Context: an optimization exercise on an open-source flow, tuned for small area. The choices shown serve that exercise and are no tape-out recipe. Function was checked by simulation only, so behaviour that the tests miss may differ from the original. Some runs may be left out. An edit can pass the tests and still lose a function that they never use.

Run 1, the metal 4 layer:
Supply wires on this layer in gray.
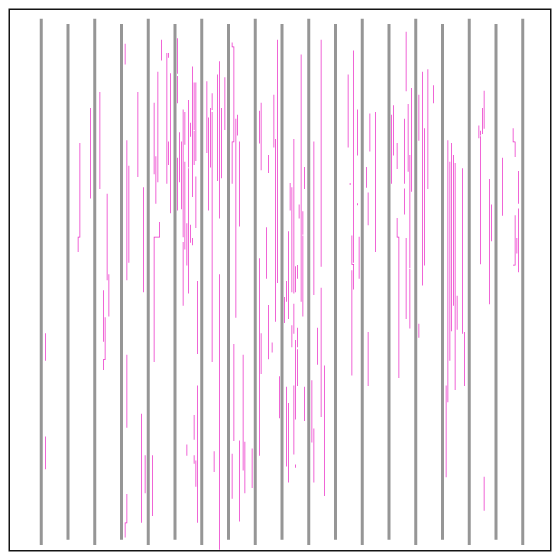
Run 1, I/O pins on the die edge:
Pins as bars across the die edge, other pins in gray.
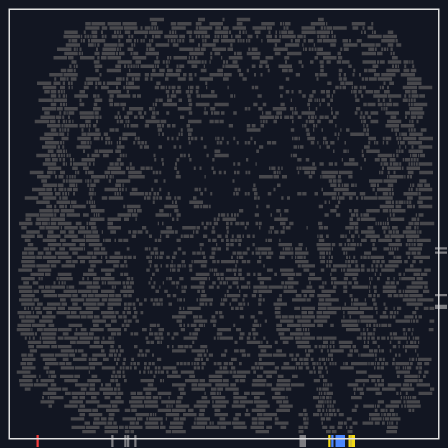
Run 1, layout detail:
Region (112, 57) to (162, 107) microns. Cells in gray, sequential cells in the stronger gray; small squares are vias.
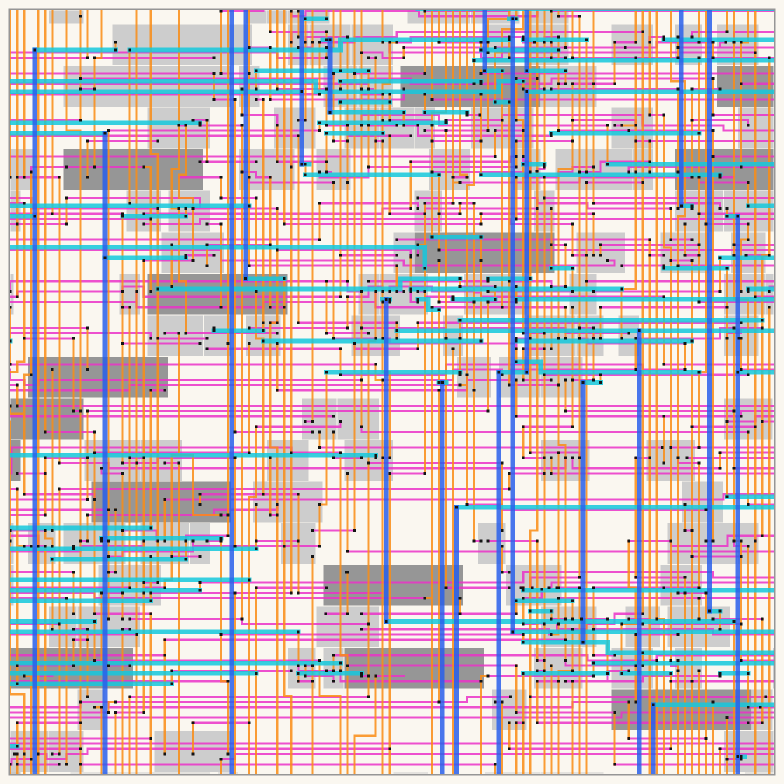
Run 1, the worst timing path:
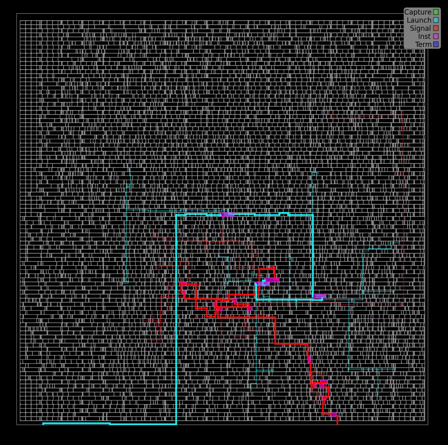
==> design/flow/design.v <==
`timescale 1ns / 1ps
module seven_segment_driver(
    input wire clk,
    input wire reset,
    input wire [7:0] data_in,
    output reg [6:0] seg,
    output reg [3:0] an
);
    localparam S_NORMAL_DISPLAY   = 1'b0;
    localparam S_RESET_DISPLAY    = 1'b1;
    parameter FIVE_SECONDS_COUNT = 40;                 
    localparam RST_W = $clog2(FIVE_SECONDS_COUNT+1);
    reg state;
    reg [RST_W-1:0] reset_timer;
    reg [2:0] refresh_counter;                       
    always @(posedge clk) begin
        refresh_counter <= refresh_counter + 1;
        if (reset) begin
            state <= S_RESET_DISPLAY;
            reset_timer <= 0;
            refresh_counter <= 0;                     
        end else if (state == S_RESET_DISPLAY) begin
            if (reset_timer < FIVE_SECONDS_COUNT) begin
                reset_timer <= reset_timer + 1;
            end else begin
                state <= S_NORMAL_DISPLAY; 
            end
        end
    end
    wire [1:0] digit_select = refresh_counter[2:1];
    reg [4:0] digit_data;
    always @(*) begin
        an = 4'b1111;
        digit_data = 5'hF;
        case(digit_select)
            2'b00: begin 
                an = 4'b1110;
                if (state == S_RESET_DISPLAY) digit_data = 5'h10; 
                else                          digit_data = data_in[3:0];
            end
            2'b01: begin 
                an = 4'b1101;
                if (state == S_RESET_DISPLAY) digit_data = 5'h11; 
                else                          digit_data = data_in[7:4];
            end
            2'b10: begin 
                an = 4'b1011;
                if (state == S_RESET_DISPLAY) digit_data = 5'h12; 
                else                          digit_data = 5'hF;
            end
            2'b11: begin
                an = 4'b0111;
                if (state == S_RESET_DISPLAY) digit_data = 5'h13; 
                else                          digit_data = 5'hF;
            end
        endcase
        case(digit_data)
            5'h0: seg = 7'b1000000;
            5'h1: seg = 7'b1111001;
            5'h2: seg = 7'b0100100;
            5'h3: seg = 7'b0110000;
            5'h4: seg = 7'b0011001;
            5'h5: seg = 7'b0010010;
            5'h6: seg = 7'b0000010;
            5'h7: seg = 7'b1111000;
            5'h8: seg = 7'b0000000;
            5'h9: seg = 7'b0010000;
            5'hA: seg = 7'b0001000;
            5'hB: seg = 7'b0000011; 
            5'hC: seg = 7'b1000110; 
            5'hD: seg = 7'b0100001; 
            5'hE: seg = 7'b0000110; 
            5'h10: seg = 7'b0000111; 
            5'h11: seg = 7'b0010010; 
            5'h12: seg = 7'b0101111; 
            5'h13: seg = 7'b0111111;
            default: seg = 7'b1111111;
        endcase
    end
endmodule
module linked_list_fsm #(
    parameter MAX_NODES         = 32,                   
    parameter ADDR_WIDTH        = $clog2(MAX_NODES),    
    parameter MAX_DISPLAY_COUNT = 7,                    
    parameter TWO_SECONDS_COUNT = 15                    
)(
    input  wire clk,
    input  wire BTNC, 
    input  wire [7:0] SW_data,                         
    input  wire [2:0] SW_op,                           
    output reg  LED0,                                  
    output reg  LED1,                                  
    output wire [6:0] seg,
    output wire [3:0] an
);
    reg [7:0] node_data_mem [0:MAX_NODES-1];
    reg [ADDR_WIDTH:0] next_ptr_mem [0:MAX_NODES-1];
    localparam [ADDR_WIDTH:0] NULL_PTR = MAX_NODES;
    reg [ADDR_WIDTH:0] head_ptr, free_ptr;
    reg [ADDR_WIDTH:0] traverse_ptr, prev_ptr, new_node_addr;
    localparam ERR_W = $clog2(TWO_SECONDS_COUNT+1);
    reg [ERR_W-1:0] error_timer;
    reg        is_overflow_error;  
    localparam [3:0] S_IDLE              = 4'd0,
                     S_INSERT_H          = 4'd1,
                     S_INSERT_T_START    = 4'd2,
                     S_INSERT_T_FIND     = 4'd3,
                     S_INSERT_T_FINISH   = 4'd4,
                     S_DELETE_START      = 4'd5,
                     S_DELETE_FIND       = 4'd6,
                     S_DELETE_FINISH     = 4'd7,
                     S_TRAVERSE_START    = 4'd8,
                     S_TRAVERSE_SHOW     = 4'd9,
                     S_ERROR_DISPLAY     = 4'd10;
    reg [3:0] current_state, next_state;
    reg [2:0] prev_op;
    reg op_pending;
    wire op_changed = (SW_op != prev_op);
    always @(posedge clk or posedge BTNC) begin
        if (BTNC) op_pending <= 1'b0;
        else if (op_changed) op_pending <= 1'b1;
        else if (current_state != S_IDLE) op_pending <= 1'b0;
    end
    localparam DISP_W = $clog2(MAX_DISPLAY_COUNT+1);
    reg [DISP_W-1:0] traverse_display_counter;
    always @(*) begin
        next_state = current_state;
        LED0 = 1'b0;
        LED1 = 1'b0;
        case (current_state)
            S_IDLE: begin
                LED0 = 1'b0;
                LED1 = 1'b0;
                if (op_pending) begin
                    case (SW_op)
                        3'b100: next_state = S_INSERT_H;
                        3'b101: next_state = S_INSERT_T_START;
                        3'b110: next_state = S_DELETE_START;
                        3'b111: next_state = S_TRAVERSE_START;
                        default: next_state = S_IDLE;
                    endcase
                end
            end
            S_INSERT_H:        if (free_ptr == NULL_PTR) next_state = S_ERROR_DISPLAY; else next_state = S_IDLE;
            S_INSERT_T_START:  if (free_ptr == NULL_PTR) next_state = S_ERROR_DISPLAY; else next_state = (head_ptr == NULL_PTR) ? S_INSERT_H : S_INSERT_T_FIND;
            S_INSERT_T_FIND:   if (next_ptr_mem[traverse_ptr] == NULL_PTR) next_state = S_INSERT_T_FINISH; else next_state = S_INSERT_T_FIND;
            S_INSERT_T_FINISH: next_state = S_IDLE;
            S_DELETE_START:    if (head_ptr == NULL_PTR) next_state = S_ERROR_DISPLAY; else next_state = S_DELETE_FIND;
            S_DELETE_FIND:     if (traverse_ptr == NULL_PTR || node_data_mem[traverse_ptr] == SW_data) next_state = S_DELETE_FINISH; else next_state = S_DELETE_FIND;
            S_DELETE_FINISH:   if (traverse_ptr == NULL_PTR && head_ptr != NULL_PTR) next_state = S_ERROR_DISPLAY; else next_state = S_IDLE;
            S_TRAVERSE_START:  next_state = (head_ptr == NULL_PTR) ? S_IDLE : S_TRAVERSE_SHOW;
            S_TRAVERSE_SHOW:   if (traverse_ptr == NULL_PTR) next_state = S_IDLE; else next_state = S_TRAVERSE_SHOW;
            S_ERROR_DISPLAY:   if (error_timer >= TWO_SECONDS_COUNT) next_state = S_IDLE; else next_state = S_ERROR_DISPLAY;
            default:           next_state = S_IDLE;
        endcase
        if (current_state == S_ERROR_DISPLAY) begin
            if (is_overflow_error) LED0 = 1'b1;
            else LED1 = 1'b1;
        end
    end
    always @(posedge clk or posedge BTNC) begin
        if (BTNC) prev_op <= 3'b000;
        else if (op_changed) prev_op <= SW_op;
    end
    integer i;
    always @(posedge clk or posedge BTNC) begin
        if (BTNC) begin
            current_state <= S_IDLE;
            head_ptr <= NULL_PTR;
            free_ptr <= 0;
            traverse_display_counter <= 0;
            traverse_ptr <= NULL_PTR;
            error_timer <= 0;
            is_overflow_error <= 1'b0;
            for (i = 0; i < MAX_NODES; i = i + 1) begin
                next_ptr_mem[i] <= (i == MAX_NODES-1) ? NULL_PTR : i + 1;
                node_data_mem[i] <= 0;
            end
        end else begin
            current_state <= next_state;
            if (next_state == S_ERROR_DISPLAY && current_state != S_ERROR_DISPLAY) begin
                error_timer <= 0;
                if ((current_state == S_INSERT_H || current_state == S_INSERT_T_START) && free_ptr == NULL_PTR)
                    is_overflow_error <= 1'b1;
                else
                    is_overflow_error <= 1'b0;
            end else if (current_state == S_ERROR_DISPLAY) begin
                error_timer <= error_timer + 1;
            end
            if (current_state == S_TRAVERSE_SHOW) begin
                if (traverse_display_counter >= MAX_DISPLAY_COUNT) begin
                    traverse_display_counter <= 0;
                    traverse_ptr <= next_ptr_mem[traverse_ptr];
                end else begin
                    traverse_display_counter <= traverse_display_counter + 1;
                end
            end else begin
                traverse_display_counter <= 0;
            end
            case (current_state)
                S_INSERT_H: begin
                    if (free_ptr != NULL_PTR) begin
                        new_node_addr = free_ptr;
                        node_data_mem[new_node_addr] <= SW_data;
                        next_ptr_mem[new_node_addr] <= head_ptr;
                        head_ptr <= new_node_addr;
                        free_ptr <= next_ptr_mem[free_ptr];
                    end
                end
                S_INSERT_T_START: begin
                    if (free_ptr != NULL_PTR) begin
                        new_node_addr = free_ptr;
                        node_data_mem[new_node_addr] <= SW_data;
                        next_ptr_mem[new_node_addr] <= NULL_PTR;
                        free_ptr <= next_ptr_mem[free_ptr];
                        traverse_ptr <= head_ptr;
                    end
                end
                S_INSERT_T_FIND: begin
                    if (next_ptr_mem[traverse_ptr] != NULL_PTR)
                        traverse_ptr <= next_ptr_mem[traverse_ptr];
                end
                S_INSERT_T_FINISH:
                    next_ptr_mem[traverse_ptr] <= new_node_addr;
                S_DELETE_START: begin
                    traverse_ptr <= head_ptr;
                    prev_ptr <= NULL_PTR;
                end
                S_DELETE_FIND: begin
                    if (traverse_ptr != NULL_PTR && node_data_mem[traverse_ptr] != SW_data) begin
                        prev_ptr <= traverse_ptr;
                        traverse_ptr <= next_ptr_mem[traverse_ptr];
                    end
                end
                S_DELETE_FINISH: begin
                    if (traverse_ptr != NULL_PTR && node_data_mem[traverse_ptr] == SW_data) begin
                        if (prev_ptr == NULL_PTR)
                            head_ptr <= next_ptr_mem[traverse_ptr];
                        else
                            next_ptr_mem[prev_ptr] <= next_ptr_mem[traverse_ptr];
                        next_ptr_mem[traverse_ptr] <= free_ptr;
                        free_ptr <= traverse_ptr;
                    end
                end
                S_TRAVERSE_START: begin
                    traverse_ptr <= head_ptr;
                end
            endcase
        end
    end
    reg [7:0] ssd_data;
    always @(*) begin
        if (current_state == S_TRAVERSE_SHOW && traverse_ptr != NULL_PTR)
            ssd_data = node_data_mem[traverse_ptr];
        else
            ssd_data = 8'hFF;
    end
    seven_segment_driver display (
        .clk(clk),
        .reset(BTNC),
        .data_in(ssd_data),
        .seg(seg),
        .an(an)
    );
endmodule
==> design/flow/run.sh <==
#!/bin/bash
# synth_recipe.tcl (not shown) runs the flow's synth.tcl, then flattens the netlist and writes it again
# the make line also repeats each setting of config.mk as NAME=value (left out here)
make -C /OpenROAD-flow-scripts/flow DESIGN_CONFIG=/design/flow/config.mk WORK_HOME=/design/flow/orfs CLKGATE_MAP_FILE= SYNTH_SCRIPT=/design/flow/synth_recipe.tcl finish
==> design/flow/constraint.sdc <==
create_clock -name core_clock -period 10.0 [get_ports {clk}]
set_input_delay 2.0000 -clock core_clock [delete_from_list [all_inputs] [get_ports {clk}]]
set_output_delay 2.0000 -clock core_clock [all_outputs]
set_load 0.01 [all_outputs]
==> design/flow/config.mk <==
export PLATFORM = sky130hd
export DESIGN_NAME = linked_list_fsm
export DESIGN_NICKNAME = linked_list_fsm
export VERILOG_FILES = /design/flow/design.v
export SDC_FILE = /design/flow/constraint.sdc
export NUM_CORES = 4
export LEC_CHECK = 0
export CAP_MARGIN = 20
export CORE_MARGIN = 2
export CORE_UTILIZATION = 40
export SLEW_MARGIN = 20
==> results.tsv, run 1 <==
stage	metric	value	unit
yosys	synth_compound_area_frac	0.1875	
clock_tree	cts_tree	yes	
clock_tree	numCtsBuffers	57	
yosys	synth_top_area_share	0.3425	
critical_path	cp_num_cells	13	
placement	place_area	30710	sq um
critical_path	crit_path_start	traverse_ptr[0]$_DFF_PP0_	
layout	regArea	12730	sq um
clock_tree	cts_max_path_buffers	3	
sta	slew_violations	0	
yosys	ys_ff_latch	504	
global_route	use_met2	0.5480	
critical_path	reg2reg_depth	12	
routing	vias_per_cell	6.990	
sta	finalSetupTns	0	ns
global_route	grt_pass1_wl	207100	microns
min_path	hold_path_end	display.refresh_counter[0]$_SDFF_PP0_	
routing	first_iter_violations	4640	
global_route	antenna_found_initial	9	
sta	setup_violations	0	
yosys	synth_common_cells	mux2_2, dfrtp_1, o21ai_0, nor2_1, clkbuf_1	
clock_tree	cts-resized-gates	0	
placement	place.gp.congestion	1.063	
clock_tree	worstSkewPairLatency	0.67	ns
layout	multi_input_area	15480	sq um
global_route	grt_overflow	0	
yosys	synthMuxAreaShare	0.1879	
clock_tree	post_cts_buffers	0	
yosys	synthMostInstantiatedCell	mux2_2	
sta	hold_viol	0	
routing	dr.pass1.iters	6	
sta	fin_crit_sh	0.7968	
layout	diodes	3	
sta	rsz0062_at_grt	no	
yosys	syn-cell-area	29150	sq um
layout	final_common_cell	mux2_2	
layout	multi_input_area_share	0.4729	
layout	regMostFlops	node_data_mem	
outcome	status	complete, no violations	
global_route	grt_max_degree	171	
Back to the opening pictures, 'the metal 4 layer':
- main direction: vertical
- share of all routed wire: 4.4%
- longest straight run: 139 microns
Routed WL: 149300 microns
via count: 27.28k

Back to the opening pictures, 'I/O pins on the die edge':
- blue: seg (pins 7; direction output; edge bottom)
- yellow: an (pins 4; direction output; edge bottom)
- red: clk (pins 1; direction input; edge bottom)
- all pins by edge: 21 bottom, 5 right
Die W: 274.0 microns
Die Height: 274.0 microns
count of buffers from port buffering: 25

Back to the opening pictures, 'layout detail':
- magenta: met1
- cyan: met3
- orange: met2
- blue: met4
- netlist names of flops here include: node_data_mem (11), traverse_ptr (1)
- sequential cells in the window: 12
- cells with their middle in the window: 108
- most frequent: dfrtp_1 (11), buf_4 (10), nor2_1 (9)

Back to the opening pictures, 'the worst timing path':
fin cells: 3902
post-layout util: 0.4556
min Tclk post-route: 7.968 ns
fin worst setup slack: 2.032 ns

--- run 2 (changed files replaced; the others as in run 1) ---
==> design/flow/design.v <==
`timescale 1ns / 1ps
module seven_segment_driver(
    input wire clk,
    input wire reset,
    input wire [7:0] data_in,
    output reg [6:0] seg,
    output reg [3:0] an
);
    localparam S_NORMAL_DISPLAY   = 1'b0;
    localparam S_RESET_DISPLAY    = 1'b1;
    parameter FIVE_SECONDS_COUNT = 40;                 
    localparam RST_W = $clog2(FIVE_SECONDS_COUNT+1);
    reg state;
    reg [RST_W-1:0] reset_timer;
    reg [2:0] refresh_counter;                       
    always @(posedge clk) begin
        refresh_counter <= refresh_counter + 1;
        if (reset) begin
            state <= S_RESET_DISPLAY;
            reset_timer <= 0;
            refresh_counter <= 0;                     
        end else if (state == S_RESET_DISPLAY) begin
            if (reset_timer < FIVE_SECONDS_COUNT) begin
                reset_timer <= reset_timer + 1;
            end else begin
                state <= S_NORMAL_DISPLAY; 
            end
        end
    end
    wire [1:0] digit_select = refresh_counter[2:1];
    reg [4:0] digit_data;
    always @(*) begin
        an = 4'b1111;
        digit_data = 5'hF;
        case(digit_select)
            2'b00: begin 
                an = 4'b1110;
                if (state == S_RESET_DISPLAY) digit_data = 5'h10; 
                else                          digit_data = data_in[3:0];
            end
            2'b01: begin 
                an = 4'b1101;
                if (state == S_RESET_DISPLAY) digit_data = 5'h11; 
                else                          digit_data = data_in[7:4];
            end
            2'b10: begin 
                an = 4'b1011;
                if (state == S_RESET_DISPLAY) digit_data = 5'h12; 
                else                          digit_data = 5'hF;
            end
            2'b11: begin
                an = 4'b0111;
                if (state == S_RESET_DISPLAY) digit_data = 5'h13; 
                else                          digit_data = 5'hF;
            end
        endcase
        case(digit_data)
            5'h0: seg = 7'b1000000;
            5'h1: seg = 7'b1111001;
            5'h2: seg = 7'b0100100;
            5'h3: seg = 7'b0110000;
            5'h4: seg = 7'b0011001;
            5'h5: seg = 7'b0010010;
            5'h6: seg = 7'b0000010;
            5'h7: seg = 7'b1111000;
            5'h8: seg = 7'b0000000;
            5'h9: seg = 7'b0010000;
            5'hA: seg = 7'b0001000;
            5'hB: seg = 7'b0000011; 
            5'hC: seg = 7'b1000110; 
            5'hD: seg = 7'b0100001; 
            5'hE: seg = 7'b0000110; 
            5'h10: seg = 7'b0000111; 
            5'h11: seg = 7'b0010010; 
            5'h12: seg = 7'b0101111; 
            5'h13: seg = 7'b0111111;
            default: seg = 7'b1111111;
        endcase
    end
endmodule
module linked_list_fsm #(
    parameter MAX_NODES         = 32,
    parameter MAX_DISPLAY_COUNT = 7,
    parameter TWO_SECONDS_COUNT = 15
)(
    input  wire clk,
    input  wire BTNC,
    input  wire [7:0] SW_data,
    input  wire [2:0] SW_op,
    output reg  LED0,
    output reg  LED1,
    output wire [6:0] seg,
    output wire [3:0] an
);
    localparam [3:0] S_IDLE            = 4'd0,
                     S_INSERT_H        = 4'd1,
                     S_INSERT_T_START  = 4'd2,
                     S_INSERT_T_FIND   = 4'd3,
                     S_INSERT_T_FINISH = 4'd4,
                     S_DELETE_START    = 4'd5,
                     S_DELETE_FIND     = 4'd6,
                     S_DELETE_FINISH   = 4'd7,
                     S_TRAVERSE_START  = 4'd8,
                     S_TRAVERSE_SHOW   = 4'd9,
                     S_ERROR_DISPLAY   = 4'd10;
    reg [7:0] mem [0:31];
    reg [3:0] state, next_state;
    reg [5:0] len;       
    reg [5:0] used;      
    reg [5:0] k;         
    reg [2:0] cnt;       
    reg       is_ovf;
    reg [2:0] prev_op;
    reg op_pending;
    wire op_changed = (SW_op != prev_op);
    always @(posedge clk or posedge BTNC) begin
        if (BTNC) op_pending <= 1'b0;
        else if (op_changed) op_pending <= 1'b1;
        else if (state != S_IDLE) op_pending <= 1'b0;
    end
    always @(posedge clk or posedge BTNC) begin
        if (BTNC) prev_op <= 3'b000;
        else if (op_changed) prev_op <= SW_op;
    end
    wire full    = used[5];
    wire empty   = (len == 6'd0);
    wire at_end  = (k == len);
    wire [7:0] cur = mem[k[4:0]];
    wire match   = (cur == SW_data);
    always @(*) begin
        next_state = state;
        case (state)
            S_IDLE:
                if (op_pending) begin
                    case (SW_op)
                        3'b100: next_state = S_INSERT_H;
                        3'b101: next_state = S_INSERT_T_START;
                        3'b110: next_state = S_DELETE_START;
                        3'b111: next_state = S_TRAVERSE_START;
                        default: next_state = S_IDLE;
                    endcase
                end
            S_INSERT_H:        next_state = full ? S_ERROR_DISPLAY : S_IDLE;
            S_INSERT_T_START:  next_state = full ? S_ERROR_DISPLAY : (empty ? S_INSERT_H : S_INSERT_T_FIND);
            S_INSERT_T_FIND:   next_state = at_end ? S_INSERT_T_FINISH : S_INSERT_T_FIND;
            S_INSERT_T_FINISH: next_state = S_IDLE;
            S_DELETE_START:    next_state = empty ? S_ERROR_DISPLAY : S_DELETE_FIND;
            S_DELETE_FIND:     next_state = (at_end || match) ? S_DELETE_FINISH : S_DELETE_FIND;
            S_DELETE_FINISH:   next_state = at_end ? S_ERROR_DISPLAY : S_IDLE;
            S_TRAVERSE_START:  next_state = empty ? S_IDLE : S_TRAVERSE_SHOW;
            S_TRAVERSE_SHOW:   next_state = at_end ? S_IDLE : S_TRAVERSE_SHOW;
            S_ERROR_DISPLAY:   next_state = ({k[0], cnt} == 4'd15) ? S_IDLE : S_ERROR_DISPLAY;
            default:           next_state = S_IDLE;
        endcase
        LED0 = (state == S_ERROR_DISPLAY) &  is_ovf;
        LED1 = (state == S_ERROR_DISPLAY) & ~is_ovf;
    end
    wire do_head = (state == S_INSERT_H) & ~full;
    wire do_tail = (state == S_INSERT_T_START) & ~full;
    wire do_del  = (state == S_DELETE_FINISH) & ~at_end & match;
    always @(posedge clk or posedge BTNC) begin
        if (BTNC) begin
            state  <= S_IDLE;
            len    <= 6'd0;
            used   <= 6'd0;
            k      <= 6'd0;
            cnt    <= 3'd0;
            is_ovf <= 1'b0;
        end else begin
            state <= next_state;
            if (next_state == S_ERROR_DISPLAY && state != S_ERROR_DISPLAY)
                is_ovf <= (state == S_INSERT_H) | (state == S_INSERT_T_START);
            if (do_head | do_tail) used <= used + 6'd1;
            else if (do_del)       used <= used - 6'd1;
            if (do_head | (state == S_INSERT_T_FINISH)) len <= len + 6'd1;
            else if (do_del)                            len <= len - 6'd1;
            case (state)
                S_INSERT_T_START: k <= 6'd1;
                S_DELETE_START, S_TRAVERSE_START: begin k <= 6'd0; cnt <= 3'd0; end
                S_INSERT_T_FIND:  k <= k + 6'd1;
                S_DELETE_FIND:    if (!(at_end || match)) k <= k + 6'd1;
                S_TRAVERSE_SHOW:  {k, cnt} <= {k, cnt} + 9'd1;
                S_ERROR_DISPLAY:  {k[0], cnt} <= {k[0], cnt} + 4'd1;
                default: ;
            endcase
            if (next_state == S_ERROR_DISPLAY && state != S_ERROR_DISPLAY) begin
                k[0] <= 1'b0;
                cnt  <= 3'd0;
            end
        end
    end
    integer i;
    always @(posedge clk) begin
        for (i = 0; i < 32; i = i + 1) begin
            if (do_head)
                mem[i] <= (i == 0) ? SW_data : mem[(i + 31) % 32];
            else if (do_del && i >= k[4:0])
                mem[i] <= mem[(i + 1) % 32];
            else if (do_tail && i == len[4:0])
                mem[i] <= SW_data;
        end
    end
    wire [7:0] ssd_data = ((state == S_TRAVERSE_SHOW) && !at_end) ? cur : 8'hFF;
    seven_segment_driver display (
        .clk(clk),
        .reset(BTNC),
        .data_in(ssd_data),
        .seg(seg),
        .an(an)
    );
endmodule
==> design/flow/config.mk <==
export PLATFORM = sky130hd
export DESIGN_NAME = linked_list_fsm
export DESIGN_NICKNAME = linked_list_fsm
export VERILOG_FILES = /design/flow/design.v
export SDC_FILE = /design/flow/constraint.sdc
export NUM_CORES = 4
export LEC_CHECK = 0
export CAP_MARGIN = 20
export CORE_MARGIN = 2
export CORE_UTILIZATION = 40
export CTS_BUF_LIST = sky130_fd_sc_hd__clkbuf_4 sky130_fd_sc_hd__clkbuf_8
export CTS_CLUSTER_DIAMETER = 60
export CTS_CLUSTER_SIZE = 30
export SLEW_MARGIN = 20
Run 2, cell classes on the final placement:
The bar under the picture is 50 microns long. Fill, decap, tap and diode cells in gray.
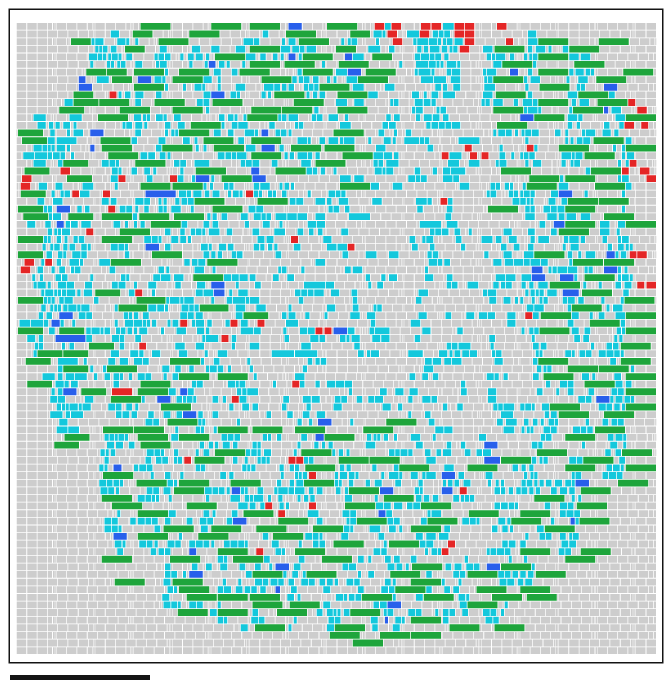
- blue: clock drivers and dummy loads (cells 64; share of their area 3.6%)
- red: other buffers and delay cells (cells 72; share of their area 2.9%)
- cyan: all other logic (cells 1793; share of their area 53%)
- green: flip-flops (cells 296; share of their area 41%)
post-layout util: 0.4285
Seq/total area: 0.3911
Final Cell Area: 22120 sq um
CORE AREA: 51610 sq um
row count: 83

Run 2, the worst timing path:
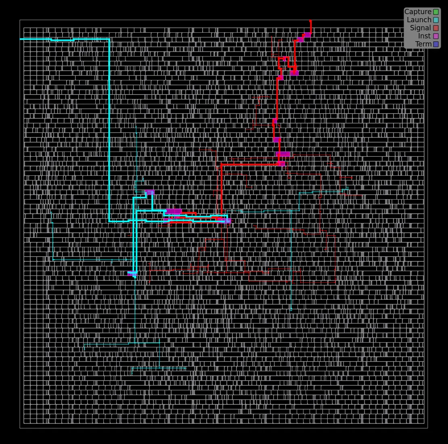
Setup Total Neg Slack: 0 ns
fin worst setup slack: 2.279 ns
fin cells: 2909

==> results.tsv, run 2 <==
stage	metric	value	unit
placement	place.gp.congestion	1.079	
critical_path	crit_path_start	k[1]$_DFFE_PP0P_	
placement	portBuffers	25	
global_route	grt_max_degree	233	
sta	layout_min_cycle_time	7.721	ns
sta	hold_viol	0	
clock_tree	numCtsBuffers	35	
yosys	ys_ff_latch	296	
yosys	synth_top_area_share	0.3666	
floorplan	dieWidth	233.0	microns
routing	vias_per_cell	7.252	
clock_tree	cts_tree	yes	
critical_path	rrSetupSlack	3.84	ns
layout	diodes	4	
floorplan	dieHeight	233.0	microns
layout	regMostFlops	mem	
global_route	grt_pass1_wl	142600	microns
critical_path	cp_num_cells	13	
min_path	hold_path_end	display.refresh_counter[0]$_SDFF_PP0_	
yosys	syn-cell-area	20970	sq um
sta	fin_crit_sh	0.7721	
layout	multi_input_area	11080	sq um
global_route	antenna_found_initial	6	
clock_tree	worstSkewPairLatency	0.65	ns
yosys	synth_async_sr_flop_share	0.1014	
outcome	status	complete, no violations	
routing	first_iter_violations	3987	
sta	setup_violations	0	
routing	drt_wl_total	100700	microns
yosys	synthMostInstantiatedCell	edfxtp_1	
clock_tree	cts-resized-gates	0	
global_route	use_met2	0.5365	
critical_path	reg2reg_depth	13	
yosys	synthMuxAreaShare	0.04159	
sta	rsz0062_at_grt	no	
clock_tree	cts_max_path_buffers	3	
yosys	synth_compound_area_frac	0.2197	
==> run 3: changes to the inputs <==
--- a/design/flow/config.mk
+++ b/design/flow/config.mk
@@ -9,6 +9,3 @@
 export CORE_MARGIN = 2
 export CORE_UTILIZATION = 40
-export CTS_BUF_LIST = sky130_fd_sc_hd__clkbuf_4 sky130_fd_sc_hd__clkbuf_8
-export CTS_CLUSTER_DIAMETER = 60
-export CTS_CLUSTER_SIZE = 30
 export SLEW_MARGIN = 20
Run 3, layout detail:
Region (91, 45) to (141, 95) microns. Cells in gray, sequential cells in the stronger gray; small squares are vias.
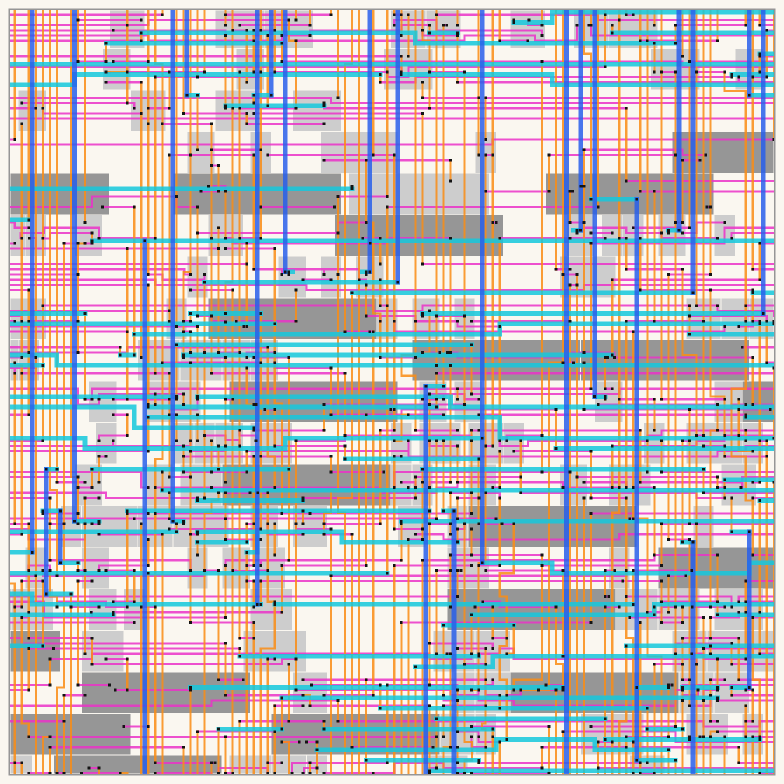
- orange: met2
- magenta: met1
- blue: met4
- cyan: met3
- cells with their middle in the window: 132
- sequential cells in the window: 17
- netlist names of flops here include: mem (17)
- most frequent: nand2_1 (20), o21ai_0 (19), edfxtp_1 (17)

Run 3, I/O pins on the die edge:
Pins as bars across the die edge, other pins in gray.
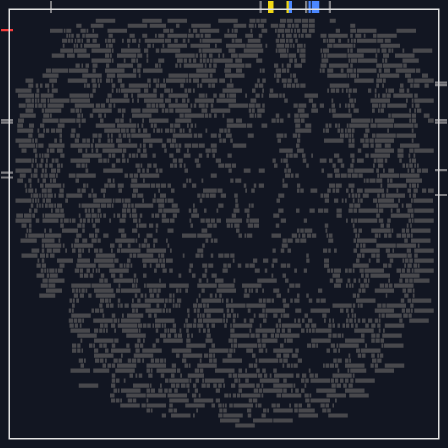
Die Height: 233.0 microns
Die W: 233.0 microns

==> results.tsv, run 3 <==
stage	metric	value	unit
layout	regArea	8650	sq um
layout	multi_input_area	11080	sq um
outcome	status	complete, no violations	
placement	portBuffers	25	
sta	fin_crit_sh	0.7669	
yosys	synth_top_family_by_area	simple AND/OR/NAND/NOR gates	
layout	sh_seq_area	0.3837	
layout	final_cells	2908	
sta	setup_ws	2.331	ns
floorplan	n_tap_cell	680	
layout	multi_input_area_share	0.4915	
routing	first_iter_violations	3830	
sta	setup_violations	0	
clock_tree	numCtsBuffers	36	
routing	vias_per_cell	7.262	
yosys	synthMostInstantiatedCell	edfxtp_1	
routing	num_vias	21118	
yosys	synth_common_cells	edfxtp_1, nand2_1, nor2_1, clkbuf_1, nand4_1	
yosys	syn-cell-area	20970	sq um
layout	final_area	22540	sq um
global_route	grt_overflow	0	
global_route	use_met2	0.5363	
floorplan	rows	83	
critical_path	critPathBufInv	2	
layout	regMostFlops	mem	
layout	final_common_cell	edfxtp_1	
layout	fillCellCount	5021	
global_route	antenna_found_initial	5	
sta	layout_min_cycle_time	7.669	ns
layout	diodes	2	
yosys	ys.warnings.count	3	
yosys	synthMuxAreaShare	0.04159	
yosys	synth_async_sr_flop_share	0.1014	
placement	place.gp.congestion	1.079	
critical_path	rrSetupSlack	3.86	ns
layout	nNetsFinal	2235	
yosys	synth_top_area_share	0.3666	
critical_path	end_kind	output pin	
global_route	grt_pass1_wl	143000	microns
sta	slew_violations	0	
clock_tree	worstSkewPairLatency	0.58	ns
yosys	ys_seq_area_frac	0.4119	
placement	place_area	21330	sq um
layout	final_util	0.4368	
critical_path	cp_num_cells	10	
layout	area_delta_synth_final	7.500	%
critical_path	reg2reg_depth	11	
yosys	ys_ff_latch	296	
clock_tree	post_cts_buffers	0	
sta	finalSetupTns	0	ns
sta	hold_viol	0	
yosys	synth_compound_area_frac	0.2197	
global_route	grt_max_degree	233	
clock_tree	cts-resized-gates	0	
routing	routed-wl-met2	42570	microns
clock_tree	cts_max_path_buffers	3	
critical_path	crit_path_start	k[3]$_DFFE_PP0P_	
min_path	hold_path_end	display.refresh_counter[0]$_SDFF_PP0_	
routing	dr.pass1.iters	12	
yosys	yosys.area_share.simple	0.2397	
clock_tree	cts_tree	yes	
floorplan	core	51610	sq um
sta	rsz0062_at_grt	no	
sta	fmax	130.4	MHz
routing	drt_wl_total	101000	microns
==> run 4: changes to the inputs <==
--- a/design/flow/design.v
+++ b/design/flow/design.v
@@ -104,5 +104,4 @@
                      S_TRAVERSE_SHOW   = 4'd9,
                      S_ERROR_DISPLAY   = 4'd10;
-    reg [7:0] mem [0:31];
     reg [3:0] state, next_state;
     reg [5:0] len;       
@@ -126,5 +125,5 @@
     wire empty   = (len == 6'd0);
     wire at_end  = (k == len);
-    wire [7:0] cur = mem[k[4:0]];
+    wire [7:0] cur;
     wire match   = (cur == SW_data);
     always @(*) begin
@@ -190,15 +189,24 @@
         end
     end
-    integer i;
-    always @(posedge clk) begin
-        for (i = 0; i < 32; i = i + 1) begin
-            if (do_head)
-                mem[i] <= (i == 0) ? SW_data : mem[(i + 31) % 32];
-            else if (do_del && i >= k[4:0])
-                mem[i] <= mem[(i + 1) % 32];
-            else if (do_tail && i == len[4:0])
-                mem[i] <= SW_data;
-        end
-    end
+    wire [255:0] q;
+    wire [31:0]  rsel, ge_k, at_len;
+    ll_decode dec_k (.a(k[4:0]), .onehot(rsel), .ge(ge_k));
+    ll_decode dec_len (.a(len[4:0]), .onehot(at_len), .ge());
+    ll_read rdmux (.sel(rsel), .q(q), .d(cur));
+    genvar p;
+    generate
+        for (p = 0; p < 32; p = p + 1) begin : slot
+            ll_slot s (
+                .clk(clk),
+                .sr(do_head),
+                .sl(do_del & ge_k[p]),
+                .sw(do_tail & at_len[p]),
+                .a(p == 0 ? SW_data : q[8*((p+31)%32) +: 8]),
+                .b(q[8*((p+1)%32) +: 8]),
+                .c(SW_data),
+                .q(q[8*p +: 8])
+            );
+        end
+    endgenerate
     wire [7:0] ssd_data = ((state == S_TRAVERSE_SHOW) && !at_end) ? cur : 8'hFF;
     seven_segment_driver display (
@@ -210,2 +218,37 @@
     );
 endmodule
+module ll_slot (
+    input  wire clk,
+    input  wire sr, sl, sw,
+    input  wire [7:0] a, b, c,
+    output reg  [7:0] q
+);
+    wire sh = ~(sr | sl | sw);
+    always @(posedge clk)
+        q <= ({8{sr}} & a) | ({8{sl}} & b) | ({8{sw}} & c) | ({8{sh}} & q);
+endmodule
+module ll_decode (
+    input  wire [4:0]  a,
+    output wire [31:0] onehot,
+    output wire [31:0] ge
+);
+    genvar i;
+    generate
+        for (i = 0; i < 32; i = i + 1) begin : d
+            assign onehot[i] = (a == i);
+            assign ge[i]     = (i >= a);
+        end
+    endgenerate
+endmodule
+module ll_read (
+    input  wire [31:0]  sel,
+    input  wire [255:0] q,
+    output reg  [7:0]   d
+);
+    integer i;
+    always @(*) begin
+        d = 8'h00;
+        for (i = 0; i < 32; i = i + 1)
+            d = d | ({8{sel[i]}} & q[8*i +: 8]);
+    end
+endmodule
--- a/design/flow/config.mk
+++ b/design/flow/config.mk
@@ -10,2 +10,3 @@
 export CORE_UTILIZATION = 40
 export SLEW_MARGIN = 20
+export SYNTH_HIERARCHICAL = 1
Run 4, cell classes on the final placement:
The bar under the picture is 50 microns long. Fill, decap, tap and diode cells in gray.
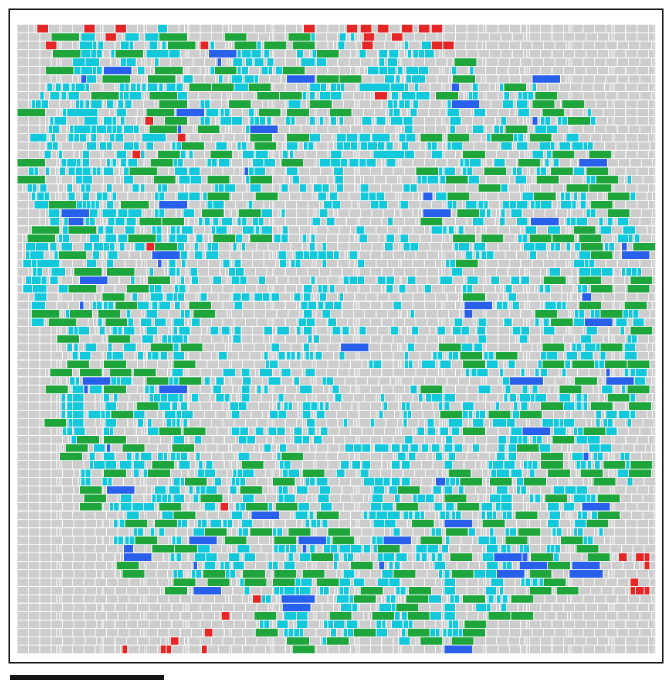
- cyan: all other logic (cells 1453; share of their area 56%)
- red: other buffers and delay cells (cells 40; share of their area 1.9%)
- green: flip-flops (cells 296; share of their area 36%)
- blue: clock drivers and dummy loads (cells 63; share of their area 6.7%)
CORE AREA: 42230 sq um
row count: 75
post-layout util: 0.4207

Run 4, the worst timing path:
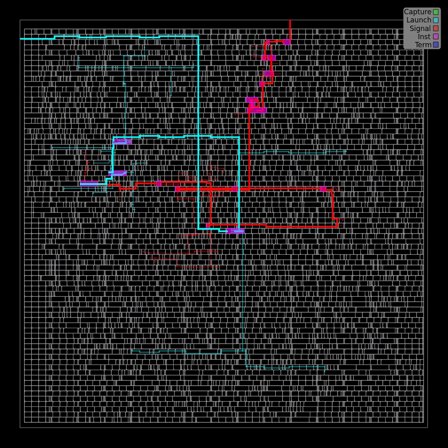
min Tclk post-route: 7.730 ns
fin cells: 2393
fin worst setup slack: 2.270 ns

==> results.tsv, run 4 <==
stage	metric	value	unit
outcome	status	complete, no violations	
layout	bufAreaShareNonClock	0.01838	
sta	setup_violations	0	
layout	clkCellAreaFrac	0.06459	
routing	routed-wl-met2	32020	microns
routing	dr.pass1.iters	14	
critical_path	crit_arrival	5.73	ns
placement	place.gp.congestion	1.039	
critical_path	end_kind	output pin	
sta	hold_viol	0	
yosys	syn-cell-area	17200	sq um
floorplan	die-area	44690	sq um
placement	post-place-ws	3.022	ns
sta	hold_slack	0.4261	ns
layout	final_cell_mix	inv_1, dfxtp_1, o21ai_1, a222oi_1, a22oi_1	
layout	fillCellCount	4184	
layout	regArea	6076	sq um
sta	fin_worst_skew	0.02827	ns
layout	sh_seq_area	0.3420	
critical_path	cp_num_cells	14	
clock_tree	numCtsBuffers	36	
layout	multi_input_area_share	0.4776	
clock_tree	worstSkewPairLatency	0.57	ns
min_path	hold_depth	1	
global_route	track_usage	0.3317	
routing	met1Wirelength	30590	microns
placement	place_area	16610	sq um
routing	first_iter_violations	4740	
clock_tree	cts-resized-gates	0	
global_route	antenna_found_initial	2	
floorplan	boundaryPins	26	
critical_path	startpoint_type	flop	
floorplan	n_tap_cell	539	
floorplan	start_util	0.4074	
sta	fmax	129.4	MHz
layout	regMostFlops	slot.s.q	
layout	multi_input_area	8484	sq um
routing	vias_per_cell	6.937	
clock_tree	root_buffer	clkbuf_16	
clock_tree	post_cts_buffers	0	
layout	largest_reg_flops	256	
sta	slew_violations	0	
layout	diodes	2	
critical_path	rr_endpoint	slot[26].s.q[4]$_DFF_P_	
routing	final_antenna_net_count	0	
clock_tree	cts_tree	yes	
yosys	postSynthCellCount	1963	
critical_path	crit_chain	or2_1 > nor2_1 > a22oi_1 > nand4_1 > or4_1 > nand2b_1 > o21ba_4 > o32ai_4 > inv_4 > ha_1 > mux2_1 > a21oi_1 > nor2_1 > clkdlybuf4s50_1	
layout	final_area	17760	sq um
placement	portBuffers	25	
min_path	hold_path.class	reg2reg	
critical_path	critical-path-max-stage-delay	0.87	ns
critical_path	crit_end	seg[6]	
routing	num_vias	16601	
layout	area_delta_synth_final	3.251	%
critical_path	rrSetupSlack	4.39	ns
floorplan	dieHeight	211.4	microns
layout	nonClockInverterCount	279	
min_path	hold_path_end	display.refresh_counter[0]$_SDFF_PP0_	
critical_path	regToRegStartpoint	k[2]$_DFFE_PP0P_	
layout	nNetsFinal	1858	
placement	dpl.hpwl	53510	microns
clock_tree	cts.sinks	296	
routing	wl_per_cell	31.59	microns
critical_path	critPathTopFamily	simple AND/OR/NAND/NOR gates	
floorplan	dieWidth	211.4	microns
global_route	grtUsageMet1	0.4595	
global_route	use_met2	0.4895	
clock_tree	ctsHoldBuffers	0	
placement	dp_cells	2328	
layout	design.seq.count	296	
global_route	globalRouteMet3Util	0.07818	
sta	finalSetupTns	0	ns
clock_tree	cts_max_path_buffers	3	
sta	rsz0062_at_grt	no	
yosys	ys.warnings.count	10	
critical_path	crit_path_start	k[2]$_DFFE_PP0P_	
global_route	grt_pass1_vias	14921	
sta	slew_headroom	0.3108	
global_route	grt_max_degree	118	
layout	final_common_cell	inv_1	
global_route	grt_pass1_wl	108300	microns
critical_path	reg2reg_depth	12	
critical_path	critPathBufInv	2	
global_route	grt_overflow	0	
clock_tree	h-tree-depth	2	
routing	drt_wl_total	75600	microns
sta	fin_crit_sh	0.7730	
==> run 5: changes to the inputs <==
--- a/design/flow/design.v
+++ b/design/flow/design.v
@@ -155,6 +155,6 @@
         LED1 = (state == S_ERROR_DISPLAY) & ~is_ovf;
     end
-    wire do_head = (state == S_INSERT_H) & ~full;
-    wire do_tail = (state == S_INSERT_T_START) & ~full;
+    wire rotate  = (state == S_INSERT_T_FIND);
+    wire do_head = ((state == S_INSERT_H) | ((state == S_INSERT_T_START) & ~empty)) & ~full;
     wire do_del  = (state == S_DELETE_FINISH) & ~at_end & match;
     always @(posedge clk or posedge BTNC) begin
@@ -170,8 +170,10 @@
             if (next_state == S_ERROR_DISPLAY && state != S_ERROR_DISPLAY)
                 is_ovf <= (state == S_INSERT_H) | (state == S_INSERT_T_START);
-            if (do_head | do_tail) used <= used + 6'd1;
-            else if (do_del)       used <= used - 6'd1;
-            if (do_head | (state == S_INSERT_T_FINISH)) len <= len + 6'd1;
-            else if (do_del)                            len <= len - 6'd1;
+            if (((state == S_INSERT_H) | (state == S_INSERT_T_START)) & ~full)
+                used <= used + 6'd1;
+            else if (do_del)
+                used <= used - 6'd1;
+            if (((state == S_INSERT_H) & ~full) | (state == S_INSERT_T_FINISH)) len <= len + 6'd1;
+            else if (do_del)                                                   len <= len - 6'd1;
             case (state)
                 S_INSERT_T_START: k <= 6'd1;
@@ -190,21 +192,28 @@
     end
     wire [255:0] q;
-    wire [31:0]  rsel, ge_k, at_len;
-    ll_decode dec_k (.a(k[4:0]), .onehot(rsel), .ge(ge_k));
-    ll_decode dec_len (.a(len[4:0]), .onehot(at_len), .ge());
+    wire [31:0]  rsel, ge_k;
+    wire [4:0]   raddr = rotate ? len[4:0] : k[4:0];
+    ll_decode dec_r (.a(raddr), .onehot(rsel));
+    ll_therm  th_k (.a(k[4:0]), .ge(ge_k));
     ll_read rdmux (.sel(rsel), .q(q), .d(cur));
+    wire shr = do_head | rotate;
     genvar p;
     generate
         for (p = 0; p < 32; p = p + 1) begin : slot
-            ll_slot s (
-                .clk(clk),
-                .sr(do_head),
-                .sl(do_del & ge_k[p]),
-                .sw(do_tail & at_len[p]),
-                .a(p == 0 ? SW_data : q[8*((p+31)%32) +: 8]),
-                .b(q[8*((p+1)%32) +: 8]),
-                .c(SW_data),
-                .q(q[8*p +: 8])
-            );
+            if (p == 0) begin : s0
+                ll_slot0 s (
+                    .clk(clk), .sn(do_head), .sr(rotate), .sl(do_del & ge_k[0]),
+                    .n(SW_data), .r(cur), .b(q[15:8]), .q(q[7:0])
+                );
+            end else if (p == 31) begin : s31
+                ll_slot1 s (
+                    .clk(clk), .sr(shr), .a(q[8*30 +: 8]), .q(q[8*31 +: 8])
+                );
+            end else begin : sm
+                ll_slot2 s (
+                    .clk(clk), .sr(shr), .sl(do_del & ge_k[p]),
+                    .a(q[8*(p-1) +: 8]), .b(q[8*(p+1) +: 8]), .q(q[8*p +: 8])
+                );
+            end
         end
     endgenerate
@@ -218,18 +227,36 @@
     );
 endmodule
-module ll_slot (
-    input  wire clk,
-    input  wire sr, sl, sw,
-    input  wire [7:0] a, b, c,
+module ll_slot0 (
+    input  wire clk,
+    input  wire sn, sr, sl,
+    input  wire [7:0] n, r, b,
     output reg  [7:0] q
 );
-    wire sh = ~(sr | sl | sw);
+    wire sh = ~(sn | sr | sl);
     always @(posedge clk)
-        q <= ({8{sr}} & a) | ({8{sl}} & b) | ({8{sw}} & c) | ({8{sh}} & q);
+        q <= ({8{sn}} & n) | ({8{sr}} & r) | ({8{sl}} & b) | ({8{sh}} & q);
+endmodule
+module ll_slot2 (
+    input  wire clk,
+    input  wire sr, sl,
+    input  wire [7:0] a, b,
+    output reg  [7:0] q
+);
+    wire sh = ~(sr | sl);
+    always @(posedge clk)
+        q <= ({8{sr}} & a) | ({8{sl}} & b) | ({8{sh}} & q);
+endmodule
+module ll_slot1 (
+    input  wire clk,
+    input  wire sr,
+    input  wire [7:0] a,
+    output reg  [7:0] q
+);
+    always @(posedge clk)
+        q <= ({8{sr}} & a) | ({8{~sr}} & q);
 endmodule
 module ll_decode (
     input  wire [4:0]  a,
-    output wire [31:0] onehot,
-    output wire [31:0] ge
+    output wire [31:0] onehot
 );
     genvar i;
@@ -237,5 +264,15 @@
         for (i = 0; i < 32; i = i + 1) begin : d
             assign onehot[i] = (a == i);
-            assign ge[i]     = (i >= a);
+        end
+    endgenerate
+endmodule
+module ll_therm (
+    input  wire [4:0]  a,
+    output wire [31:0] ge
+);
+    genvar i;
+    generate
+        for (i = 0; i < 32; i = i + 1) begin : d
+            assign ge[i] = (i >= a);
         end
     endgenerate
--- a/design/flow/config.mk
+++ b/design/flow/config.mk
@@ -9,4 +9,5 @@
 export CORE_MARGIN = 2
 export CORE_UTILIZATION = 40
+export CTS_BUF_LIST = sky130_fd_sc_hd__clkbuf_8
 export SLEW_MARGIN = 20
 export SYNTH_HIERARCHICAL = 1
Run 5, I/O pins on the die edge:
Pins as bars across the die edge, other pins in gray.
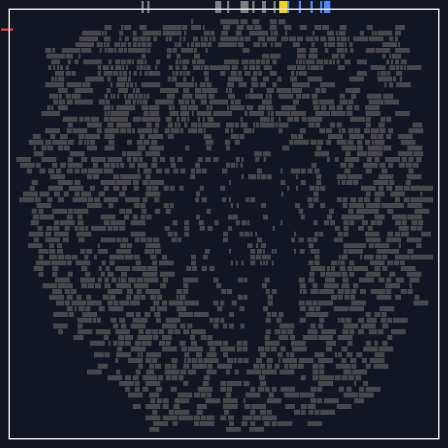
- yellow: an (pins 4; direction output; edge top)
- blue: seg (pins 7; direction output; edge top)
- red: clk (pins 1; direction input; edge left)
- all pins by edge: 25 top, 1 left
Die Height: 202.7 microns
Die W: 202.7 microns

Run 5, layout detail:
Region (76, 36) to (126, 86) microns. Cells in gray, sequential cells in the stronger gray; small squares are vias.
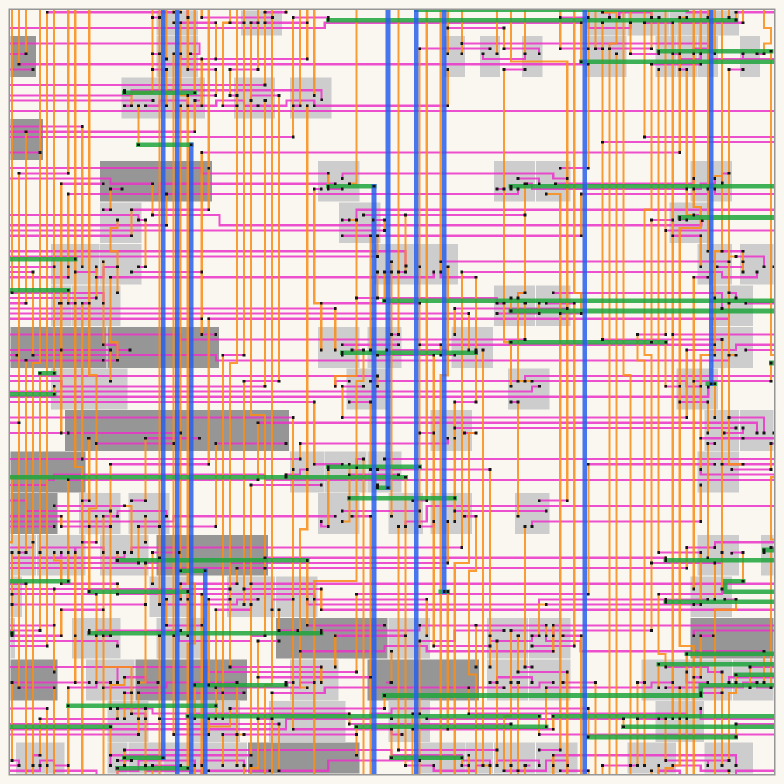

==> results.tsv, run 5 <==
stage	metric	value	unit
clock_tree	cts_max_path_buffers	3	
global_route	grtUsageMet1	0.4184	
critical_path	crit_chain	nand2_1 > nor3_2 > buf_4 > mux2_2 > nand2b_1 > nor2_1 > a22oi_1 > nand4_1 > or4_1 > or2_2 > o21ba_2 > o21bai_2 > inv_2 > ha_1 > nor3_1 > a32o_2 > a221oi_1 > a311o_1 > clkdlybuf4s50_1	
floorplan	rows	72	
layout	final_area	16800	sq um
layout	final_cells	2085	
layout	regArea	6156	sq um
critical_path	critical-path-max-stage-delay	0.65	ns
min_path	hold_path_end	display.refresh_counter[0]$_SDFF_PP0_	
yosys	postSynthCellCount	1565	
sta	slew_headroom	0.2793	
sta	fmax	117.6	MHz
critical_path	critPathTopFamily	simple AND/OR/NAND/NOR gates	
clock_tree	cts_tree	yes	
sta	fin_worst_skew	0.02865	ns
clock_tree	numCtsBuffers	53	
layout	fillCellCount	3769	
routing	wl_per_cell	27.99	microns
floorplan	die-area	41100	sq um
placement	place.gp.congestion	0.9863	
placement	dp_cells	1990	
clock_tree	post_cts_buffers	0	
critical_path	regToRegStartpoint	state[1]$_DFF_PP0_	
placement	place_area	15690	sq um
placement	post-place-ws	2.198	ns
layout	nNetsFinal	1562	
layout	regMostFlops	slot.genblk1.sm.s.q	
critical_path	crit_path_start	state[1]$_DFF_PP0_	
sta	fin_crit_sh	0.8504	
clock_tree	h-tree-depth	2	
routing	met1Wirelength	27260	microns
routing	drt_wl_total	58350	microns
clock_tree	worstSkewPairLatency	0.62	ns
sta	hold_slack	0.4360	ns
critical_path	reg2reg_depth	16	
clock_tree	ctsHoldBuffers	0	
layout	largest_reg_flops	240	
yosys	syn-cell-area	15800	sq um
layout	sh_seq_area	0.3665	
routing	first_iter_violations	1470	
critical_path	end_kind	output pin	
layout	final_common_cell	dfxtp_1	
sta	finalSetupTns	0	ns
clock_tree	root_buffer	clkbuf_8	
global_route	globalRouteMet3Util	0.04398	
clock_tree	cts-resized-gates	0	
routing	vias_per_cell	6.374	
critical_path	cp_num_cells	19	
outcome	status	complete, no violations	
sta	setup_violations	0	
placement	portBuffers	25	
global_route	antenna_found_initial	0	
==> run 6: a larger rewrite; changed files in full <==
==> design/flow/design.v <==
module seven_segment_driver(
    input wire clk,
    input wire reset,
    input wire [7:0] data_in,
    output reg [6:0] seg,
    output reg [3:0] an
);
    localparam S_NORMAL_DISPLAY   = 1'b0;
    localparam S_RESET_DISPLAY    = 1'b1;
    parameter FIVE_SECONDS_COUNT = 40;                 
    reg state;
    reg [5:0] count;
    always @(posedge clk) begin
        count <= reset ? 6'd0 : count + 6'd1;
        if (reset)
            state <= S_RESET_DISPLAY;
        else if (count == FIVE_SECONDS_COUNT)
            state <= S_NORMAL_DISPLAY;
    end
    wire [1:0] digit_select = count[2:1];
    reg [4:0] digit_data;
    always @(*) begin
        an = 4'b1111;
        digit_data = 5'hF;
        case(digit_select)
            2'b00: begin
                an = 4'b1110;
                if (state == S_RESET_DISPLAY) digit_data = 5'h10;
                else                          digit_data = data_in[3:0];
            end
            2'b01: begin
                an = 4'b1101;
                if (state == S_RESET_DISPLAY) digit_data = 5'h11;
                else                          digit_data = data_in[7:4];
            end
            2'b10: begin
                an = 4'b1011;
                if (state == S_RESET_DISPLAY) digit_data = 5'h12;
                else                          digit_data = 5'hF;
            end
            2'b11: begin
                an = 4'b0111;
                if (state == S_RESET_DISPLAY) digit_data = 5'h13;
                else                          digit_data = 5'hF;
            end
        endcase
        case(digit_data)
            5'h0: seg = 7'b1000000;
            5'h1: seg = 7'b1111001;
            5'h2: seg = 7'b0100100;
            5'h3: seg = 7'b0110000;
            5'h4: seg = 7'b0011001;
            5'h5: seg = 7'b0010010;
            5'h6: seg = 7'b0000010;
            5'h7: seg = 7'b1111000;
            5'h8: seg = 7'b0000000;
            5'h9: seg = 7'b0010000;
            5'hA: seg = 7'b0001000;
            5'hB: seg = 7'b0000011;
            5'hC: seg = 7'b1000110;
            5'hD: seg = 7'b0100001;
            5'hE: seg = 7'b0000110;
            5'h10: seg = 7'b0000111;
            5'h11: seg = 7'b0010010;
            5'h12: seg = 7'b0101111;
            5'h13: seg = 7'b0111111;
            default: seg = 7'b1111111;
        endcase
    end
endmodule
module linked_list_fsm #(
    parameter MAX_NODES         = 32,
    parameter MAX_DISPLAY_COUNT = 7,
    parameter TWO_SECONDS_COUNT = 15
)(
    input  wire clk,
    input  wire BTNC,
    input  wire [7:0] SW_data,
    input  wire [2:0] SW_op,
    output reg  LED0,
    output reg  LED1,
    output wire [6:0] seg,
    output wire [3:0] an
);
    localparam [3:0] S_IDLE            = 4'd0,
                     S_INSERT_H        = 4'd1,
                     S_INSERT_T_START  = 4'd2,
                     S_INSERT_T_FIND   = 4'd3,
                     S_INSERT_T_FINISH = 4'd4,
                     S_DELETE_START    = 4'd5,
                     S_DELETE_FIND     = 4'd6,
                     S_DELETE_FINISH   = 4'd7,
                     S_TRAVERSE_START  = 4'd8,
                     S_TRAVERSE_SHOW   = 4'd9,
                     S_ERROR_DISPLAY   = 4'd10;
    reg [3:0] state, next_state;
    reg [5:0] len;       
    reg [5:0] used;      
    reg [5:0] k;         
    reg [2:0] cnt;       
    reg       is_ovf;
    reg [2:0] prev_op;
    reg op_pending;
    wire op_changed = (SW_op != prev_op);
    always @(posedge clk or posedge BTNC) begin
        if (BTNC) op_pending <= 1'b0;
        else if (op_changed) op_pending <= 1'b1;
        else if (state != S_IDLE) op_pending <= 1'b0;
    end
    always @(posedge clk or posedge BTNC) begin
        if (BTNC) prev_op <= 3'b000;
        else if (op_changed) prev_op <= SW_op;
    end
    wire full    = used[5];
    wire empty   = (len == 6'd0);
    wire at_end  = (k == len);
    wire [7:0] cur;
    wire match   = (cur == SW_data);
    always @(*) begin
        next_state = state;
        case (state)
            S_IDLE:
                if (op_pending) begin
                    case (SW_op)
                        3'b100: next_state = S_INSERT_H;
                        3'b101: next_state = S_INSERT_T_START;
                        3'b110: next_state = S_DELETE_START;
                        3'b111: next_state = S_TRAVERSE_START;
                        default: next_state = S_IDLE;
                    endcase
                end
            S_INSERT_H:        next_state = full ? S_ERROR_DISPLAY : S_IDLE;
            S_INSERT_T_START:  next_state = full ? S_ERROR_DISPLAY : (empty ? S_INSERT_H : S_INSERT_T_FIND);
            S_INSERT_T_FIND:   next_state = at_end ? S_INSERT_T_FINISH : S_INSERT_T_FIND;
            S_INSERT_T_FINISH: next_state = S_IDLE;
            S_DELETE_START:    next_state = empty ? S_ERROR_DISPLAY : S_DELETE_FIND;
            S_DELETE_FIND:     next_state = (at_end || match) ? S_DELETE_FINISH : S_DELETE_FIND;
            S_DELETE_FINISH:   next_state = at_end ? S_ERROR_DISPLAY : S_IDLE;
            S_TRAVERSE_START:  next_state = empty ? S_IDLE : S_TRAVERSE_SHOW;
            S_TRAVERSE_SHOW:   next_state = at_end ? S_IDLE : S_TRAVERSE_SHOW;
            S_ERROR_DISPLAY:   next_state = ({k[0], cnt} == 4'd15) ? S_IDLE : S_ERROR_DISPLAY;
            default:           next_state = S_IDLE;
        endcase
        LED0 = (state == S_ERROR_DISPLAY) &  is_ovf;
        LED1 = (state == S_ERROR_DISPLAY) & ~is_ovf;
    end
    wire rotate  = (state == S_INSERT_T_FIND);
    wire do_head = ((state == S_INSERT_H) | ((state == S_INSERT_T_START) & ~empty)) & ~full;
    wire do_del  = (state == S_DELETE_FINISH) & ~at_end & match;
    always @(posedge clk or posedge BTNC) begin
        if (BTNC) begin
            state  <= S_IDLE;
            len    <= 6'd0;
            used   <= 6'd0;
        end else begin
            state <= next_state;
            if (((state == S_INSERT_H) | (state == S_INSERT_T_START)) & ~full)
                used <= used + 6'd1;
            else if (do_del)
                used <= used - 6'd1;
            if (((state == S_INSERT_H) & ~full) | (state == S_INSERT_T_FINISH)) len <= len + 6'd1;
            else if (do_del)                                                   len <= len - 6'd1;
        end
    end
    always @(posedge clk) begin
            if (next_state == S_ERROR_DISPLAY && state != S_ERROR_DISPLAY)
                is_ovf <= (state == S_INSERT_H) | (state == S_INSERT_T_START);
            case (state)
                S_INSERT_T_START: k <= 6'd1;
                S_DELETE_START, S_TRAVERSE_START: begin k <= 6'd0; cnt <= 3'd0; end
                S_INSERT_T_FIND:  k <= inc[8:3];
                S_DELETE_FIND:    if (!(at_end || match)) k <= inc[8:3];
                S_TRAVERSE_SHOW:  {k, cnt} <= inc;
                S_ERROR_DISPLAY:  {k[0], cnt} <= inc[3:0];
                default: ;
            endcase
            if (next_state == S_ERROR_DISPLAY && state != S_ERROR_DISPLAY) begin
                k[0] <= 1'b0;
                cnt  <= 3'd0;
            end
    end
    wire step_k = (state == S_INSERT_T_FIND) | (state == S_DELETE_FIND);
    wire [8:0] inc = {k, cnt | {3{step_k}}} + 9'd1;
    wire [255:0] q;
    wire [31:0]  rsel;
    wire [4:0]   raddr = rotate ? len[4:0] : k[4:0];
    ll_decode dec_r (.a(raddr), .onehot(rsel));
    ll_read rdmux (.sel(rsel), .q(q), .d(cur));
    wire shr = do_head | rotate;
    wire [31:0] sl, sh;
    ll_sel sel (.a(k[4:0]), .shr(shr), .del(do_del), .sl(sl), .sh(sh));
    genvar p;
    generate
        for (p = 0; p < 32; p = p + 1) begin : slot
            if (p == 0) begin : s0
                ll_slot0 s (
                    .clk(clk), .sn(do_head), .sr(rotate), .sl(sl[0]), .sh(sh[0]),
                    .n(SW_data), .r(cur), .b(q[15:8]), .q(q[7:0])
                );
            end else if (p == 31) begin : s31
                ll_slot1 s (
                    .clk(clk), .sr(shr), .a(q[8*30 +: 8]), .q(q[8*31 +: 8])
                );
            end else begin : sm
                ll_slot2 s (
                    .clk(clk), .sr(shr), .sl(sl[p]), .sh(sh[p]),
                    .a(q[8*(p-1) +: 8]), .b(q[8*(p+1) +: 8]), .q(q[8*p +: 8])
                );
            end
        end
    endgenerate
    wire [7:0] ssd_data = ((state == S_TRAVERSE_SHOW) && !at_end) ? cur : 8'hFF;
    seven_segment_driver display (
        .clk(clk),
        .reset(BTNC),
        .data_in(ssd_data),
        .seg(seg),
        .an(an)
    );
endmodule
module ll_slot0 (
    input  wire clk,
    input  wire sn, sr, sl, sh,
    input  wire [7:0] n, r, b,
    output reg  [7:0] q
);
    always @(posedge clk)
        q <= ({8{sn}} & n) | ({8{sr}} & r) | ({8{sl}} & b) | ({8{sh}} & q);
endmodule
module ll_slot2 (
    input  wire clk,
    input  wire sr, sl, sh,
    input  wire [7:0] a, b,
    output reg  [7:0] q
);
    always @(posedge clk)
        q <= ({8{sr}} & a) | ({8{sl}} & b) | ({8{sh}} & q);
endmodule
module ll_slot1 (
    input  wire clk,
    input  wire sr,
    input  wire [7:0] a,
    output reg  [7:0] q
);
    always @(posedge clk)
        q <= ({8{sr}} & a) | ({8{~sr}} & q);
endmodule
module ll_decode (
    input  wire [4:0]  a,
    output wire [31:0] onehot
);
    genvar i;
    generate
        for (i = 0; i < 32; i = i + 1) begin : d
            assign onehot[i] = (a == i);
        end
    endgenerate
endmodule
module ll_read (
    input  wire [31:0]  sel,
    input  wire [255:0] q,
    output reg  [7:0]   d
);
    integer i;
    always @(*) begin
        d = 8'h00;
        for (i = 0; i < 32; i = i + 1)
            d = d | ({8{sel[i]}} & q[8*i +: 8]);
    end
endmodule
module ll_sel (
    input  wire [4:0]  a,
    input  wire        shr,
    input  wire        del,
    output wire [31:0] sl,
    output wire [31:0] sh
);
    genvar i;
    generate
        for (i = 0; i < 32; i = i + 1) begin : d
            assign sl[i] = del & (i >= a);
            assign sh[i] = ~(shr | sl[i]);
        end
    endgenerate
endmodule
==> design/flow/config.mk <==
export PLATFORM = sky130hd
export DESIGN_NAME = linked_list_fsm
export DESIGN_NICKNAME = linked_list_fsm
export VERILOG_FILES = /design/flow/design.v
export SDC_FILE = /design/flow/constraint.sdc
export NUM_CORES = 4
export LEC_CHECK = 0
export CAP_MARGIN = 20
export CORE_MARGIN = 2
export CORE_UTILIZATION = 45
export CTS_BUF_LIST = sky130_fd_sc_hd__clkbuf_16
export CTS_CLUSTER_DIAMETER = 80
export CTS_CLUSTER_SIZE = 22
export SLEW_MARGIN = 20
export SYNTH_HIERARCHICAL = 1
Run 6, the worst timing path:
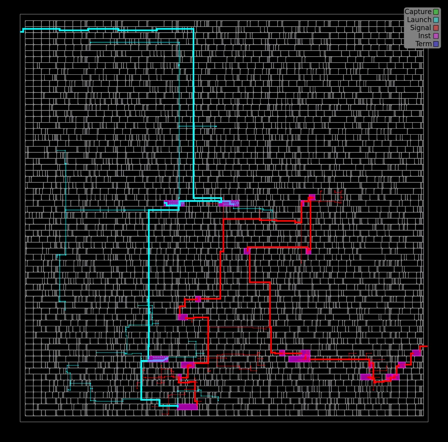
fin cells: 1897
fin worst setup slack: 1.297 ns
post-layout util: 0.4665
min Tclk post-route: 8.703 ns

Run 6, the metal 4 layer:
Supply wires on this layer in gray.
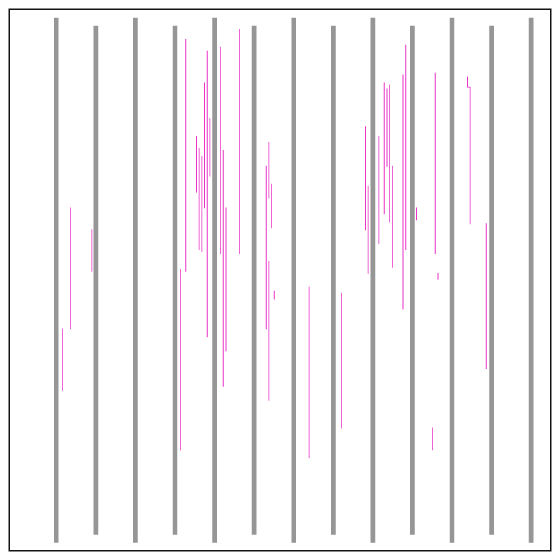
Routed WL: 56740 microns
via count: 13.24k

==> results.tsv, run 6 <==
stage	metric	value	unit
outcome	status	complete, no violations	
global_route	grt_overflow	0	
critical_path	rr_endpoint	slot[9].genblk1.sm.s.q[6]$_DFF_P_	
floorplan	core	32450	sq um
placement	portBuffers	25	
placement	dpl.hpwl	42370	microns
floorplan	dieWidth	185.2	microns
critical_path	end_kind	output pin	
layout	multi_input_area_share	0.4368	
yosys	syn-cell-area	14770	sq um
floorplan	boundaryPins	26	
layout	regArea	6106	sq um
sta	slew_violations	0	
sta	finalSetupTns	0	ns
critical_path	crit_end	seg[0]	
critical_path	rrSetupSlack	2.32	ns
critical_path	startpoint_type	flop	
layout	area_delta_synth_final	2.507	%
global_route	use_met2	0.4745	
clock_tree	root_buffer	clkbuf_16	
layout	final_cell_mix	inv_1, dfxtp_1, a222oi_1, a22oi_1, nor2_1	
sta	setup_violations	0	
layout	nonClockInverterCount	259	
sta	fin_worst_skew	0.02952	ns
placement	place_area	14590	sq um
layout	multi_input_area	6613	sq um
clock_tree	cts-resized-gates	0	
critical_path	crit_chain	nand2_1 > nor3_4 > mux2_2 > nand2b_1 > nor2_1 > a22oi_1 > nand4_1 > or4_1 > or2_2 > or3_4 > o311ai_4 > inv_1 > ha_1 > nor3b_1 > a2111oi_0 > a221oi_1 > clkdlybuf4s50_1	
routing	final_antenna_net_count	0	
critical_path	cp_num_cells	17	
global_route	globalRouteMet3Util	0.05604	
min_path	hold_depth	1	
layout	design.seq.count	293	
placement	place.gp.congestion	1.036	
layout	diodes	0	
critical_path	critPathTopFamily	simple AND/OR/NAND/NOR gates	
routing	first_iter_violations	3456	
routing	met1Wirelength	24860	microns
clock_tree	ctsHoldBuffers	0	
global_route	grt_pass1_wl	82190	microns
min_path	hold_path.class	reg2reg	
layout	largest_reg_flops	240	
sta	hold_viol	0	
clock_tree	cts.sinks	293	
sta	fin_crit_sh	0.8703	
layout	clkCellAreaFrac	0.03537	
routing	routed-wl-met2	23770	microns
layout	nNetsFinal	1481	
clock_tree	worstSkewPairLatency	0.54	ns
clock_tree	cts_tree	yes	
clock_tree	post_cts_buffers	0	
global_route	grt_pass1_vias	11725	
floorplan	n_tap_cell	442	
global_route	grtUsageMet1	0.4933	
sta	hold_slack	0.4758	ns
layout	regMostFlops	slot.genblk1.sm.s.q	
sta	slew_headroom	0.2334	
global_route	grt_max_degree	198	
clock_tree	numCtsBuffers	18	
floorplan	start_util	0.4551	
sta	rsz0062_at_grt	no	
critical_path	reg2reg_depth	18	
critical_path	critical-path-max-stage-delay	0.67	ns
yosys	ys.warnings.count	12	
floorplan	dieHeight	185.2	microns
global_route	antenna_found_initial	1	
clock_tree	h-tree-depth	1	
floorplan	rows	66	
routing	vias_per_cell	6.978	
critical_path	critPathBufInv	2	
==> run 7: changes to the inputs <==
--- a/design/flow/design.v
+++ b/design/flow/design.v
@@ -2,4 +2,5 @@
     input wire clk,
     input wire reset,
+    input wire show,
     input wire [7:0] data_in,
     output reg [6:0] seg,
@@ -19,52 +20,42 @@
     end
     wire [1:0] digit_select = count[2:1];
-    reg [4:0] digit_data;
+    wire [3:0] nib = digit_select[0] ? data_in[7:4] : data_in[3:0];
+    wire       nib_on = show & ~digit_select[1];
     always @(*) begin
-        an = 4'b1111;
-        digit_data = 5'hF;
-        case(digit_select)
-            2'b00: begin
-                an = 4'b1110;
-                if (state == S_RESET_DISPLAY) digit_data = 5'h10;
-                else                          digit_data = data_in[3:0];
-            end
-            2'b01: begin
-                an = 4'b1101;
-                if (state == S_RESET_DISPLAY) digit_data = 5'h11;
-                else                          digit_data = data_in[7:4];
-            end
-            2'b10: begin
-                an = 4'b1011;
-                if (state == S_RESET_DISPLAY) digit_data = 5'h12;
-                else                          digit_data = 5'hF;
-            end
-            2'b11: begin
-                an = 4'b0111;
-                if (state == S_RESET_DISPLAY) digit_data = 5'h13;
-                else                          digit_data = 5'hF;
-            end
+        case (digit_select)
+            2'b00: an = 4'b1110;
+            2'b01: an = 4'b1101;
+            2'b10: an = 4'b1011;
+            default: an = 4'b0111;
         endcase
-        case(digit_data)
-            5'h0: seg = 7'b1000000;
-            5'h1: seg = 7'b1111001;
-            5'h2: seg = 7'b0100100;
-            5'h3: seg = 7'b0110000;
-            5'h4: seg = 7'b0011001;
-            5'h5: seg = 7'b0010010;
-            5'h6: seg = 7'b0000010;
-            5'h7: seg = 7'b1111000;
-            5'h8: seg = 7'b0000000;
-            5'h9: seg = 7'b0010000;
-            5'hA: seg = 7'b0001000;
-            5'hB: seg = 7'b0000011;
-            5'hC: seg = 7'b1000110;
-            5'hD: seg = 7'b0100001;
-            5'hE: seg = 7'b0000110;
-            5'h10: seg = 7'b0000111;
-            5'h11: seg = 7'b0010010;
-            5'h12: seg = 7'b0101111;
-            5'h13: seg = 7'b0111111;
-            default: seg = 7'b1111111;
-        endcase
+        if (state == S_RESET_DISPLAY) begin
+            case (digit_select)
+                2'b00: seg = 7'b0000111;
+                2'b01: seg = 7'b0010010;
+                2'b10: seg = 7'b0101111;
+                default: seg = 7'b0111111;
+            endcase
+        end else if (!nib_on) begin
+            seg = 7'b1111111;
+        end else begin
+            case (nib)
+                4'h0: seg = 7'b1000000;
+                4'h1: seg = 7'b1111001;
+                4'h2: seg = 7'b0100100;
+                4'h3: seg = 7'b0110000;
+                4'h4: seg = 7'b0011001;
+                4'h5: seg = 7'b0010010;
+                4'h6: seg = 7'b0000010;
+                4'h7: seg = 7'b1111000;
+                4'h8: seg = 7'b0000000;
+                4'h9: seg = 7'b0010000;
+                4'hA: seg = 7'b0001000;
+                4'hB: seg = 7'b0000011;
+                4'hC: seg = 7'b1000110;
+                4'hD: seg = 7'b0100001;
+                4'hE: seg = 7'b0000110;
+                default: seg = 7'b1111111;
+            endcase
+        end
     end
 endmodule
@@ -200,5 +191,5 @@
             end else if (p == 31) begin : s31
                 ll_slot1 s (
-                    .clk(clk), .sr(shr), .a(q[8*30 +: 8]), .q(q[8*31 +: 8])
+                    .clk(clk), .sr(shr), .sh(sh[31]), .a(q[8*30 +: 8]), .q(q[8*31 +: 8])
                 );
             end else begin : sm
@@ -210,9 +201,9 @@
         end
     endgenerate
-    wire [7:0] ssd_data = ((state == S_TRAVERSE_SHOW) && !at_end) ? cur : 8'hFF;
     seven_segment_driver display (
         .clk(clk),
         .reset(BTNC),
-        .data_in(ssd_data),
+        .show((state == S_TRAVERSE_SHOW) && !at_end),
+        .data_in(cur),
         .seg(seg),
         .an(an)
@@ -239,10 +230,10 @@
 module ll_slot1 (
     input  wire clk,
-    input  wire sr,
+    input  wire sr, sh,
     input  wire [7:0] a,
     output reg  [7:0] q
 );
     always @(posedge clk)
-        q <= ({8{sr}} & a) | ({8{~sr}} & q);
+        q <= ({8{sr}} & a) | ({8{sh}} & q);
 endmodule
 module ll_decode (
@@ -260,12 +251,29 @@
     input  wire [31:0]  sel,
     input  wire [255:0] q,
-    output reg  [7:0]   d
-);
+    output wire [7:0]   d
+);
+    wire [8*11-1:0] gn;
+    genvar g;
+    generate
+        for (g = 0; g < 10; g = g + 1) begin : grp
+            ll_rd3 r (.s(sel[3*g +: 3]), .q(q[24*g +: 24]), .n(gn[8*g +: 8]));
+        end
+    endgenerate
+    ll_rd3 r10 (.s({1'b0, sel[31:30]}), .q({8'h00, q[255:240]}), .n(gn[80 +: 8]));
     integer i;
+    reg [7:0] acc;
     always @(*) begin
-        d = 8'h00;
-        for (i = 0; i < 32; i = i + 1)
-            d = d | ({8{sel[i]}} & q[8*i +: 8]);
-    end
+        acc = 8'h00;
+        for (i = 0; i < 11; i = i + 1)
+            acc = acc | ~gn[8*i +: 8];
+    end
+    assign d = acc;
+endmodule
+module ll_rd3 (
+    input  wire [2:0]  s,
+    input  wire [23:0] q,
+    output wire [7:0]  n
+);
+    assign n = ~(({8{s[0]}} & q[7:0]) | ({8{s[1]}} & q[15:8]) | ({8{s[2]}} & q[23:16]));
 endmodule
 module ll_sel (
Run 7, the metal 4 layer:
Supply wires on this layer in gray.
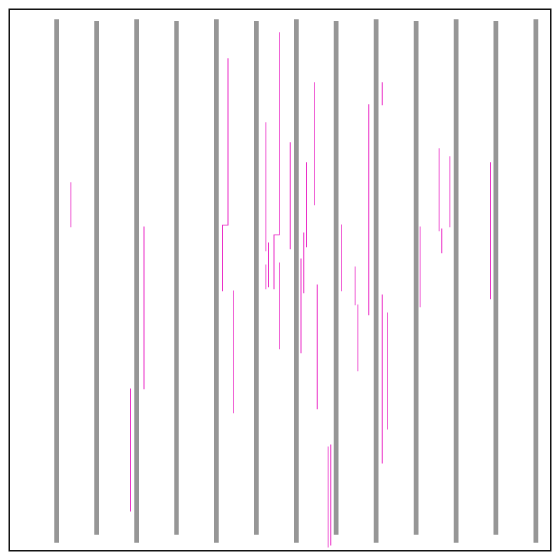
- nets with wire on the layer: 23
- longest straight run: 71.4 microns
via count: 12.60k
Routed WL: 41630 microns

Run 7, cell classes on the final placement:
The bar under the picture is 50 microns long. Fill, decap, tap and diode cells in gray.
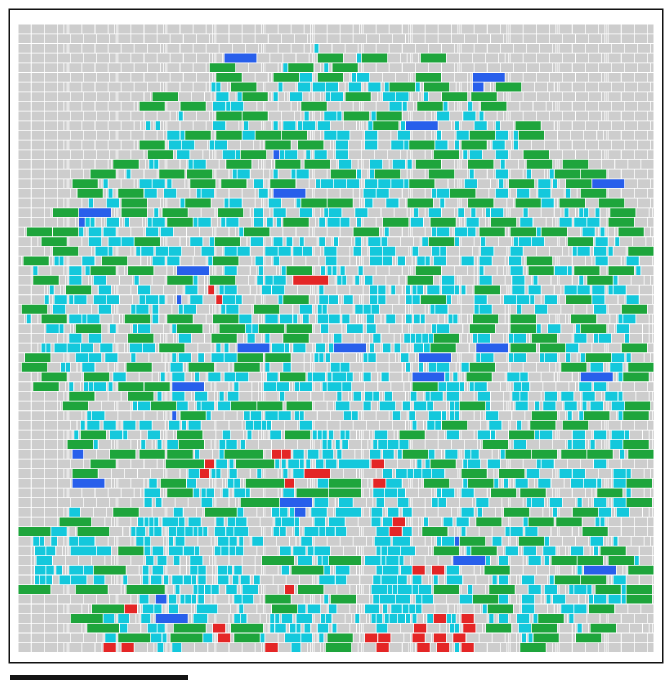
- cyan: all other logic (cells 1071; share of their area 52%)
- green: flip-flops (cells 293; share of their area 42%)
- red: other buffers and delay cells (cells 35; share of their area 2.5%)
- blue: clock drivers and dummy loads (cells 28; share of their area 3.7%)
CORE AREA: 31640 sq um
row count: 65
Seq/total area: 0.4057
post-layout util: 0.4694
Final Cell Area: 14850 sq um

==> results.tsv, run 7 <==
stage	metric	value	unit
outcome	status	complete, no violations	
floorplan	dieWidth	183.5	microns
critical_path	rr_endpoint	slot[5].genblk1.sm.s.q[6]$_DFF_P_	
routing	vias_per_cell	6.891	
floorplan	die-area	33670	sq um
routing	first_iter_violations	3219	
routing	met1Wirelength	18440	microns
placement	portBuffers	25	
sta	hold_viol	0	
placement	place_area	14280	sq um
global_route	grt_overflow	0	
critical_path	end_kind	output pin	
critical_path	crit_path_start	state[1]$_DFF_PP0_	
placement	post-place-ws	2.341	ns
sta	fmax	121.0	MHz
clock_tree	ctsHoldBuffers	0	
clock_tree	root_buffer	clkbuf_16	
floorplan	dieHeight	183.5	microns
layout	multi_input_area	6470	sq um
global_route	globalRouteMet3Util	0.02318	
layout	nNetsFinal	1451	
layout	final_common_cell	a222oi_1	
clock_tree	numCtsBuffers	18	
critical_path	crit_end	seg[6]	
sta	rsz0062_at_grt	no	
placement	place.gp.congestion	0.9016	
clock_tree	cts_max_path_buffers	3	
sta	setup_ws	1.734	ns
sta	finalSetupTns	0	ns
min_path	hold_depth	1	
layout	final_cell_mix	a222oi_1, dfxtp_1, inv_1, nor2_1, nand2_1	
layout	multi_input_area_share	0.4356	
clock_tree	cts.sinks	293	
sta	setup_violations	0	
critical_path	regToRegStartpoint	state[1]$_DFF_PP0_	
min_path	hold_path_end	display.count[0]$_SDFF_PP0_	
critical_path	reg2reg_depth	18	
routing	routed-wl-met2	18980	microns
global_route	grt_pass1_wl	65840	microns
clock_tree	h-tree-depth	1	
==> run 8: changes to the inputs <==
--- a/design/flow/design.v
+++ b/design/flow/design.v
@@ -260,5 +260,5 @@
         end
     endgenerate
-    ll_rd3 r10 (.s({1'b0, sel[31:30]}), .q({8'h00, q[255:240]}), .n(gn[80 +: 8]));
+    ll_rd2 r10 (.s(sel[31:30]), .q(q[255:240]), .n(gn[80 +: 8]));
     integer i;
     reg [7:0] acc;
@@ -277,4 +277,11 @@
     assign n = ~(({8{s[0]}} & q[7:0]) | ({8{s[1]}} & q[15:8]) | ({8{s[2]}} & q[23:16]));
 endmodule
+module ll_rd2 (
+    input  wire [1:0]  s,
+    input  wire [15:0] q,
+    output wire [7:0]  n
+);
+    assign n = ~(({8{s[0]}} & q[7:0]) | ({8{s[1]}} & q[15:8]));
+endmodule
 module ll_sel (
     input  wire [4:0]  a,
==> design/flow/flow/run.sh (new file) <==
#!/bin/bash
# Layout flow: the standard flow (standard.sh) with three changes:
#  1. after the standard synthesis, combinational cells that the mapper
#     upsized are put back to drive strength 1 (timing repair later sizes
#     up whatever needs it; registers are left as synthesis made them);
#  2. port buffers use the smallest buffer cell;
#  3. clock tree synthesis clusters sinks more coarsely and inserts no
#     dummy loads.
# Each step's output goes to a log file of its own in this folder.
set -euo pipefail
export BUFFER_PORTS_ARGS="-buffer_cell sky130_fd_sc_hd__buf_1"
export CTS_ARGS="-sink_clustering_enable -repair_clock_nets -dont_use_dummy_load -sink_clustering_size 22 -sink_clustering_max_diameter 80 -buf_list sky130_fd_sc_hd__clkbuf_16"
RES=$PWD/orfs/results/sky130hd/linked_list_fsm/base

bash standard.sh synth > synth.log 2>&1
python3 flow/downsize.py "$RES/1_2_yosys.v" > downsize.log 2>&1
rm -f "$RES/1_synth.odb" "$RES/1_synth.sdc"
bash standard.sh finish > finish.log 2>&1
==> design/flow/flow/downsize.py (new file) <==
# Put combinational cells of the synthesized netlist back to drive strength 1
# where the library has that size and it is smaller. Registers, latches and
# clock cells are left alone.
import os, re, sys

net = sys.argv[1]
lib = os.path.join(os.environ.get('FLOW_HOME', '/OpenROAD-flow-scripts/flow'),
                   'platforms/sky130hd/lib/sky130_fd_sc_hd__tt_025C_1v80.lib')
text = open(lib).read()
area = {c: float(a) for c, a in re.findall(
    r'cell \("?(sky130_fd_sc_hd__\w+)"?\)\s*\{.*?area\s*:\s*([\d.]+)', text, re.S)}
skip = re.compile(r'__(df|edf|sdf|dl|clk|lpflow|probe|conb|tap|fill|decap|diode)')

src = open(net).read()
count = {}
def swap(cell):
    mm = re.match(r'(sky130_fd_sc_hd__\w+?)_(\d+)$', cell)
    if not mm or skip.search(cell):
        return cell
    small = mm.group(1) + '_1'
    if small != cell and small in area and area[small] < area.get(cell, 0):
        count[cell] = count.get(cell, 0) + 1
        return small
    return cell
out = re.sub(r'(?m)^(\s*)(sky130_fd_sc_hd__\w+)(\s)',
             lambda m: m.group(1) + swap(m.group(2)) + m.group(3), src)
open(net, 'w').write(out)
for c, n in sorted(count.items()):
    print(f'{c} -> _1: {n}')
print('cells resized:', sum(count.values()))
==> design/flow/standard.sh (new file) <==
#!/bin/bash
# synth_recipe.tcl (not shown) runs the flow's synth.tcl, then flattens the netlist and writes it again
# the make line also repeats each setting of config.mk as NAME=value (left out here)
make -C /OpenROAD-flow-scripts/flow DESIGN_CONFIG=/design/flow/config.mk WORK_HOME=/design/flow/orfs CLKGATE_MAP_FILE= SYNTH_SCRIPT=/design/flow/synth_recipe.tcl "${@:-finish}"
--- a/design/flow/config.mk
+++ b/design/flow/config.mk
@@ -8,8 +8,5 @@
 export CAP_MARGIN = 20
 export CORE_MARGIN = 2
-export CORE_UTILIZATION = 45
-export CTS_BUF_LIST = sky130_fd_sc_hd__clkbuf_16
-export CTS_CLUSTER_DIAMETER = 80
-export CTS_CLUSTER_SIZE = 22
+export CORE_UTILIZATION = 40
 export SLEW_MARGIN = 20
 export SYNTH_HIERARCHICAL = 1
removed: design/flow/run.sh
Run 8, cell classes on the final placement:
The bar under the picture is 50 microns long. Fill, decap, tap and diode cells in gray.
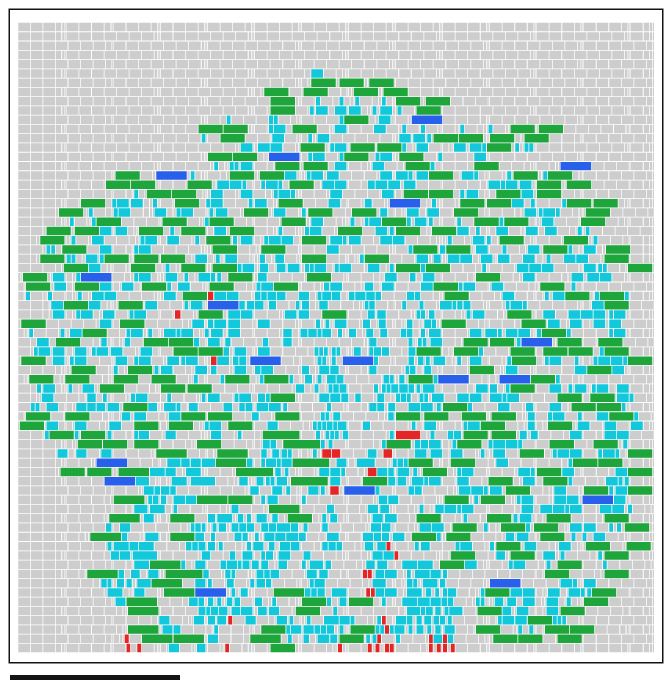
- red: other buffers and delay cells (cells 34; share of their area 1.2%)
- green: flip-flops (cells 293; share of their area 43%)
- cyan: all other logic (cells 1062; share of their area 52%)
- blue: cells driving clock nets (cells 18; share of their area 3.2%)
Seq/total area: 0.4152
CORE AREA: 34540 sq um
post-layout util: 0.4201
Final Cell Area: 14510 sq um
row count: 68

Run 8, the worst timing path:
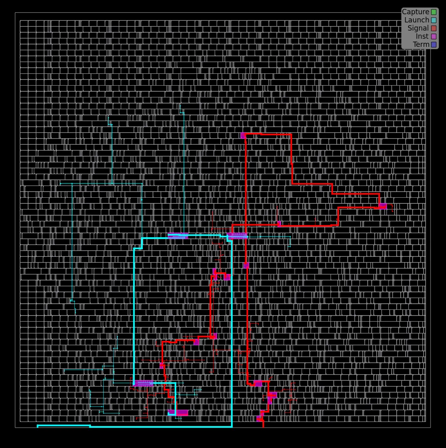
min Tclk post-route: 8.035 ns
fin cells: 1862
fin worst setup slack: 1.965 ns

==> results.tsv, run 8 <==
stage	metric	value	unit
outcome	status	complete, no violations	
sta	rsz0062_at_grt	no	
critical_path	regToRegStartpoint	state[1]$_DFF_PP0_	
sta	finalSetupTns	0	ns
min_path	hold_path.class	reg2reg	
global_route	grt_pass1_wl	65810	microns
floorplan	dieWidth	191.3	microns
critical_path	critPathTopFamily	simple AND/OR/NAND/NOR gates	
routing	top_layer_used	met4	
placement	dpl.hpwl	29860	microns
global_route	grt_overflow	0	
sta	slew_headroom	0.2334	
routing	vias_per_cell	6.708	
placement	dp_cells	1842	
clock_tree	h-tree-depth	1	
layout	final_common_cell	a222oi_1	
yosys	syn-cell-area	14040	sq um
sta	setup_violations	0	
layout	nNetsFinal	1441	
clock_tree	cts_max_path_buffers	3	
critical_path	crit_arrival	6.04	ns
global_route	use_met2	0.3468	
clock_tree	cts.sinks	293	
clock_tree	cts-resized-gates	0	
routing	drcViolationCount	0	
placement	portBuffers	25	
sta	fin_crit_sh	0.8035	
global_route	grt_pass1_vias	11485	
floorplan	die-area	36610	sq um
critical_path	crit_chain	nand2_1 > or3_1 > inv_2 > nand2_1 > nand2_1 > nand3b_1 > nor2_1 > a222oi_1 > nand4_1 > or3_1 > mux2i_1 > mux2_2 > a21oi_1 > nor2_1 > buf_1	
layout	final_cell_mix	a222oi_1, dfxtp_1, inv_1, nor2_1, nand2_1	
layout	diodes	0	
clock_tree	post_cts_buffers	0	
clock_tree	ctsHoldBuffers	0	
clock_tree	worstSkewPairLatency	0.52	ns
layout	multi_input_gates	804	
layout	multi_input_area	6332	sq um
routing	drt_wl_total	41350	microns
sta	hold_viol	0	
routing	dr.pass1.iters	13	
routing	num_vias	12491	
global_route	grtUsageMet1	0.3153	
layout	bufAreaShareNonClock	0.01147	
placement	place.gp.congestion	0.9324	
critical_path	startpoint_type	flop	
critical_path	crit_end	seg[6]	
clock_tree	cts_tree	yes	
critical_path	crit_path_start	state[1]$_DFF_PP0_	
yosys	postSynthCellCount	1514	
layout	largest_reg_flops	240	
critical_path	end_kind	output pin	
critical_path	rr_endpoint	slot[10].genblk1.sm.s.q[6]$_DFF_P_	
global_route	antenna_found_initial	1	
critical_path	reg2reg_depth	19	
layout	area_delta_synth_final	3.378	%
layout	multi_input_area_share	0.4363	
min_path	hold_depth	1	
floorplan	n_tap_cell	455	
floorplan	dieHeight	191.3	microns
routing	routed-wl-met2	18710	microns
critical_path	critPathKind	reg2out	
floorplan	start_util	0.4064	
min_path	min_from	display.count[0]$_SDFF_PP0_	
sta	fin_worst_skew	0.06217	ns
layout	regArea	6026	sq um
routing	final_antenna_net_count	0	
placement	place_area	14050	sq um
critical_path	rrSetupSlack	2.72	ns
layout	clkCellAreaFrac	0.03104	
layout	nonClockInverterCount	258	
min_path	hold_path_end	display.count[0]$_SDFF_PP0_	
global_route	globalRouteMet3Util	0.03176	
critical_path	critical-path-max-stage-delay	0.75	ns
layout	fillCellCount	3439	
placement	post-place-ws	2.566	ns
clock_tree	numCtsBuffers	18	
routing	first_iter_violations	2855	
sta	slew_violations	0	
critical_path	critPathBufInv	2	
critical_path	cpMostUsedCell	nand2_1	
layout	design.seq.count	293	
critical_path	cp_num_cells	15	
floorplan	boundaryPins	26	
routing	met1Wirelength	18190	microns
clock_tree	root_buffer	clkbuf_16	
routing	wl_per_cell	22.21	microns
global_route	grt_max_degree	204	
global_route	track_usage	0.2215	
==> run 9: changes to the inputs <==
--- a/design/flow/design.v
+++ b/design/flow/design.v
@@ -84,11 +84,11 @@
                      S_TRAVERSE_START  = 4'd8,
                      S_TRAVERSE_SHOW   = 4'd9,
-                     S_ERROR_DISPLAY   = 4'd10;
+                     S_ERROR_OVF       = 4'd10,    
+                     S_ERROR_UNF       = 4'd11;    
     reg [3:0] state, next_state;
     reg [5:0] len;       
-    reg [5:0] used;      
+    reg [5:0] cap;       
     reg [5:0] k;         
     reg [2:0] cnt;       
-    reg       is_ovf;
     reg [2:0] prev_op;
     reg op_pending;
@@ -103,5 +103,5 @@
         else if (op_changed) prev_op <= SW_op;
     end
-    wire full    = used[5];
+    wire full    = (len == cap);
     wire empty   = (len == 6'd0);
     wire at_end  = (k == len);
@@ -121,19 +121,22 @@
                     endcase
                 end
-            S_INSERT_H:        next_state = full ? S_ERROR_DISPLAY : S_IDLE;
-            S_INSERT_T_START:  next_state = full ? S_ERROR_DISPLAY : (empty ? S_INSERT_H : S_INSERT_T_FIND);
+            S_INSERT_H:        next_state = full ? S_ERROR_OVF : S_IDLE;
+            S_INSERT_T_START:  next_state = full ? S_ERROR_OVF : (empty ? S_INSERT_H : S_INSERT_T_FIND);
             S_INSERT_T_FIND:   next_state = at_end ? S_INSERT_T_FINISH : S_INSERT_T_FIND;
             S_INSERT_T_FINISH: next_state = S_IDLE;
-            S_DELETE_START:    next_state = empty ? S_ERROR_DISPLAY : S_DELETE_FIND;
+            S_DELETE_START:    next_state = empty ? S_ERROR_UNF : S_DELETE_FIND;
             S_DELETE_FIND:     next_state = (at_end || match) ? S_DELETE_FINISH : S_DELETE_FIND;
-            S_DELETE_FINISH:   next_state = at_end ? S_ERROR_DISPLAY : S_IDLE;
+            S_DELETE_FINISH:   next_state = at_end ? S_ERROR_UNF : S_IDLE;
             S_TRAVERSE_START:  next_state = empty ? S_IDLE : S_TRAVERSE_SHOW;
             S_TRAVERSE_SHOW:   next_state = at_end ? S_IDLE : S_TRAVERSE_SHOW;
-            S_ERROR_DISPLAY:   next_state = ({k[0], cnt} == 4'd15) ? S_IDLE : S_ERROR_DISPLAY;
+            S_ERROR_OVF,
+            S_ERROR_UNF:       next_state = ({k[0], cnt} == 4'd15) ? S_IDLE : state;
             default:           next_state = S_IDLE;
         endcase
-        LED0 = (state == S_ERROR_DISPLAY) &  is_ovf;
-        LED1 = (state == S_ERROR_DISPLAY) & ~is_ovf;
-    end
+        LED0 = (state == S_ERROR_OVF);
+        LED1 = (state == S_ERROR_UNF);
+    end
+    wire in_error    = (state == S_ERROR_OVF) | (state == S_ERROR_UNF);
+    wire enter_error = ~in_error & ((next_state == S_ERROR_OVF) | (next_state == S_ERROR_UNF));
     wire rotate  = (state == S_INSERT_T_FIND);
     wire do_head = ((state == S_INSERT_H) | ((state == S_INSERT_T_START) & ~empty)) & ~full;
@@ -143,11 +146,9 @@
             state  <= S_IDLE;
             len    <= 6'd0;
-            used   <= 6'd0;
+            cap    <= 6'd32;
         end else begin
             state <= next_state;
-            if (((state == S_INSERT_H) | (state == S_INSERT_T_START)) & ~full)
-                used <= used + 6'd1;
-            else if (do_del)
-                used <= used - 6'd1;
+            if ((state == S_INSERT_T_START) & ~full & empty)
+                cap <= cap - 6'd1;
             if (((state == S_INSERT_H) & ~full) | (state == S_INSERT_T_FINISH)) len <= len + 6'd1;
             else if (do_del)                                                   len <= len - 6'd1;
@@ -155,19 +156,18 @@
     end
     always @(posedge clk) begin
-            if (next_state == S_ERROR_DISPLAY && state != S_ERROR_DISPLAY)
-                is_ovf <= (state == S_INSERT_H) | (state == S_INSERT_T_START);
-            case (state)
-                S_INSERT_T_START: k <= 6'd1;
-                S_DELETE_START, S_TRAVERSE_START: begin k <= 6'd0; cnt <= 3'd0; end
-                S_INSERT_T_FIND:  k <= inc[8:3];
-                S_DELETE_FIND:    if (!(at_end || match)) k <= inc[8:3];
-                S_TRAVERSE_SHOW:  {k, cnt} <= inc;
-                S_ERROR_DISPLAY:  {k[0], cnt} <= inc[3:0];
-                default: ;
-            endcase
-            if (next_state == S_ERROR_DISPLAY && state != S_ERROR_DISPLAY) begin
-                k[0] <= 1'b0;
-                cnt  <= 3'd0;
-            end
+        case (state)
+            S_INSERT_T_START: k <= 6'd1;
+            S_DELETE_START, S_TRAVERSE_START: begin k <= 6'd0; cnt <= 3'd0; end
+            S_INSERT_T_FIND:  k <= inc[8:3];
+            S_DELETE_FIND:    if (!(at_end || match)) k <= inc[8:3];
+            S_TRAVERSE_SHOW:  {k, cnt} <= inc;
+            S_ERROR_OVF,
+            S_ERROR_UNF:      {k[0], cnt} <= inc[3:0];
+            default: ;
+        endcase
+        if (enter_error) begin
+            k[0] <= 1'b0;
+            cnt  <= 3'd0;
+        end
     end
     wire step_k = (state == S_INSERT_T_FIND) | (state == S_DELETE_FIND);
@@ -260,5 +260,5 @@
         end
     endgenerate
-    ll_rd2 r10 (.s(sel[31:30]), .q(q[255:240]), .n(gn[80 +: 8]));
+    ll_rd3 r10 (.s({1'b0, sel[31:30]}), .q({8'h00, q[255:240]}), .n(gn[80 +: 8]));
     integer i;
     reg [7:0] acc;
@@ -277,11 +277,4 @@
     assign n = ~(({8{s[0]}} & q[7:0]) | ({8{s[1]}} & q[15:8]) | ({8{s[2]}} & q[23:16]));
 endmodule
-module ll_rd2 (
-    input  wire [1:0]  s,
-    input  wire [15:0] q,
-    output wire [7:0]  n
-);
-    assign n = ~(({8{s[0]}} & q[7:0]) | ({8{s[1]}} & q[15:8]));
-endmodule
 module ll_sel (
     input  wire [4:0]  a,
Run 9, the metal 4 layer:
Supply wires on this layer in gray.
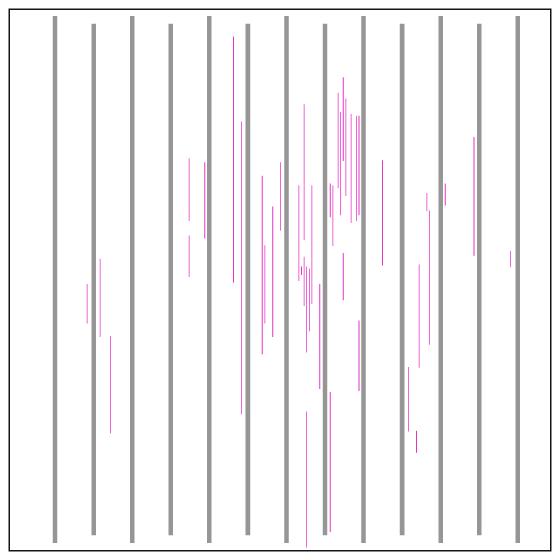
- nets with wire on the layer: 35
- longest straight run: 103 microns
via count: 12.59k
Routed WL: 42570 microns

Run 9, layout detail:
Region (70, 32) to (120, 82) microns. Cells in gray, sequential cells in the stronger gray; small squares are vias.
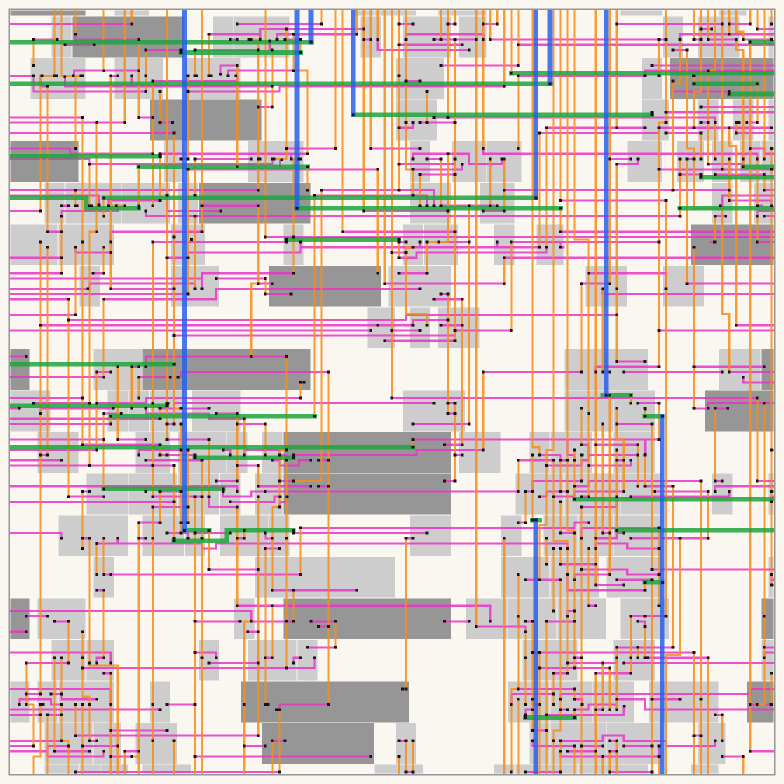
- blue: met4
- green: met3
- orange: met2
- magenta: met1
- cells with their middle in the window: 138
- netlist names of flops here include: k (6), slot.genblk1.sm.s.q (4), slot.genblk1.s31.s.q (3)
- sequential cells in the window: 14
- most frequent: nor2_1 (15), xnor2_1 (10), nand2_1 (10)

==> results.tsv, run 9 <==
stage	metric	value	unit
placement	post-place-ws	2.698	ns
min_path	hold_depth	1	
global_route	track_usage	0.2295	
critical_path	rr_endpoint	slot[10].genblk1.sm.s.q[6]$_DFF_P_	
clock_tree	cts_max_path_buffers	3	
layout	regMostFlops	slot.genblk1.sm.s.q	
layout	nNetsFinal	1423	
critical_path	rrSetupSlack	3.45	ns
routing	routed-wl-met2	19570	microns
routing	drcViolationCount	0	
layout	design.seq.count	292	
critical_path	end_kind	output pin	
layout	fillCellCount	3353	
routing	vias_per_cell	6.811	
critical_path	cp_num_cells	16	
min_path	hold_path_end	display.count[0]$_SDFF_PP0_	
floorplan	core	34290	sq um
yosys	syn-cell-area	13850	sq um
critical_path	critPathTopFamily	simple AND/OR/NAND/NOR gates	
sta	slew_violations	0	
layout	nonClockInverterCount	264	
layout	final_cell_mix	a222oi_1, dfxtp_1, inv_1, nor2_1, a21oi_1	
global_route	grt_max_degree	107	
global_route	use_met2	0.3673	
critical_path	crit_arrival	5.99	ns
layout	regArea	5997	sq um
global_route	grtUsageMet1	0.3234	
layout	multi_input_area_share	0.4323	
layout	final_common_cell	a222oi_1	
sta	hold_slack	0.4607	ns
layout	multi_input_area	6233	sq um
outcome	status	complete, no violations	
yosys	postSynthCellCount	1486	
yosys	ys.warnings.count	12	
critical_path	critPathKind	reg2out	
critical_path	critical-path-max-stage-delay	0.69	ns
global_route	grt_overflow	0	
critical_path	crit_end	seg[6]	
sta	rsz0062_at_grt	no	
routing	top_layer_used	met4	
sta	fin_worst_skew	0.03991	ns
clock_tree	cts.sinks	292	
clock_tree	worstSkewPairLatency	0.52	ns
floorplan	n_tap_cell	455	
sta	finalSetupTns	0	ns
floorplan	rows	68	
clock_tree	h-tree-depth	1	
layout	clkCellAreaFrac	0.03124	
layout	final_cells	1848	
routing	dr.pass1.iters	17	
placement	dp_cells	1828	
sta	setup_violations	0	
routing	wl_per_cell	23.04	microns
critical_path	critPathBufInv	3	
floorplan	dieWidth	190.1	microns
placement	dpl.hpwl	30610	microns
clock_tree	numCtsBuffers	18	
clock_tree	cts-resized-gates	0	
floorplan	boundaryPins	26	
placement	portBuffers	25	
global_route	grt_pass1_vias	11351	
clock_tree	root_buffer	clkbuf_16	
placement	place_area	13950	sq um
sta	fmax	125.2	MHz
routing	met1Wirelength	18140	microns
sta	setup_ws	2.014	ns
layout	area_delta_synth_final	4.148	%
critical_path	reg2reg_depth	18	
layout	final_area	14420	sq um
routing	final_antenna_net_count	0	
layout	multi_input_gates	782	
sta	slew_headroom	0.2511	
layout	diodes	0	
layout	sh_seq_area	0.4159	
clock_tree	cts_tree	yes	
min_path	min_from	display.count[0]$_SDFF_PP0_	
sta	hold_viol	0	
critical_path	crit_chain	nor2_1 > nand3_1 > inv_1 > o21ai_0 > or3_1 > nor2_1 > a222oi_1 > nand4_1 > or3_1 > mux2i_1 > inv_1 > ha_1 > mux2_2 > a21oi_1 > nor2_1 > buf_1	
floorplan	start_util	0.4038	
floorplan	dieHeight	190.1	microns
critical_path	crit_path_start	state[3]$_DFF_PP0_	
layout	bufAreaShareNonClock	0.01241	
global_route	globalRouteMet3Util	0.02859	
==> run 10: changes to the inputs <==
--- a/design/flow/design.v
+++ b/design/flow/design.v
@@ -101,5 +101,5 @@
     always @(posedge clk or posedge BTNC) begin
         if (BTNC) prev_op <= 3'b000;
-        else if (op_changed) prev_op <= SW_op;
+        else prev_op <= SW_op;       
     end
     wire full    = (len == cap);
Run 10, layout detail:
Region (70, 32) to (120, 82) microns. Cells in gray, sequential cells in the stronger gray; small squares are vias.
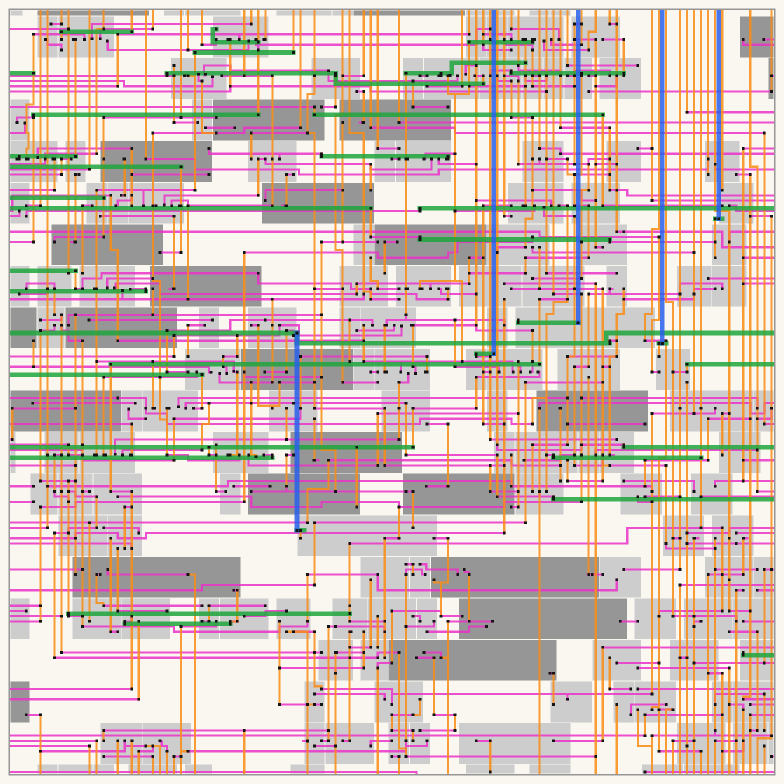

Run 10, the worst timing path:
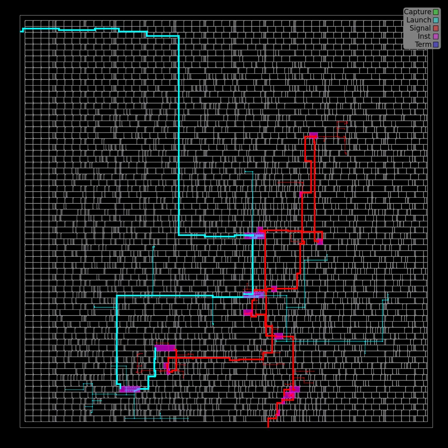
min Tclk post-route: 7.829 ns
fin cells: 1853
post-layout util: 0.4220
fin worst setup slack: 2.171 ns

==> results.tsv, run 10 <==
stage	metric	value	unit
floorplan	die-area	36130	sq um
clock_tree	cts_max_path_buffers	3	
floorplan	boundaryPins	26	
sta	setup_violations	0	
floorplan	core	34290	sq um
clock_tree	cts.sinks	292	
sta	finalSetupTns	0	ns
global_route	grt_overflow	0	
routing	drcViolationCount	0	
critical_path	rrSetupSlack	3.07	ns
sta	slew_headroom	0.3100	
critical_path	crit_path_start	state[2]$_DFF_PP0_	
layout	nonClockInverterCount	263	
clock_tree	ctsHoldBuffers	0	
layout	final_common_cell	a222oi_1	
routing	top_layer_used	met4	
outcome	status	complete, no violations	
global_route	use_met2	0.3492	
sta	rsz0062_at_grt	no	
global_route	antenna_found_initial	1	
critical_path	regToRegStartpoint	state[2]$_DFF_PP0_	
sta	fin_worst_skew	0.05313	ns
sta	fin_crit_sh	0.7829	
clock_tree	worstSkewPairLatency	0.53	ns
floorplan	start_util	0.4039	
routing	num_vias	12221	
critical_path	rr_endpoint	slot[10].genblk1.sm.s.q[6]$_DFF_P_	
clock_tree	numCtsBuffers	18	
critical_path	critPathBufInv	1	
critical_path	critPathTopFamily	simple AND/OR/NAND/NOR gates	
clock_tree	root_buffer	clkbuf_16	
placement	dpl.hpwl	29130	microns
min_path	hold_depth	1	
floorplan	dieHeight	190.1	microns
yosys	syn-cell-area	13850	sq um
layout	final_area	14470	sq um
min_path	min_from	display.count[0]$_SDFF_PP0_	
critical_path	end_kind	output pin	
sta	slew_violations	0	
layout	final_cell_mix	a222oi_1, dfxtp_1, inv_1, nor2_1, a21oi_1	
==> run 11: changes to the inputs <==
--- a/design/flow/flow/run.sh
+++ b/design/flow/flow/run.sh
@@ -10,5 +10,5 @@
 set -euo pipefail
 export BUFFER_PORTS_ARGS="-buffer_cell sky130_fd_sc_hd__buf_1"
-export CTS_ARGS="-sink_clustering_enable -repair_clock_nets -dont_use_dummy_load -sink_clustering_size 22 -sink_clustering_max_diameter 80 -buf_list sky130_fd_sc_hd__clkbuf_16"
+export CTS_ARGS="-sink_clustering_enable -repair_clock_nets -dont_use_dummy_load -sink_clustering_size 12 -sink_clustering_max_diameter 70 -buf_list sky130_fd_sc_hd__clkbuf_8"
 RES=$PWD/orfs/results/sky130hd/linked_list_fsm/base
 
Run 11, I/O pins on the die edge:
Pins as bars across the die edge, other pins in gray.
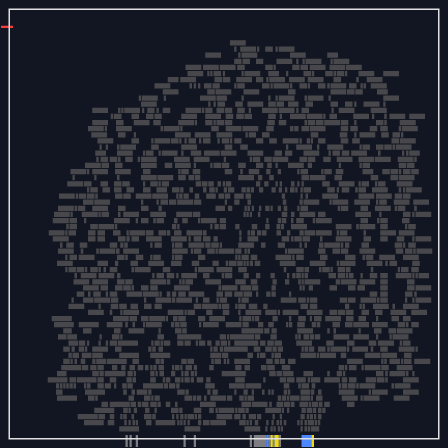
- yellow: an (pins 4; direction output; edge bottom)
- blue: seg (pins 7; direction output; edge bottom)
- red: clk (pins 1; direction input; edge left)
- all pins by edge: 25 bottom, 1 left
Die W: 190.1 microns
Die Height: 190.1 microns

Run 11, cell classes on the final placement:
The bar under the picture is 50 microns long. Fill, decap, tap and diode cells in gray.
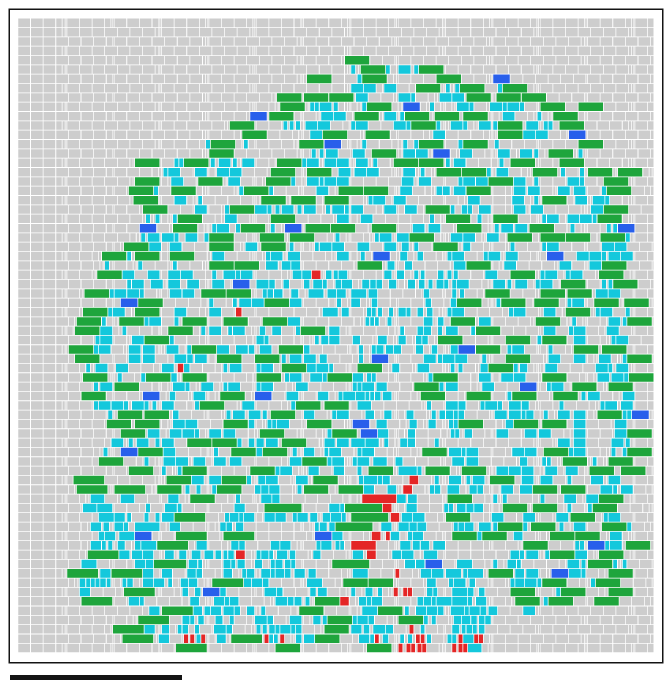
Final Cell Area: 14410 sq um
Seq/total area: 0.4162

==> results.tsv, run 11 <==
stage	metric	value	unit
critical_path	cp_num_cells	13	
global_route	globalRouteMet3Util	0.02583	
sta	hold_slack	0.4649	ns
global_route	grt_overflow	0	
sta	layout_min_cycle_time	7.919	ns
clock_tree	cts-resized-gates	0	
layout	bufAreaShareNonClock	0.01519	
layout	final_util	0.4203	
min_path	hold_path_end	display.count[0]$_SDFF_PP0_	
global_route	antenna_found_initial	1	
critical_path	crit_end	seg[6]	
critical_path	reg2reg_depth	18	
floorplan	rows	68	
routing	num_vias	12247	
global_route	grt_pass1_wl	65090	microns
floorplan	boundaryPins	26	
layout	multi_input_area	6252	sq um
floorplan	n_tap_cell	455	
clock_tree	worstSkewPairLatency	0.60	ns
routing	routed-wl-met2	18620	microns
clock_tree	cts_tree	yes	
placement	post-place-ws	2.754	ns
critical_path	critical-path-max-stage-delay	0.78	ns
critical_path	crit_arrival	5.92	ns
layout	nonClockInverterCount	263	
critical_path	rr_endpoint	slot[10].genblk1.sm.s.q[6]$_DFF_P_	
clock_tree	post_cts_buffers	0	
layout	multi_input_area_share	0.4339	
floorplan	die-area	36130	sq um
routing	drt_wl_total	41070	microns
sta	setup_violations	0	
yosys	ys.warnings.count	12	
critical_path	critPathTopFamily	simple AND/OR/NAND/NOR gates	
critical_path	crit_chain	nor2_1 > and3_1 > mux2_2 > nand2b_1 > nor2_1 > a222oi_1 > nand4_1 > or3_1 > mux2i_1 > mux2_2 > a21oi_1 > nor2_1 > buf_1	
critical_path	startpoint_type	flop	
layout	final_common_cell	a222oi_1	
layout	fillCellCount	3356	
routing	dr.pass1.iters	14	
sta	fin_crit_sh	0.7919	
global_route	grtUsageMet1	0.3185	
global_route	track_usage	0.2211	
yosys	postSynthCellCount	1487	
routing	drcViolationCount	0	
clock_tree	root_buffer	clkbuf_8	
sta	rsz0062_at_grt	no	
sta	hold_viol	0	
placement	place.gp.congestion	0.8942	
routing	wl_per_cell	22.04	microns
routing	final_antenna_net_count	0	
sta	fin_worst_skew	0.02202	ns
layout	final_cell_mix	a222oi_1, dfxtp_1, inv_1, nor2_1, a21oi_1	
layout	nNetsFinal	1438	
floorplan	start_util	0.4039	
critical_path	cpMostUsedCell	nor2_1	
clock_tree	cts.sinks	292	
clock_tree	ctsHoldBuffers	0	
placement	dp_cells	1833	
routing	first_iter_violations	2864	
min_path	min_from	display.count[0]$_SDFF_PP0_	
layout	largest_reg_flops	240	
outcome	status	complete, no violations	
yosys	syn-cell-area	13850	sq um
placement	dpl.hpwl	29130	microns
layout	clkCellAreaFrac	0.02674	
critical_path	rrSetupSlack	3.19	ns
layout	diodes	0	
layout	area_delta_synth_final	4.048	%
sta	fmax	126.3	MHz
routing	met1Wirelength	18170	microns
global_route	use_met2	0.3429	
clock_tree	cts_max_path_buffers	3	
sta	slew_headroom	0.3029	
floorplan	core	34290	sq um
placement	portBuffers	25	
placement	place_area	13970	sq um
layout	regMostFlops	slot.genblk1.sm.s.q	
critical_path	end_kind	output pin	
sta	slew_violations	0	
min_path	hold_depth	1	
sta	setup_ws	2.081	ns
global_route	grt_max_degree	281	
layout	multi_input_gates	787	
layout	design.seq.count	292	
layout	regArea	5997	sq um
routing	top_layer_used	met4	
critical_path	crit_path_start	state[2]$_DFF_PP0_	
min_path	hold_path.class	reg2reg	
critical_path	critPathKind	reg2out	
layout	final_cells	1863	
critical_path	regToRegStartpoint	state[2]$_DFF_PP0_	
clock_tree	h-tree-depth	1	
sta	finalSetupTns	0	ns
routing	vias_per_cell	6.574	
==> run 12: changes to the inputs <==
--- a/design/flow/design.v
+++ b/design/flow/design.v
@@ -101,5 +101,5 @@
     always @(posedge clk or posedge BTNC) begin
         if (BTNC) prev_op <= 3'b000;
-        else prev_op <= SW_op;       
+        else if (op_changed) prev_op <= SW_op;
     end
     wire full    = (len == cap);
Run 12, layout detail:
Region (70, 32) to (120, 82) microns. Cells in gray, sequential cells in the stronger gray; small squares are vias.
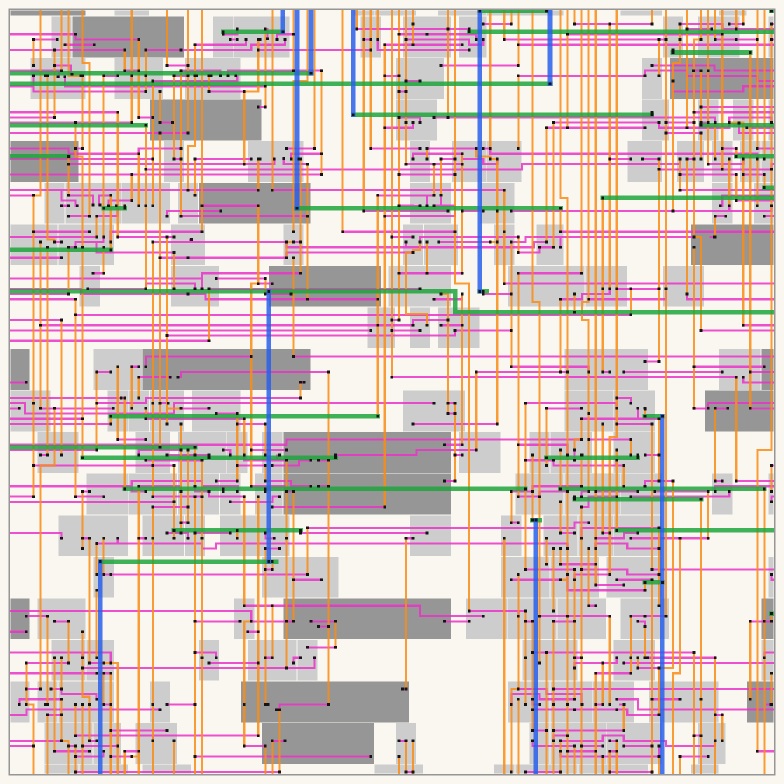
- green: met3
- magenta: met1
- blue: met4
- orange: met2
- sequential cells in the window: 14
- cells with their middle in the window: 139
- most frequent: nor2_1 (15), xnor2_1 (10), nand2_1 (10)
- netlist names of flops here include: k (6), slot.genblk1.sm.s.q (4), slot.genblk1.s31.s.q (3)

Run 12, the metal 4 layer:
Supply wires on this layer in gray.
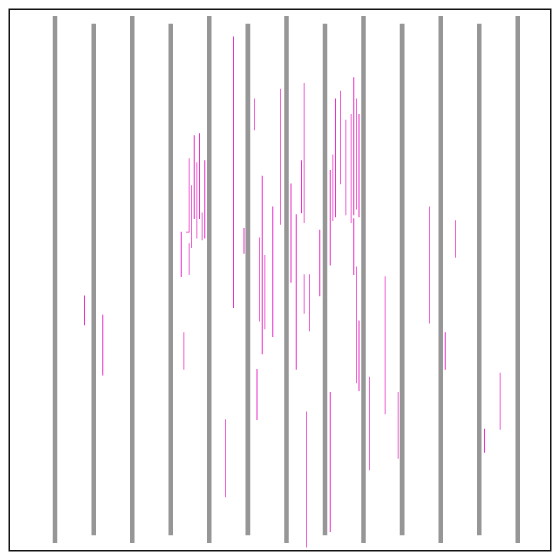
- nets with wire on the layer: 40
- share of all routed wire: 3.6%
- wire length on this layer: 1530 microns
Routed WL: 42780 microns
via count: 12.62k

==> results.tsv, run 12 <==
stage	metric	value	unit
clock_tree	root_buffer	clkbuf_8	
critical_path	crit_arrival	6.12	ns
sta	rsz0062_at_grt	no	
sta	fmax	123.2	MHz
layout	bufAreaShareNonClock	0.01246	
floorplan	dieHeight	190.1	microns
global_route	grt_max_degree	107	
layout	sh_seq_area	0.4175	
floorplan	n_tap_cell	455	
layout	diodes	0	
sta	hold_slack	0.4635	ns
layout	final_cell_mix	a222oi_1, dfxtp_1, inv_1, nor2_1, a21oi_1	
clock_tree	cts_tree	yes	
placement	portBuffers	25	
floorplan	boundaryPins	26	
routing	wl_per_cell	23.01	microns
floorplan	die-area	36120	sq um
clock_tree	ctsHoldBuffers	0	
sta	setup_violations	0	
critical_path	cpMostUsedCell	nor2_1	
min_path	hold_path_end	display.count[0]$_SDFF_PP0_	
layout	regArea	5997	sq um
yosys	ys.warnings.count	12	
routing	drcViolationCount	0	
clock_tree	worstSkewPairLatency	0.61	ns
placement	post-place-ws	2.698	ns
yosys	postSynthCellCount	1486	
global_route	grt_pass1_vias	11451	
routing	met1Wirelength	18080	microns
placement	dp_cells	1828	
min_path	hold_depth	1	
sta	setup_ws	1.881	ns
critical_path	critical-path-max-stage-delay	0.71	ns
layout	largest_reg_flops	240	
layout	area_delta_synth_final	3.741	%
layout	design.seq.count	292	
layout	final_util	0.4189	
critical_path	rrSetupSlack	3.38	ns
critical_path	end_kind	output pin	
sta	layout_min_cycle_time	8.119	ns
layout	nonClockInverterCount	264	
critical_path	crit_path_start	state[2]$_DFF_PP0_	
routing	routed-wl-met2	19300	microns
critical_path	cp_max_fo	12	
critical_path	reg2reg_depth	18	
routing	met3_length	3865	microns
routing	dr.pass1.iters	14	
routing	vias_per_cell	6.789	
min_path	min_from	display.count[0]$_SDFF_PP0_	
layout	final_area	14360	sq um
critical_path	critPathTopFamily	simple AND/OR/NAND/NOR gates	
critical_path	critPathKind	reg2out	
global_route	grt_overflow	0	
critical_path	critPathBufInv	3	
clock_tree	cts_max_path_buffers	3	
layout	multi_input_gates	782	
floorplan	start_util	0.4038	
layout	regMostFlops	slot.genblk1.sm.s.q	
sta	fin_worst_skew	0.04468	ns
sta	finalSetupTns	0	ns
critical_path	crit_end	seg[6]	
sta	slew_violations	0	
layout	fillCellCount	3369	
sta	hold_viol	0	
min_path	hold_path.class	reg2reg	
clock_tree	cts-resized-gates	0	
routing	first_iter_violations	2597	
outcome	status	complete, no violations	
layout	nNetsFinal	1434	
critical_path	startpoint_type	flop	
critical_path	cp_num_cells	16	
run	drv_cap	0	
layout	multi_input_area	6228	sq um
critical_path	rr_endpoint	slot[28].genblk1.sm.s.q[6]$_DFF_P_	
critical_path	crit_chain	nor2_1 > nand3_1 > inv_1 > o21ai_0 > or3_1 > nor2_1 > a222oi_1 > nand4_1 > or3_1 > mux2i_1 > inv_1 > ha_1 > mux2_2 > a21oi_1 > nor2_1 > buf_1	
layout	clkCellAreaFrac	0.02779	
clock_tree	numCtsBuffers	29	
layout	nClkBuffers	29	
clock_tree	h-tree-depth	1	
sta	fin_crit_sh	0.8119	
placement	dpl.hpwl	30610	microns
global_route	grt_pass1_wl	67500	microns
placement	place.gp.congestion	0.9556	
global_route	track_usage	0.2313	
layout	multi_input_area_share	0.4336	
clock_tree	post_cts_buffers	0	
global_route	antenna_found_initial	1	
global_route	use_met2	0.3651	
clock_tree	cts.sinks	292	
critical_path	regToRegStartpoint	state[2]$_DFF_PP0_	
floorplan	rows	68	
floorplan	dieWidth	190.1	microns
routing	top_layer_used	met4	
global_route	grtUsageMet1	0.3219	
layout	final_cells	1859	

==> notes/layouts.md <==
Pictures saved along the way, in no particular order.

Cell classes on the final placement.
(a)
The bar under the picture is 100 microns long. Fill, decap, tap and diode cells in gray.
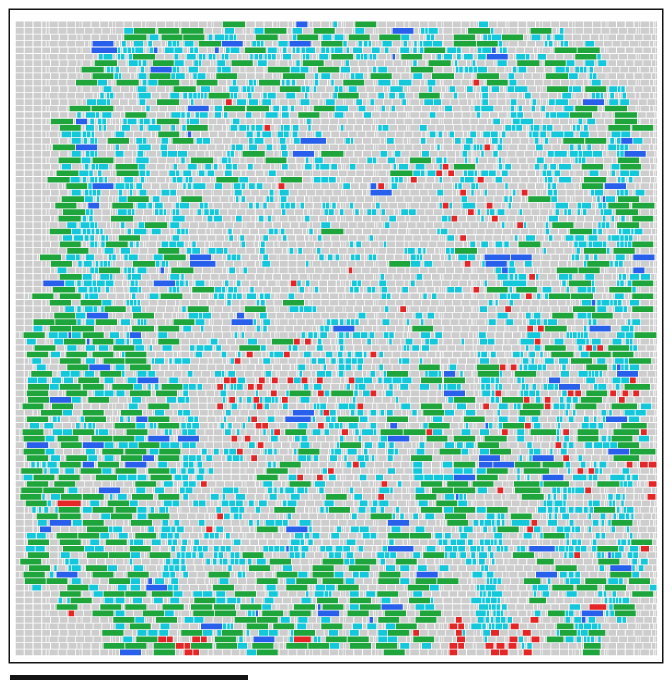
(b)
The bar under the picture is 50 microns long. Fill, decap, tap and diode cells in gray.
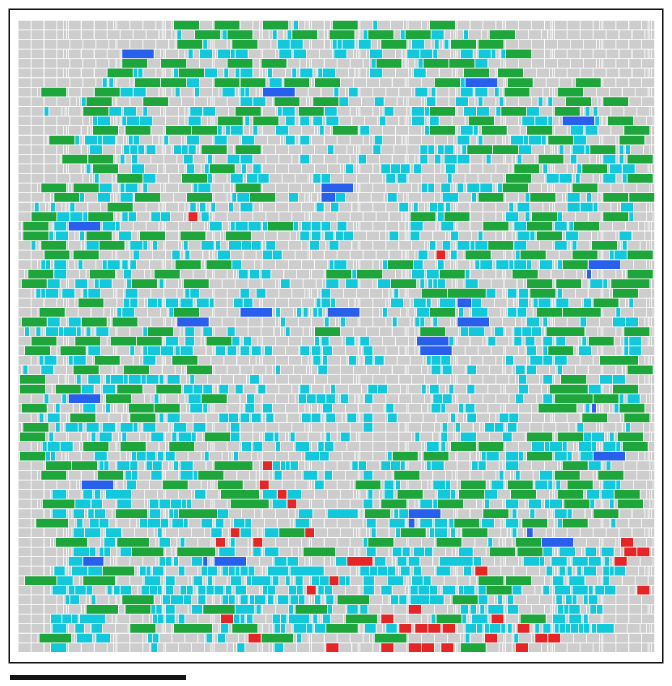
(c)
The bar under the picture is 50 microns long. Fill, decap, tap and diode cells in gray.
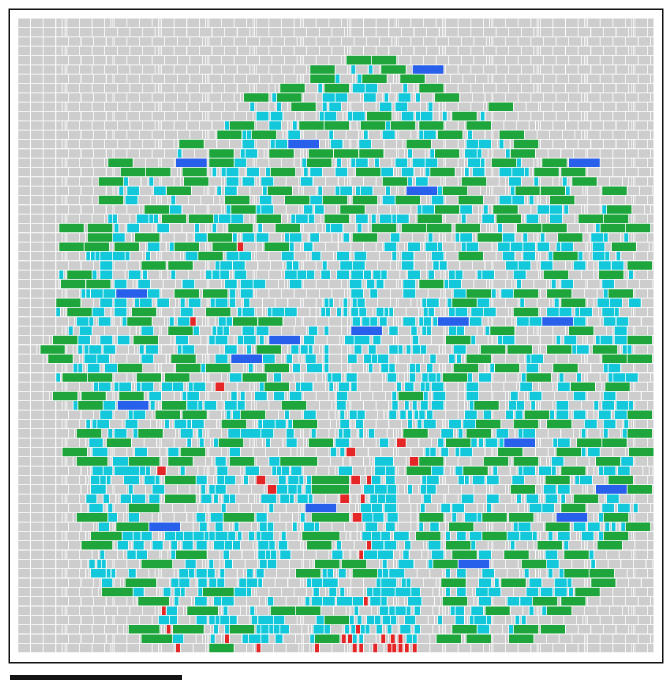
(d)
The bar under the picture is 50 microns long. Fill, decap, tap and diode cells in gray.
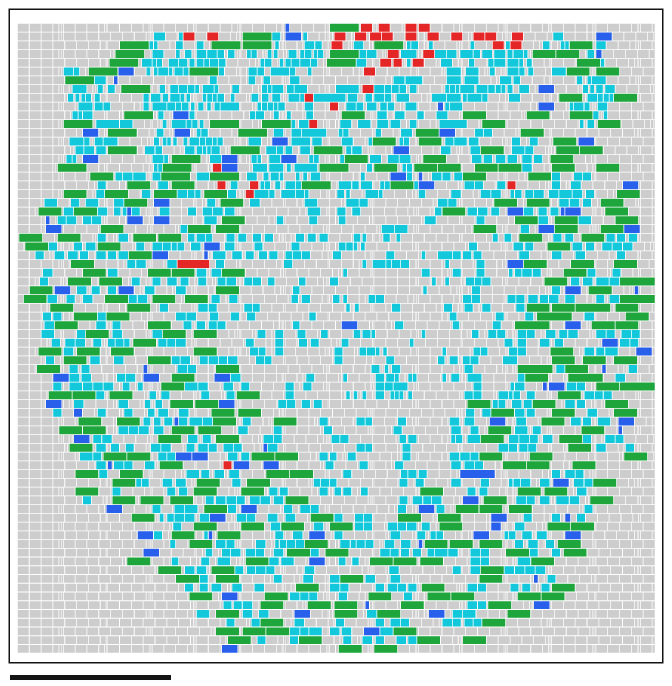
(e)
The bar under the picture is 50 microns long. Fill, decap, tap and diode cells in gray.
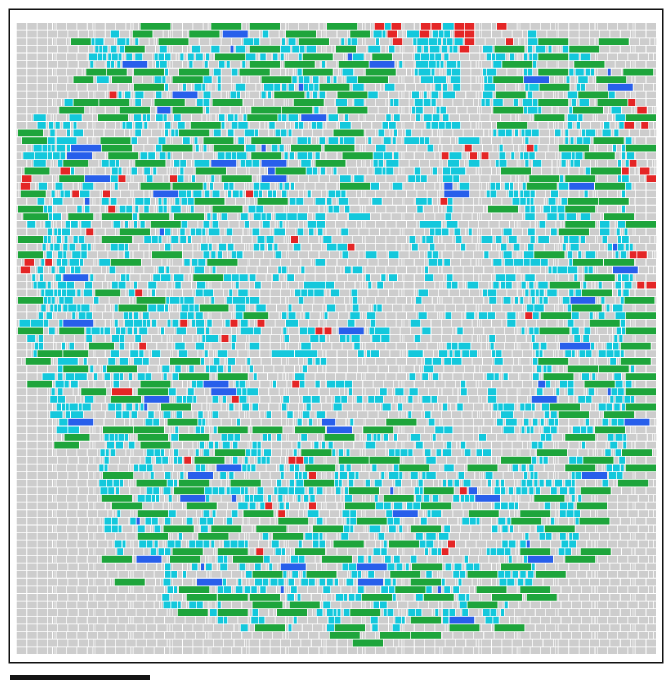
| picture | from |
|---|---|
| (a) | run 1 |
| (d) | run 5 |
| (b) | run 6 |
| (c) | run 9 |
| (e) | run 3 |
- most sequential cells: (a)

==> separate check: timing with driven ports <==
The results above use ideal ports. As a check the final layouts listed here were re-extracted and re-timed, cells and wires unchanged. Step 1, drivers: a clkbuf_16 drives clk and a buf_2 each remaining input, both assumed. Step 2 adds t to the input delays and takes it off the output delays; t is the mean of the earliest and latest rising clock arrival at the registers after step 1. Input paths then give back, and output paths get back, about the clock's delay inside the block. a / b / c = no drivers / after step 1 / after step 2; a / b = the first two.
| run | shift t [ns] | slack for setup (ns) | clock arrival spread, ns |
|---|---|---|---|
| run 1 | 0.712 | 2.032 / 1.967 / 2.679 | 0.050 / 0.050 |
| run 2 | 0.686 | 2.279 / 2.218 / 2.905 | 0.044 / 0.043 |
| run 3 | 0.631 | 2.331 / 2.266 / 2.897 | 0.022 / 0.021 |
| run 4 | 0.609 | 2.270 / 2.212 / 2.822 | 0.028 / 0.029 |
| run 5 | 0.658 | 1.496 / 1.445 / 2.103 | 0.028 / 0.028 |
| run 6 | 0.572 | 1.297 / 1.245 / 1.817 | 0.029 / 0.030 |
| run 7 | 0.566 | 1.734 / 1.683 / 2.249 | 0.020 / 0.020 |
| run 8 | 0.537 | 1.965 / 1.917 / 2.454 | 0.062 / 0.062 |
| run 9 | 0.558 | 2.014 / 1.959 / 2.517 | 0.040 / 0.040 |
| run 10 | 0.559 | 2.171 / 2.116 / 2.676 | 0.053 / 0.053 |
| run 11 | 0.642 | 2.081 / 2.029 / 2.671 | 0.022 / 0.022 |
| run 12 | 0.645 | 1.881 / 1.828 / 2.474 | 0.045 / 0.045 |
After both steps every run listed still meets setup and hold.
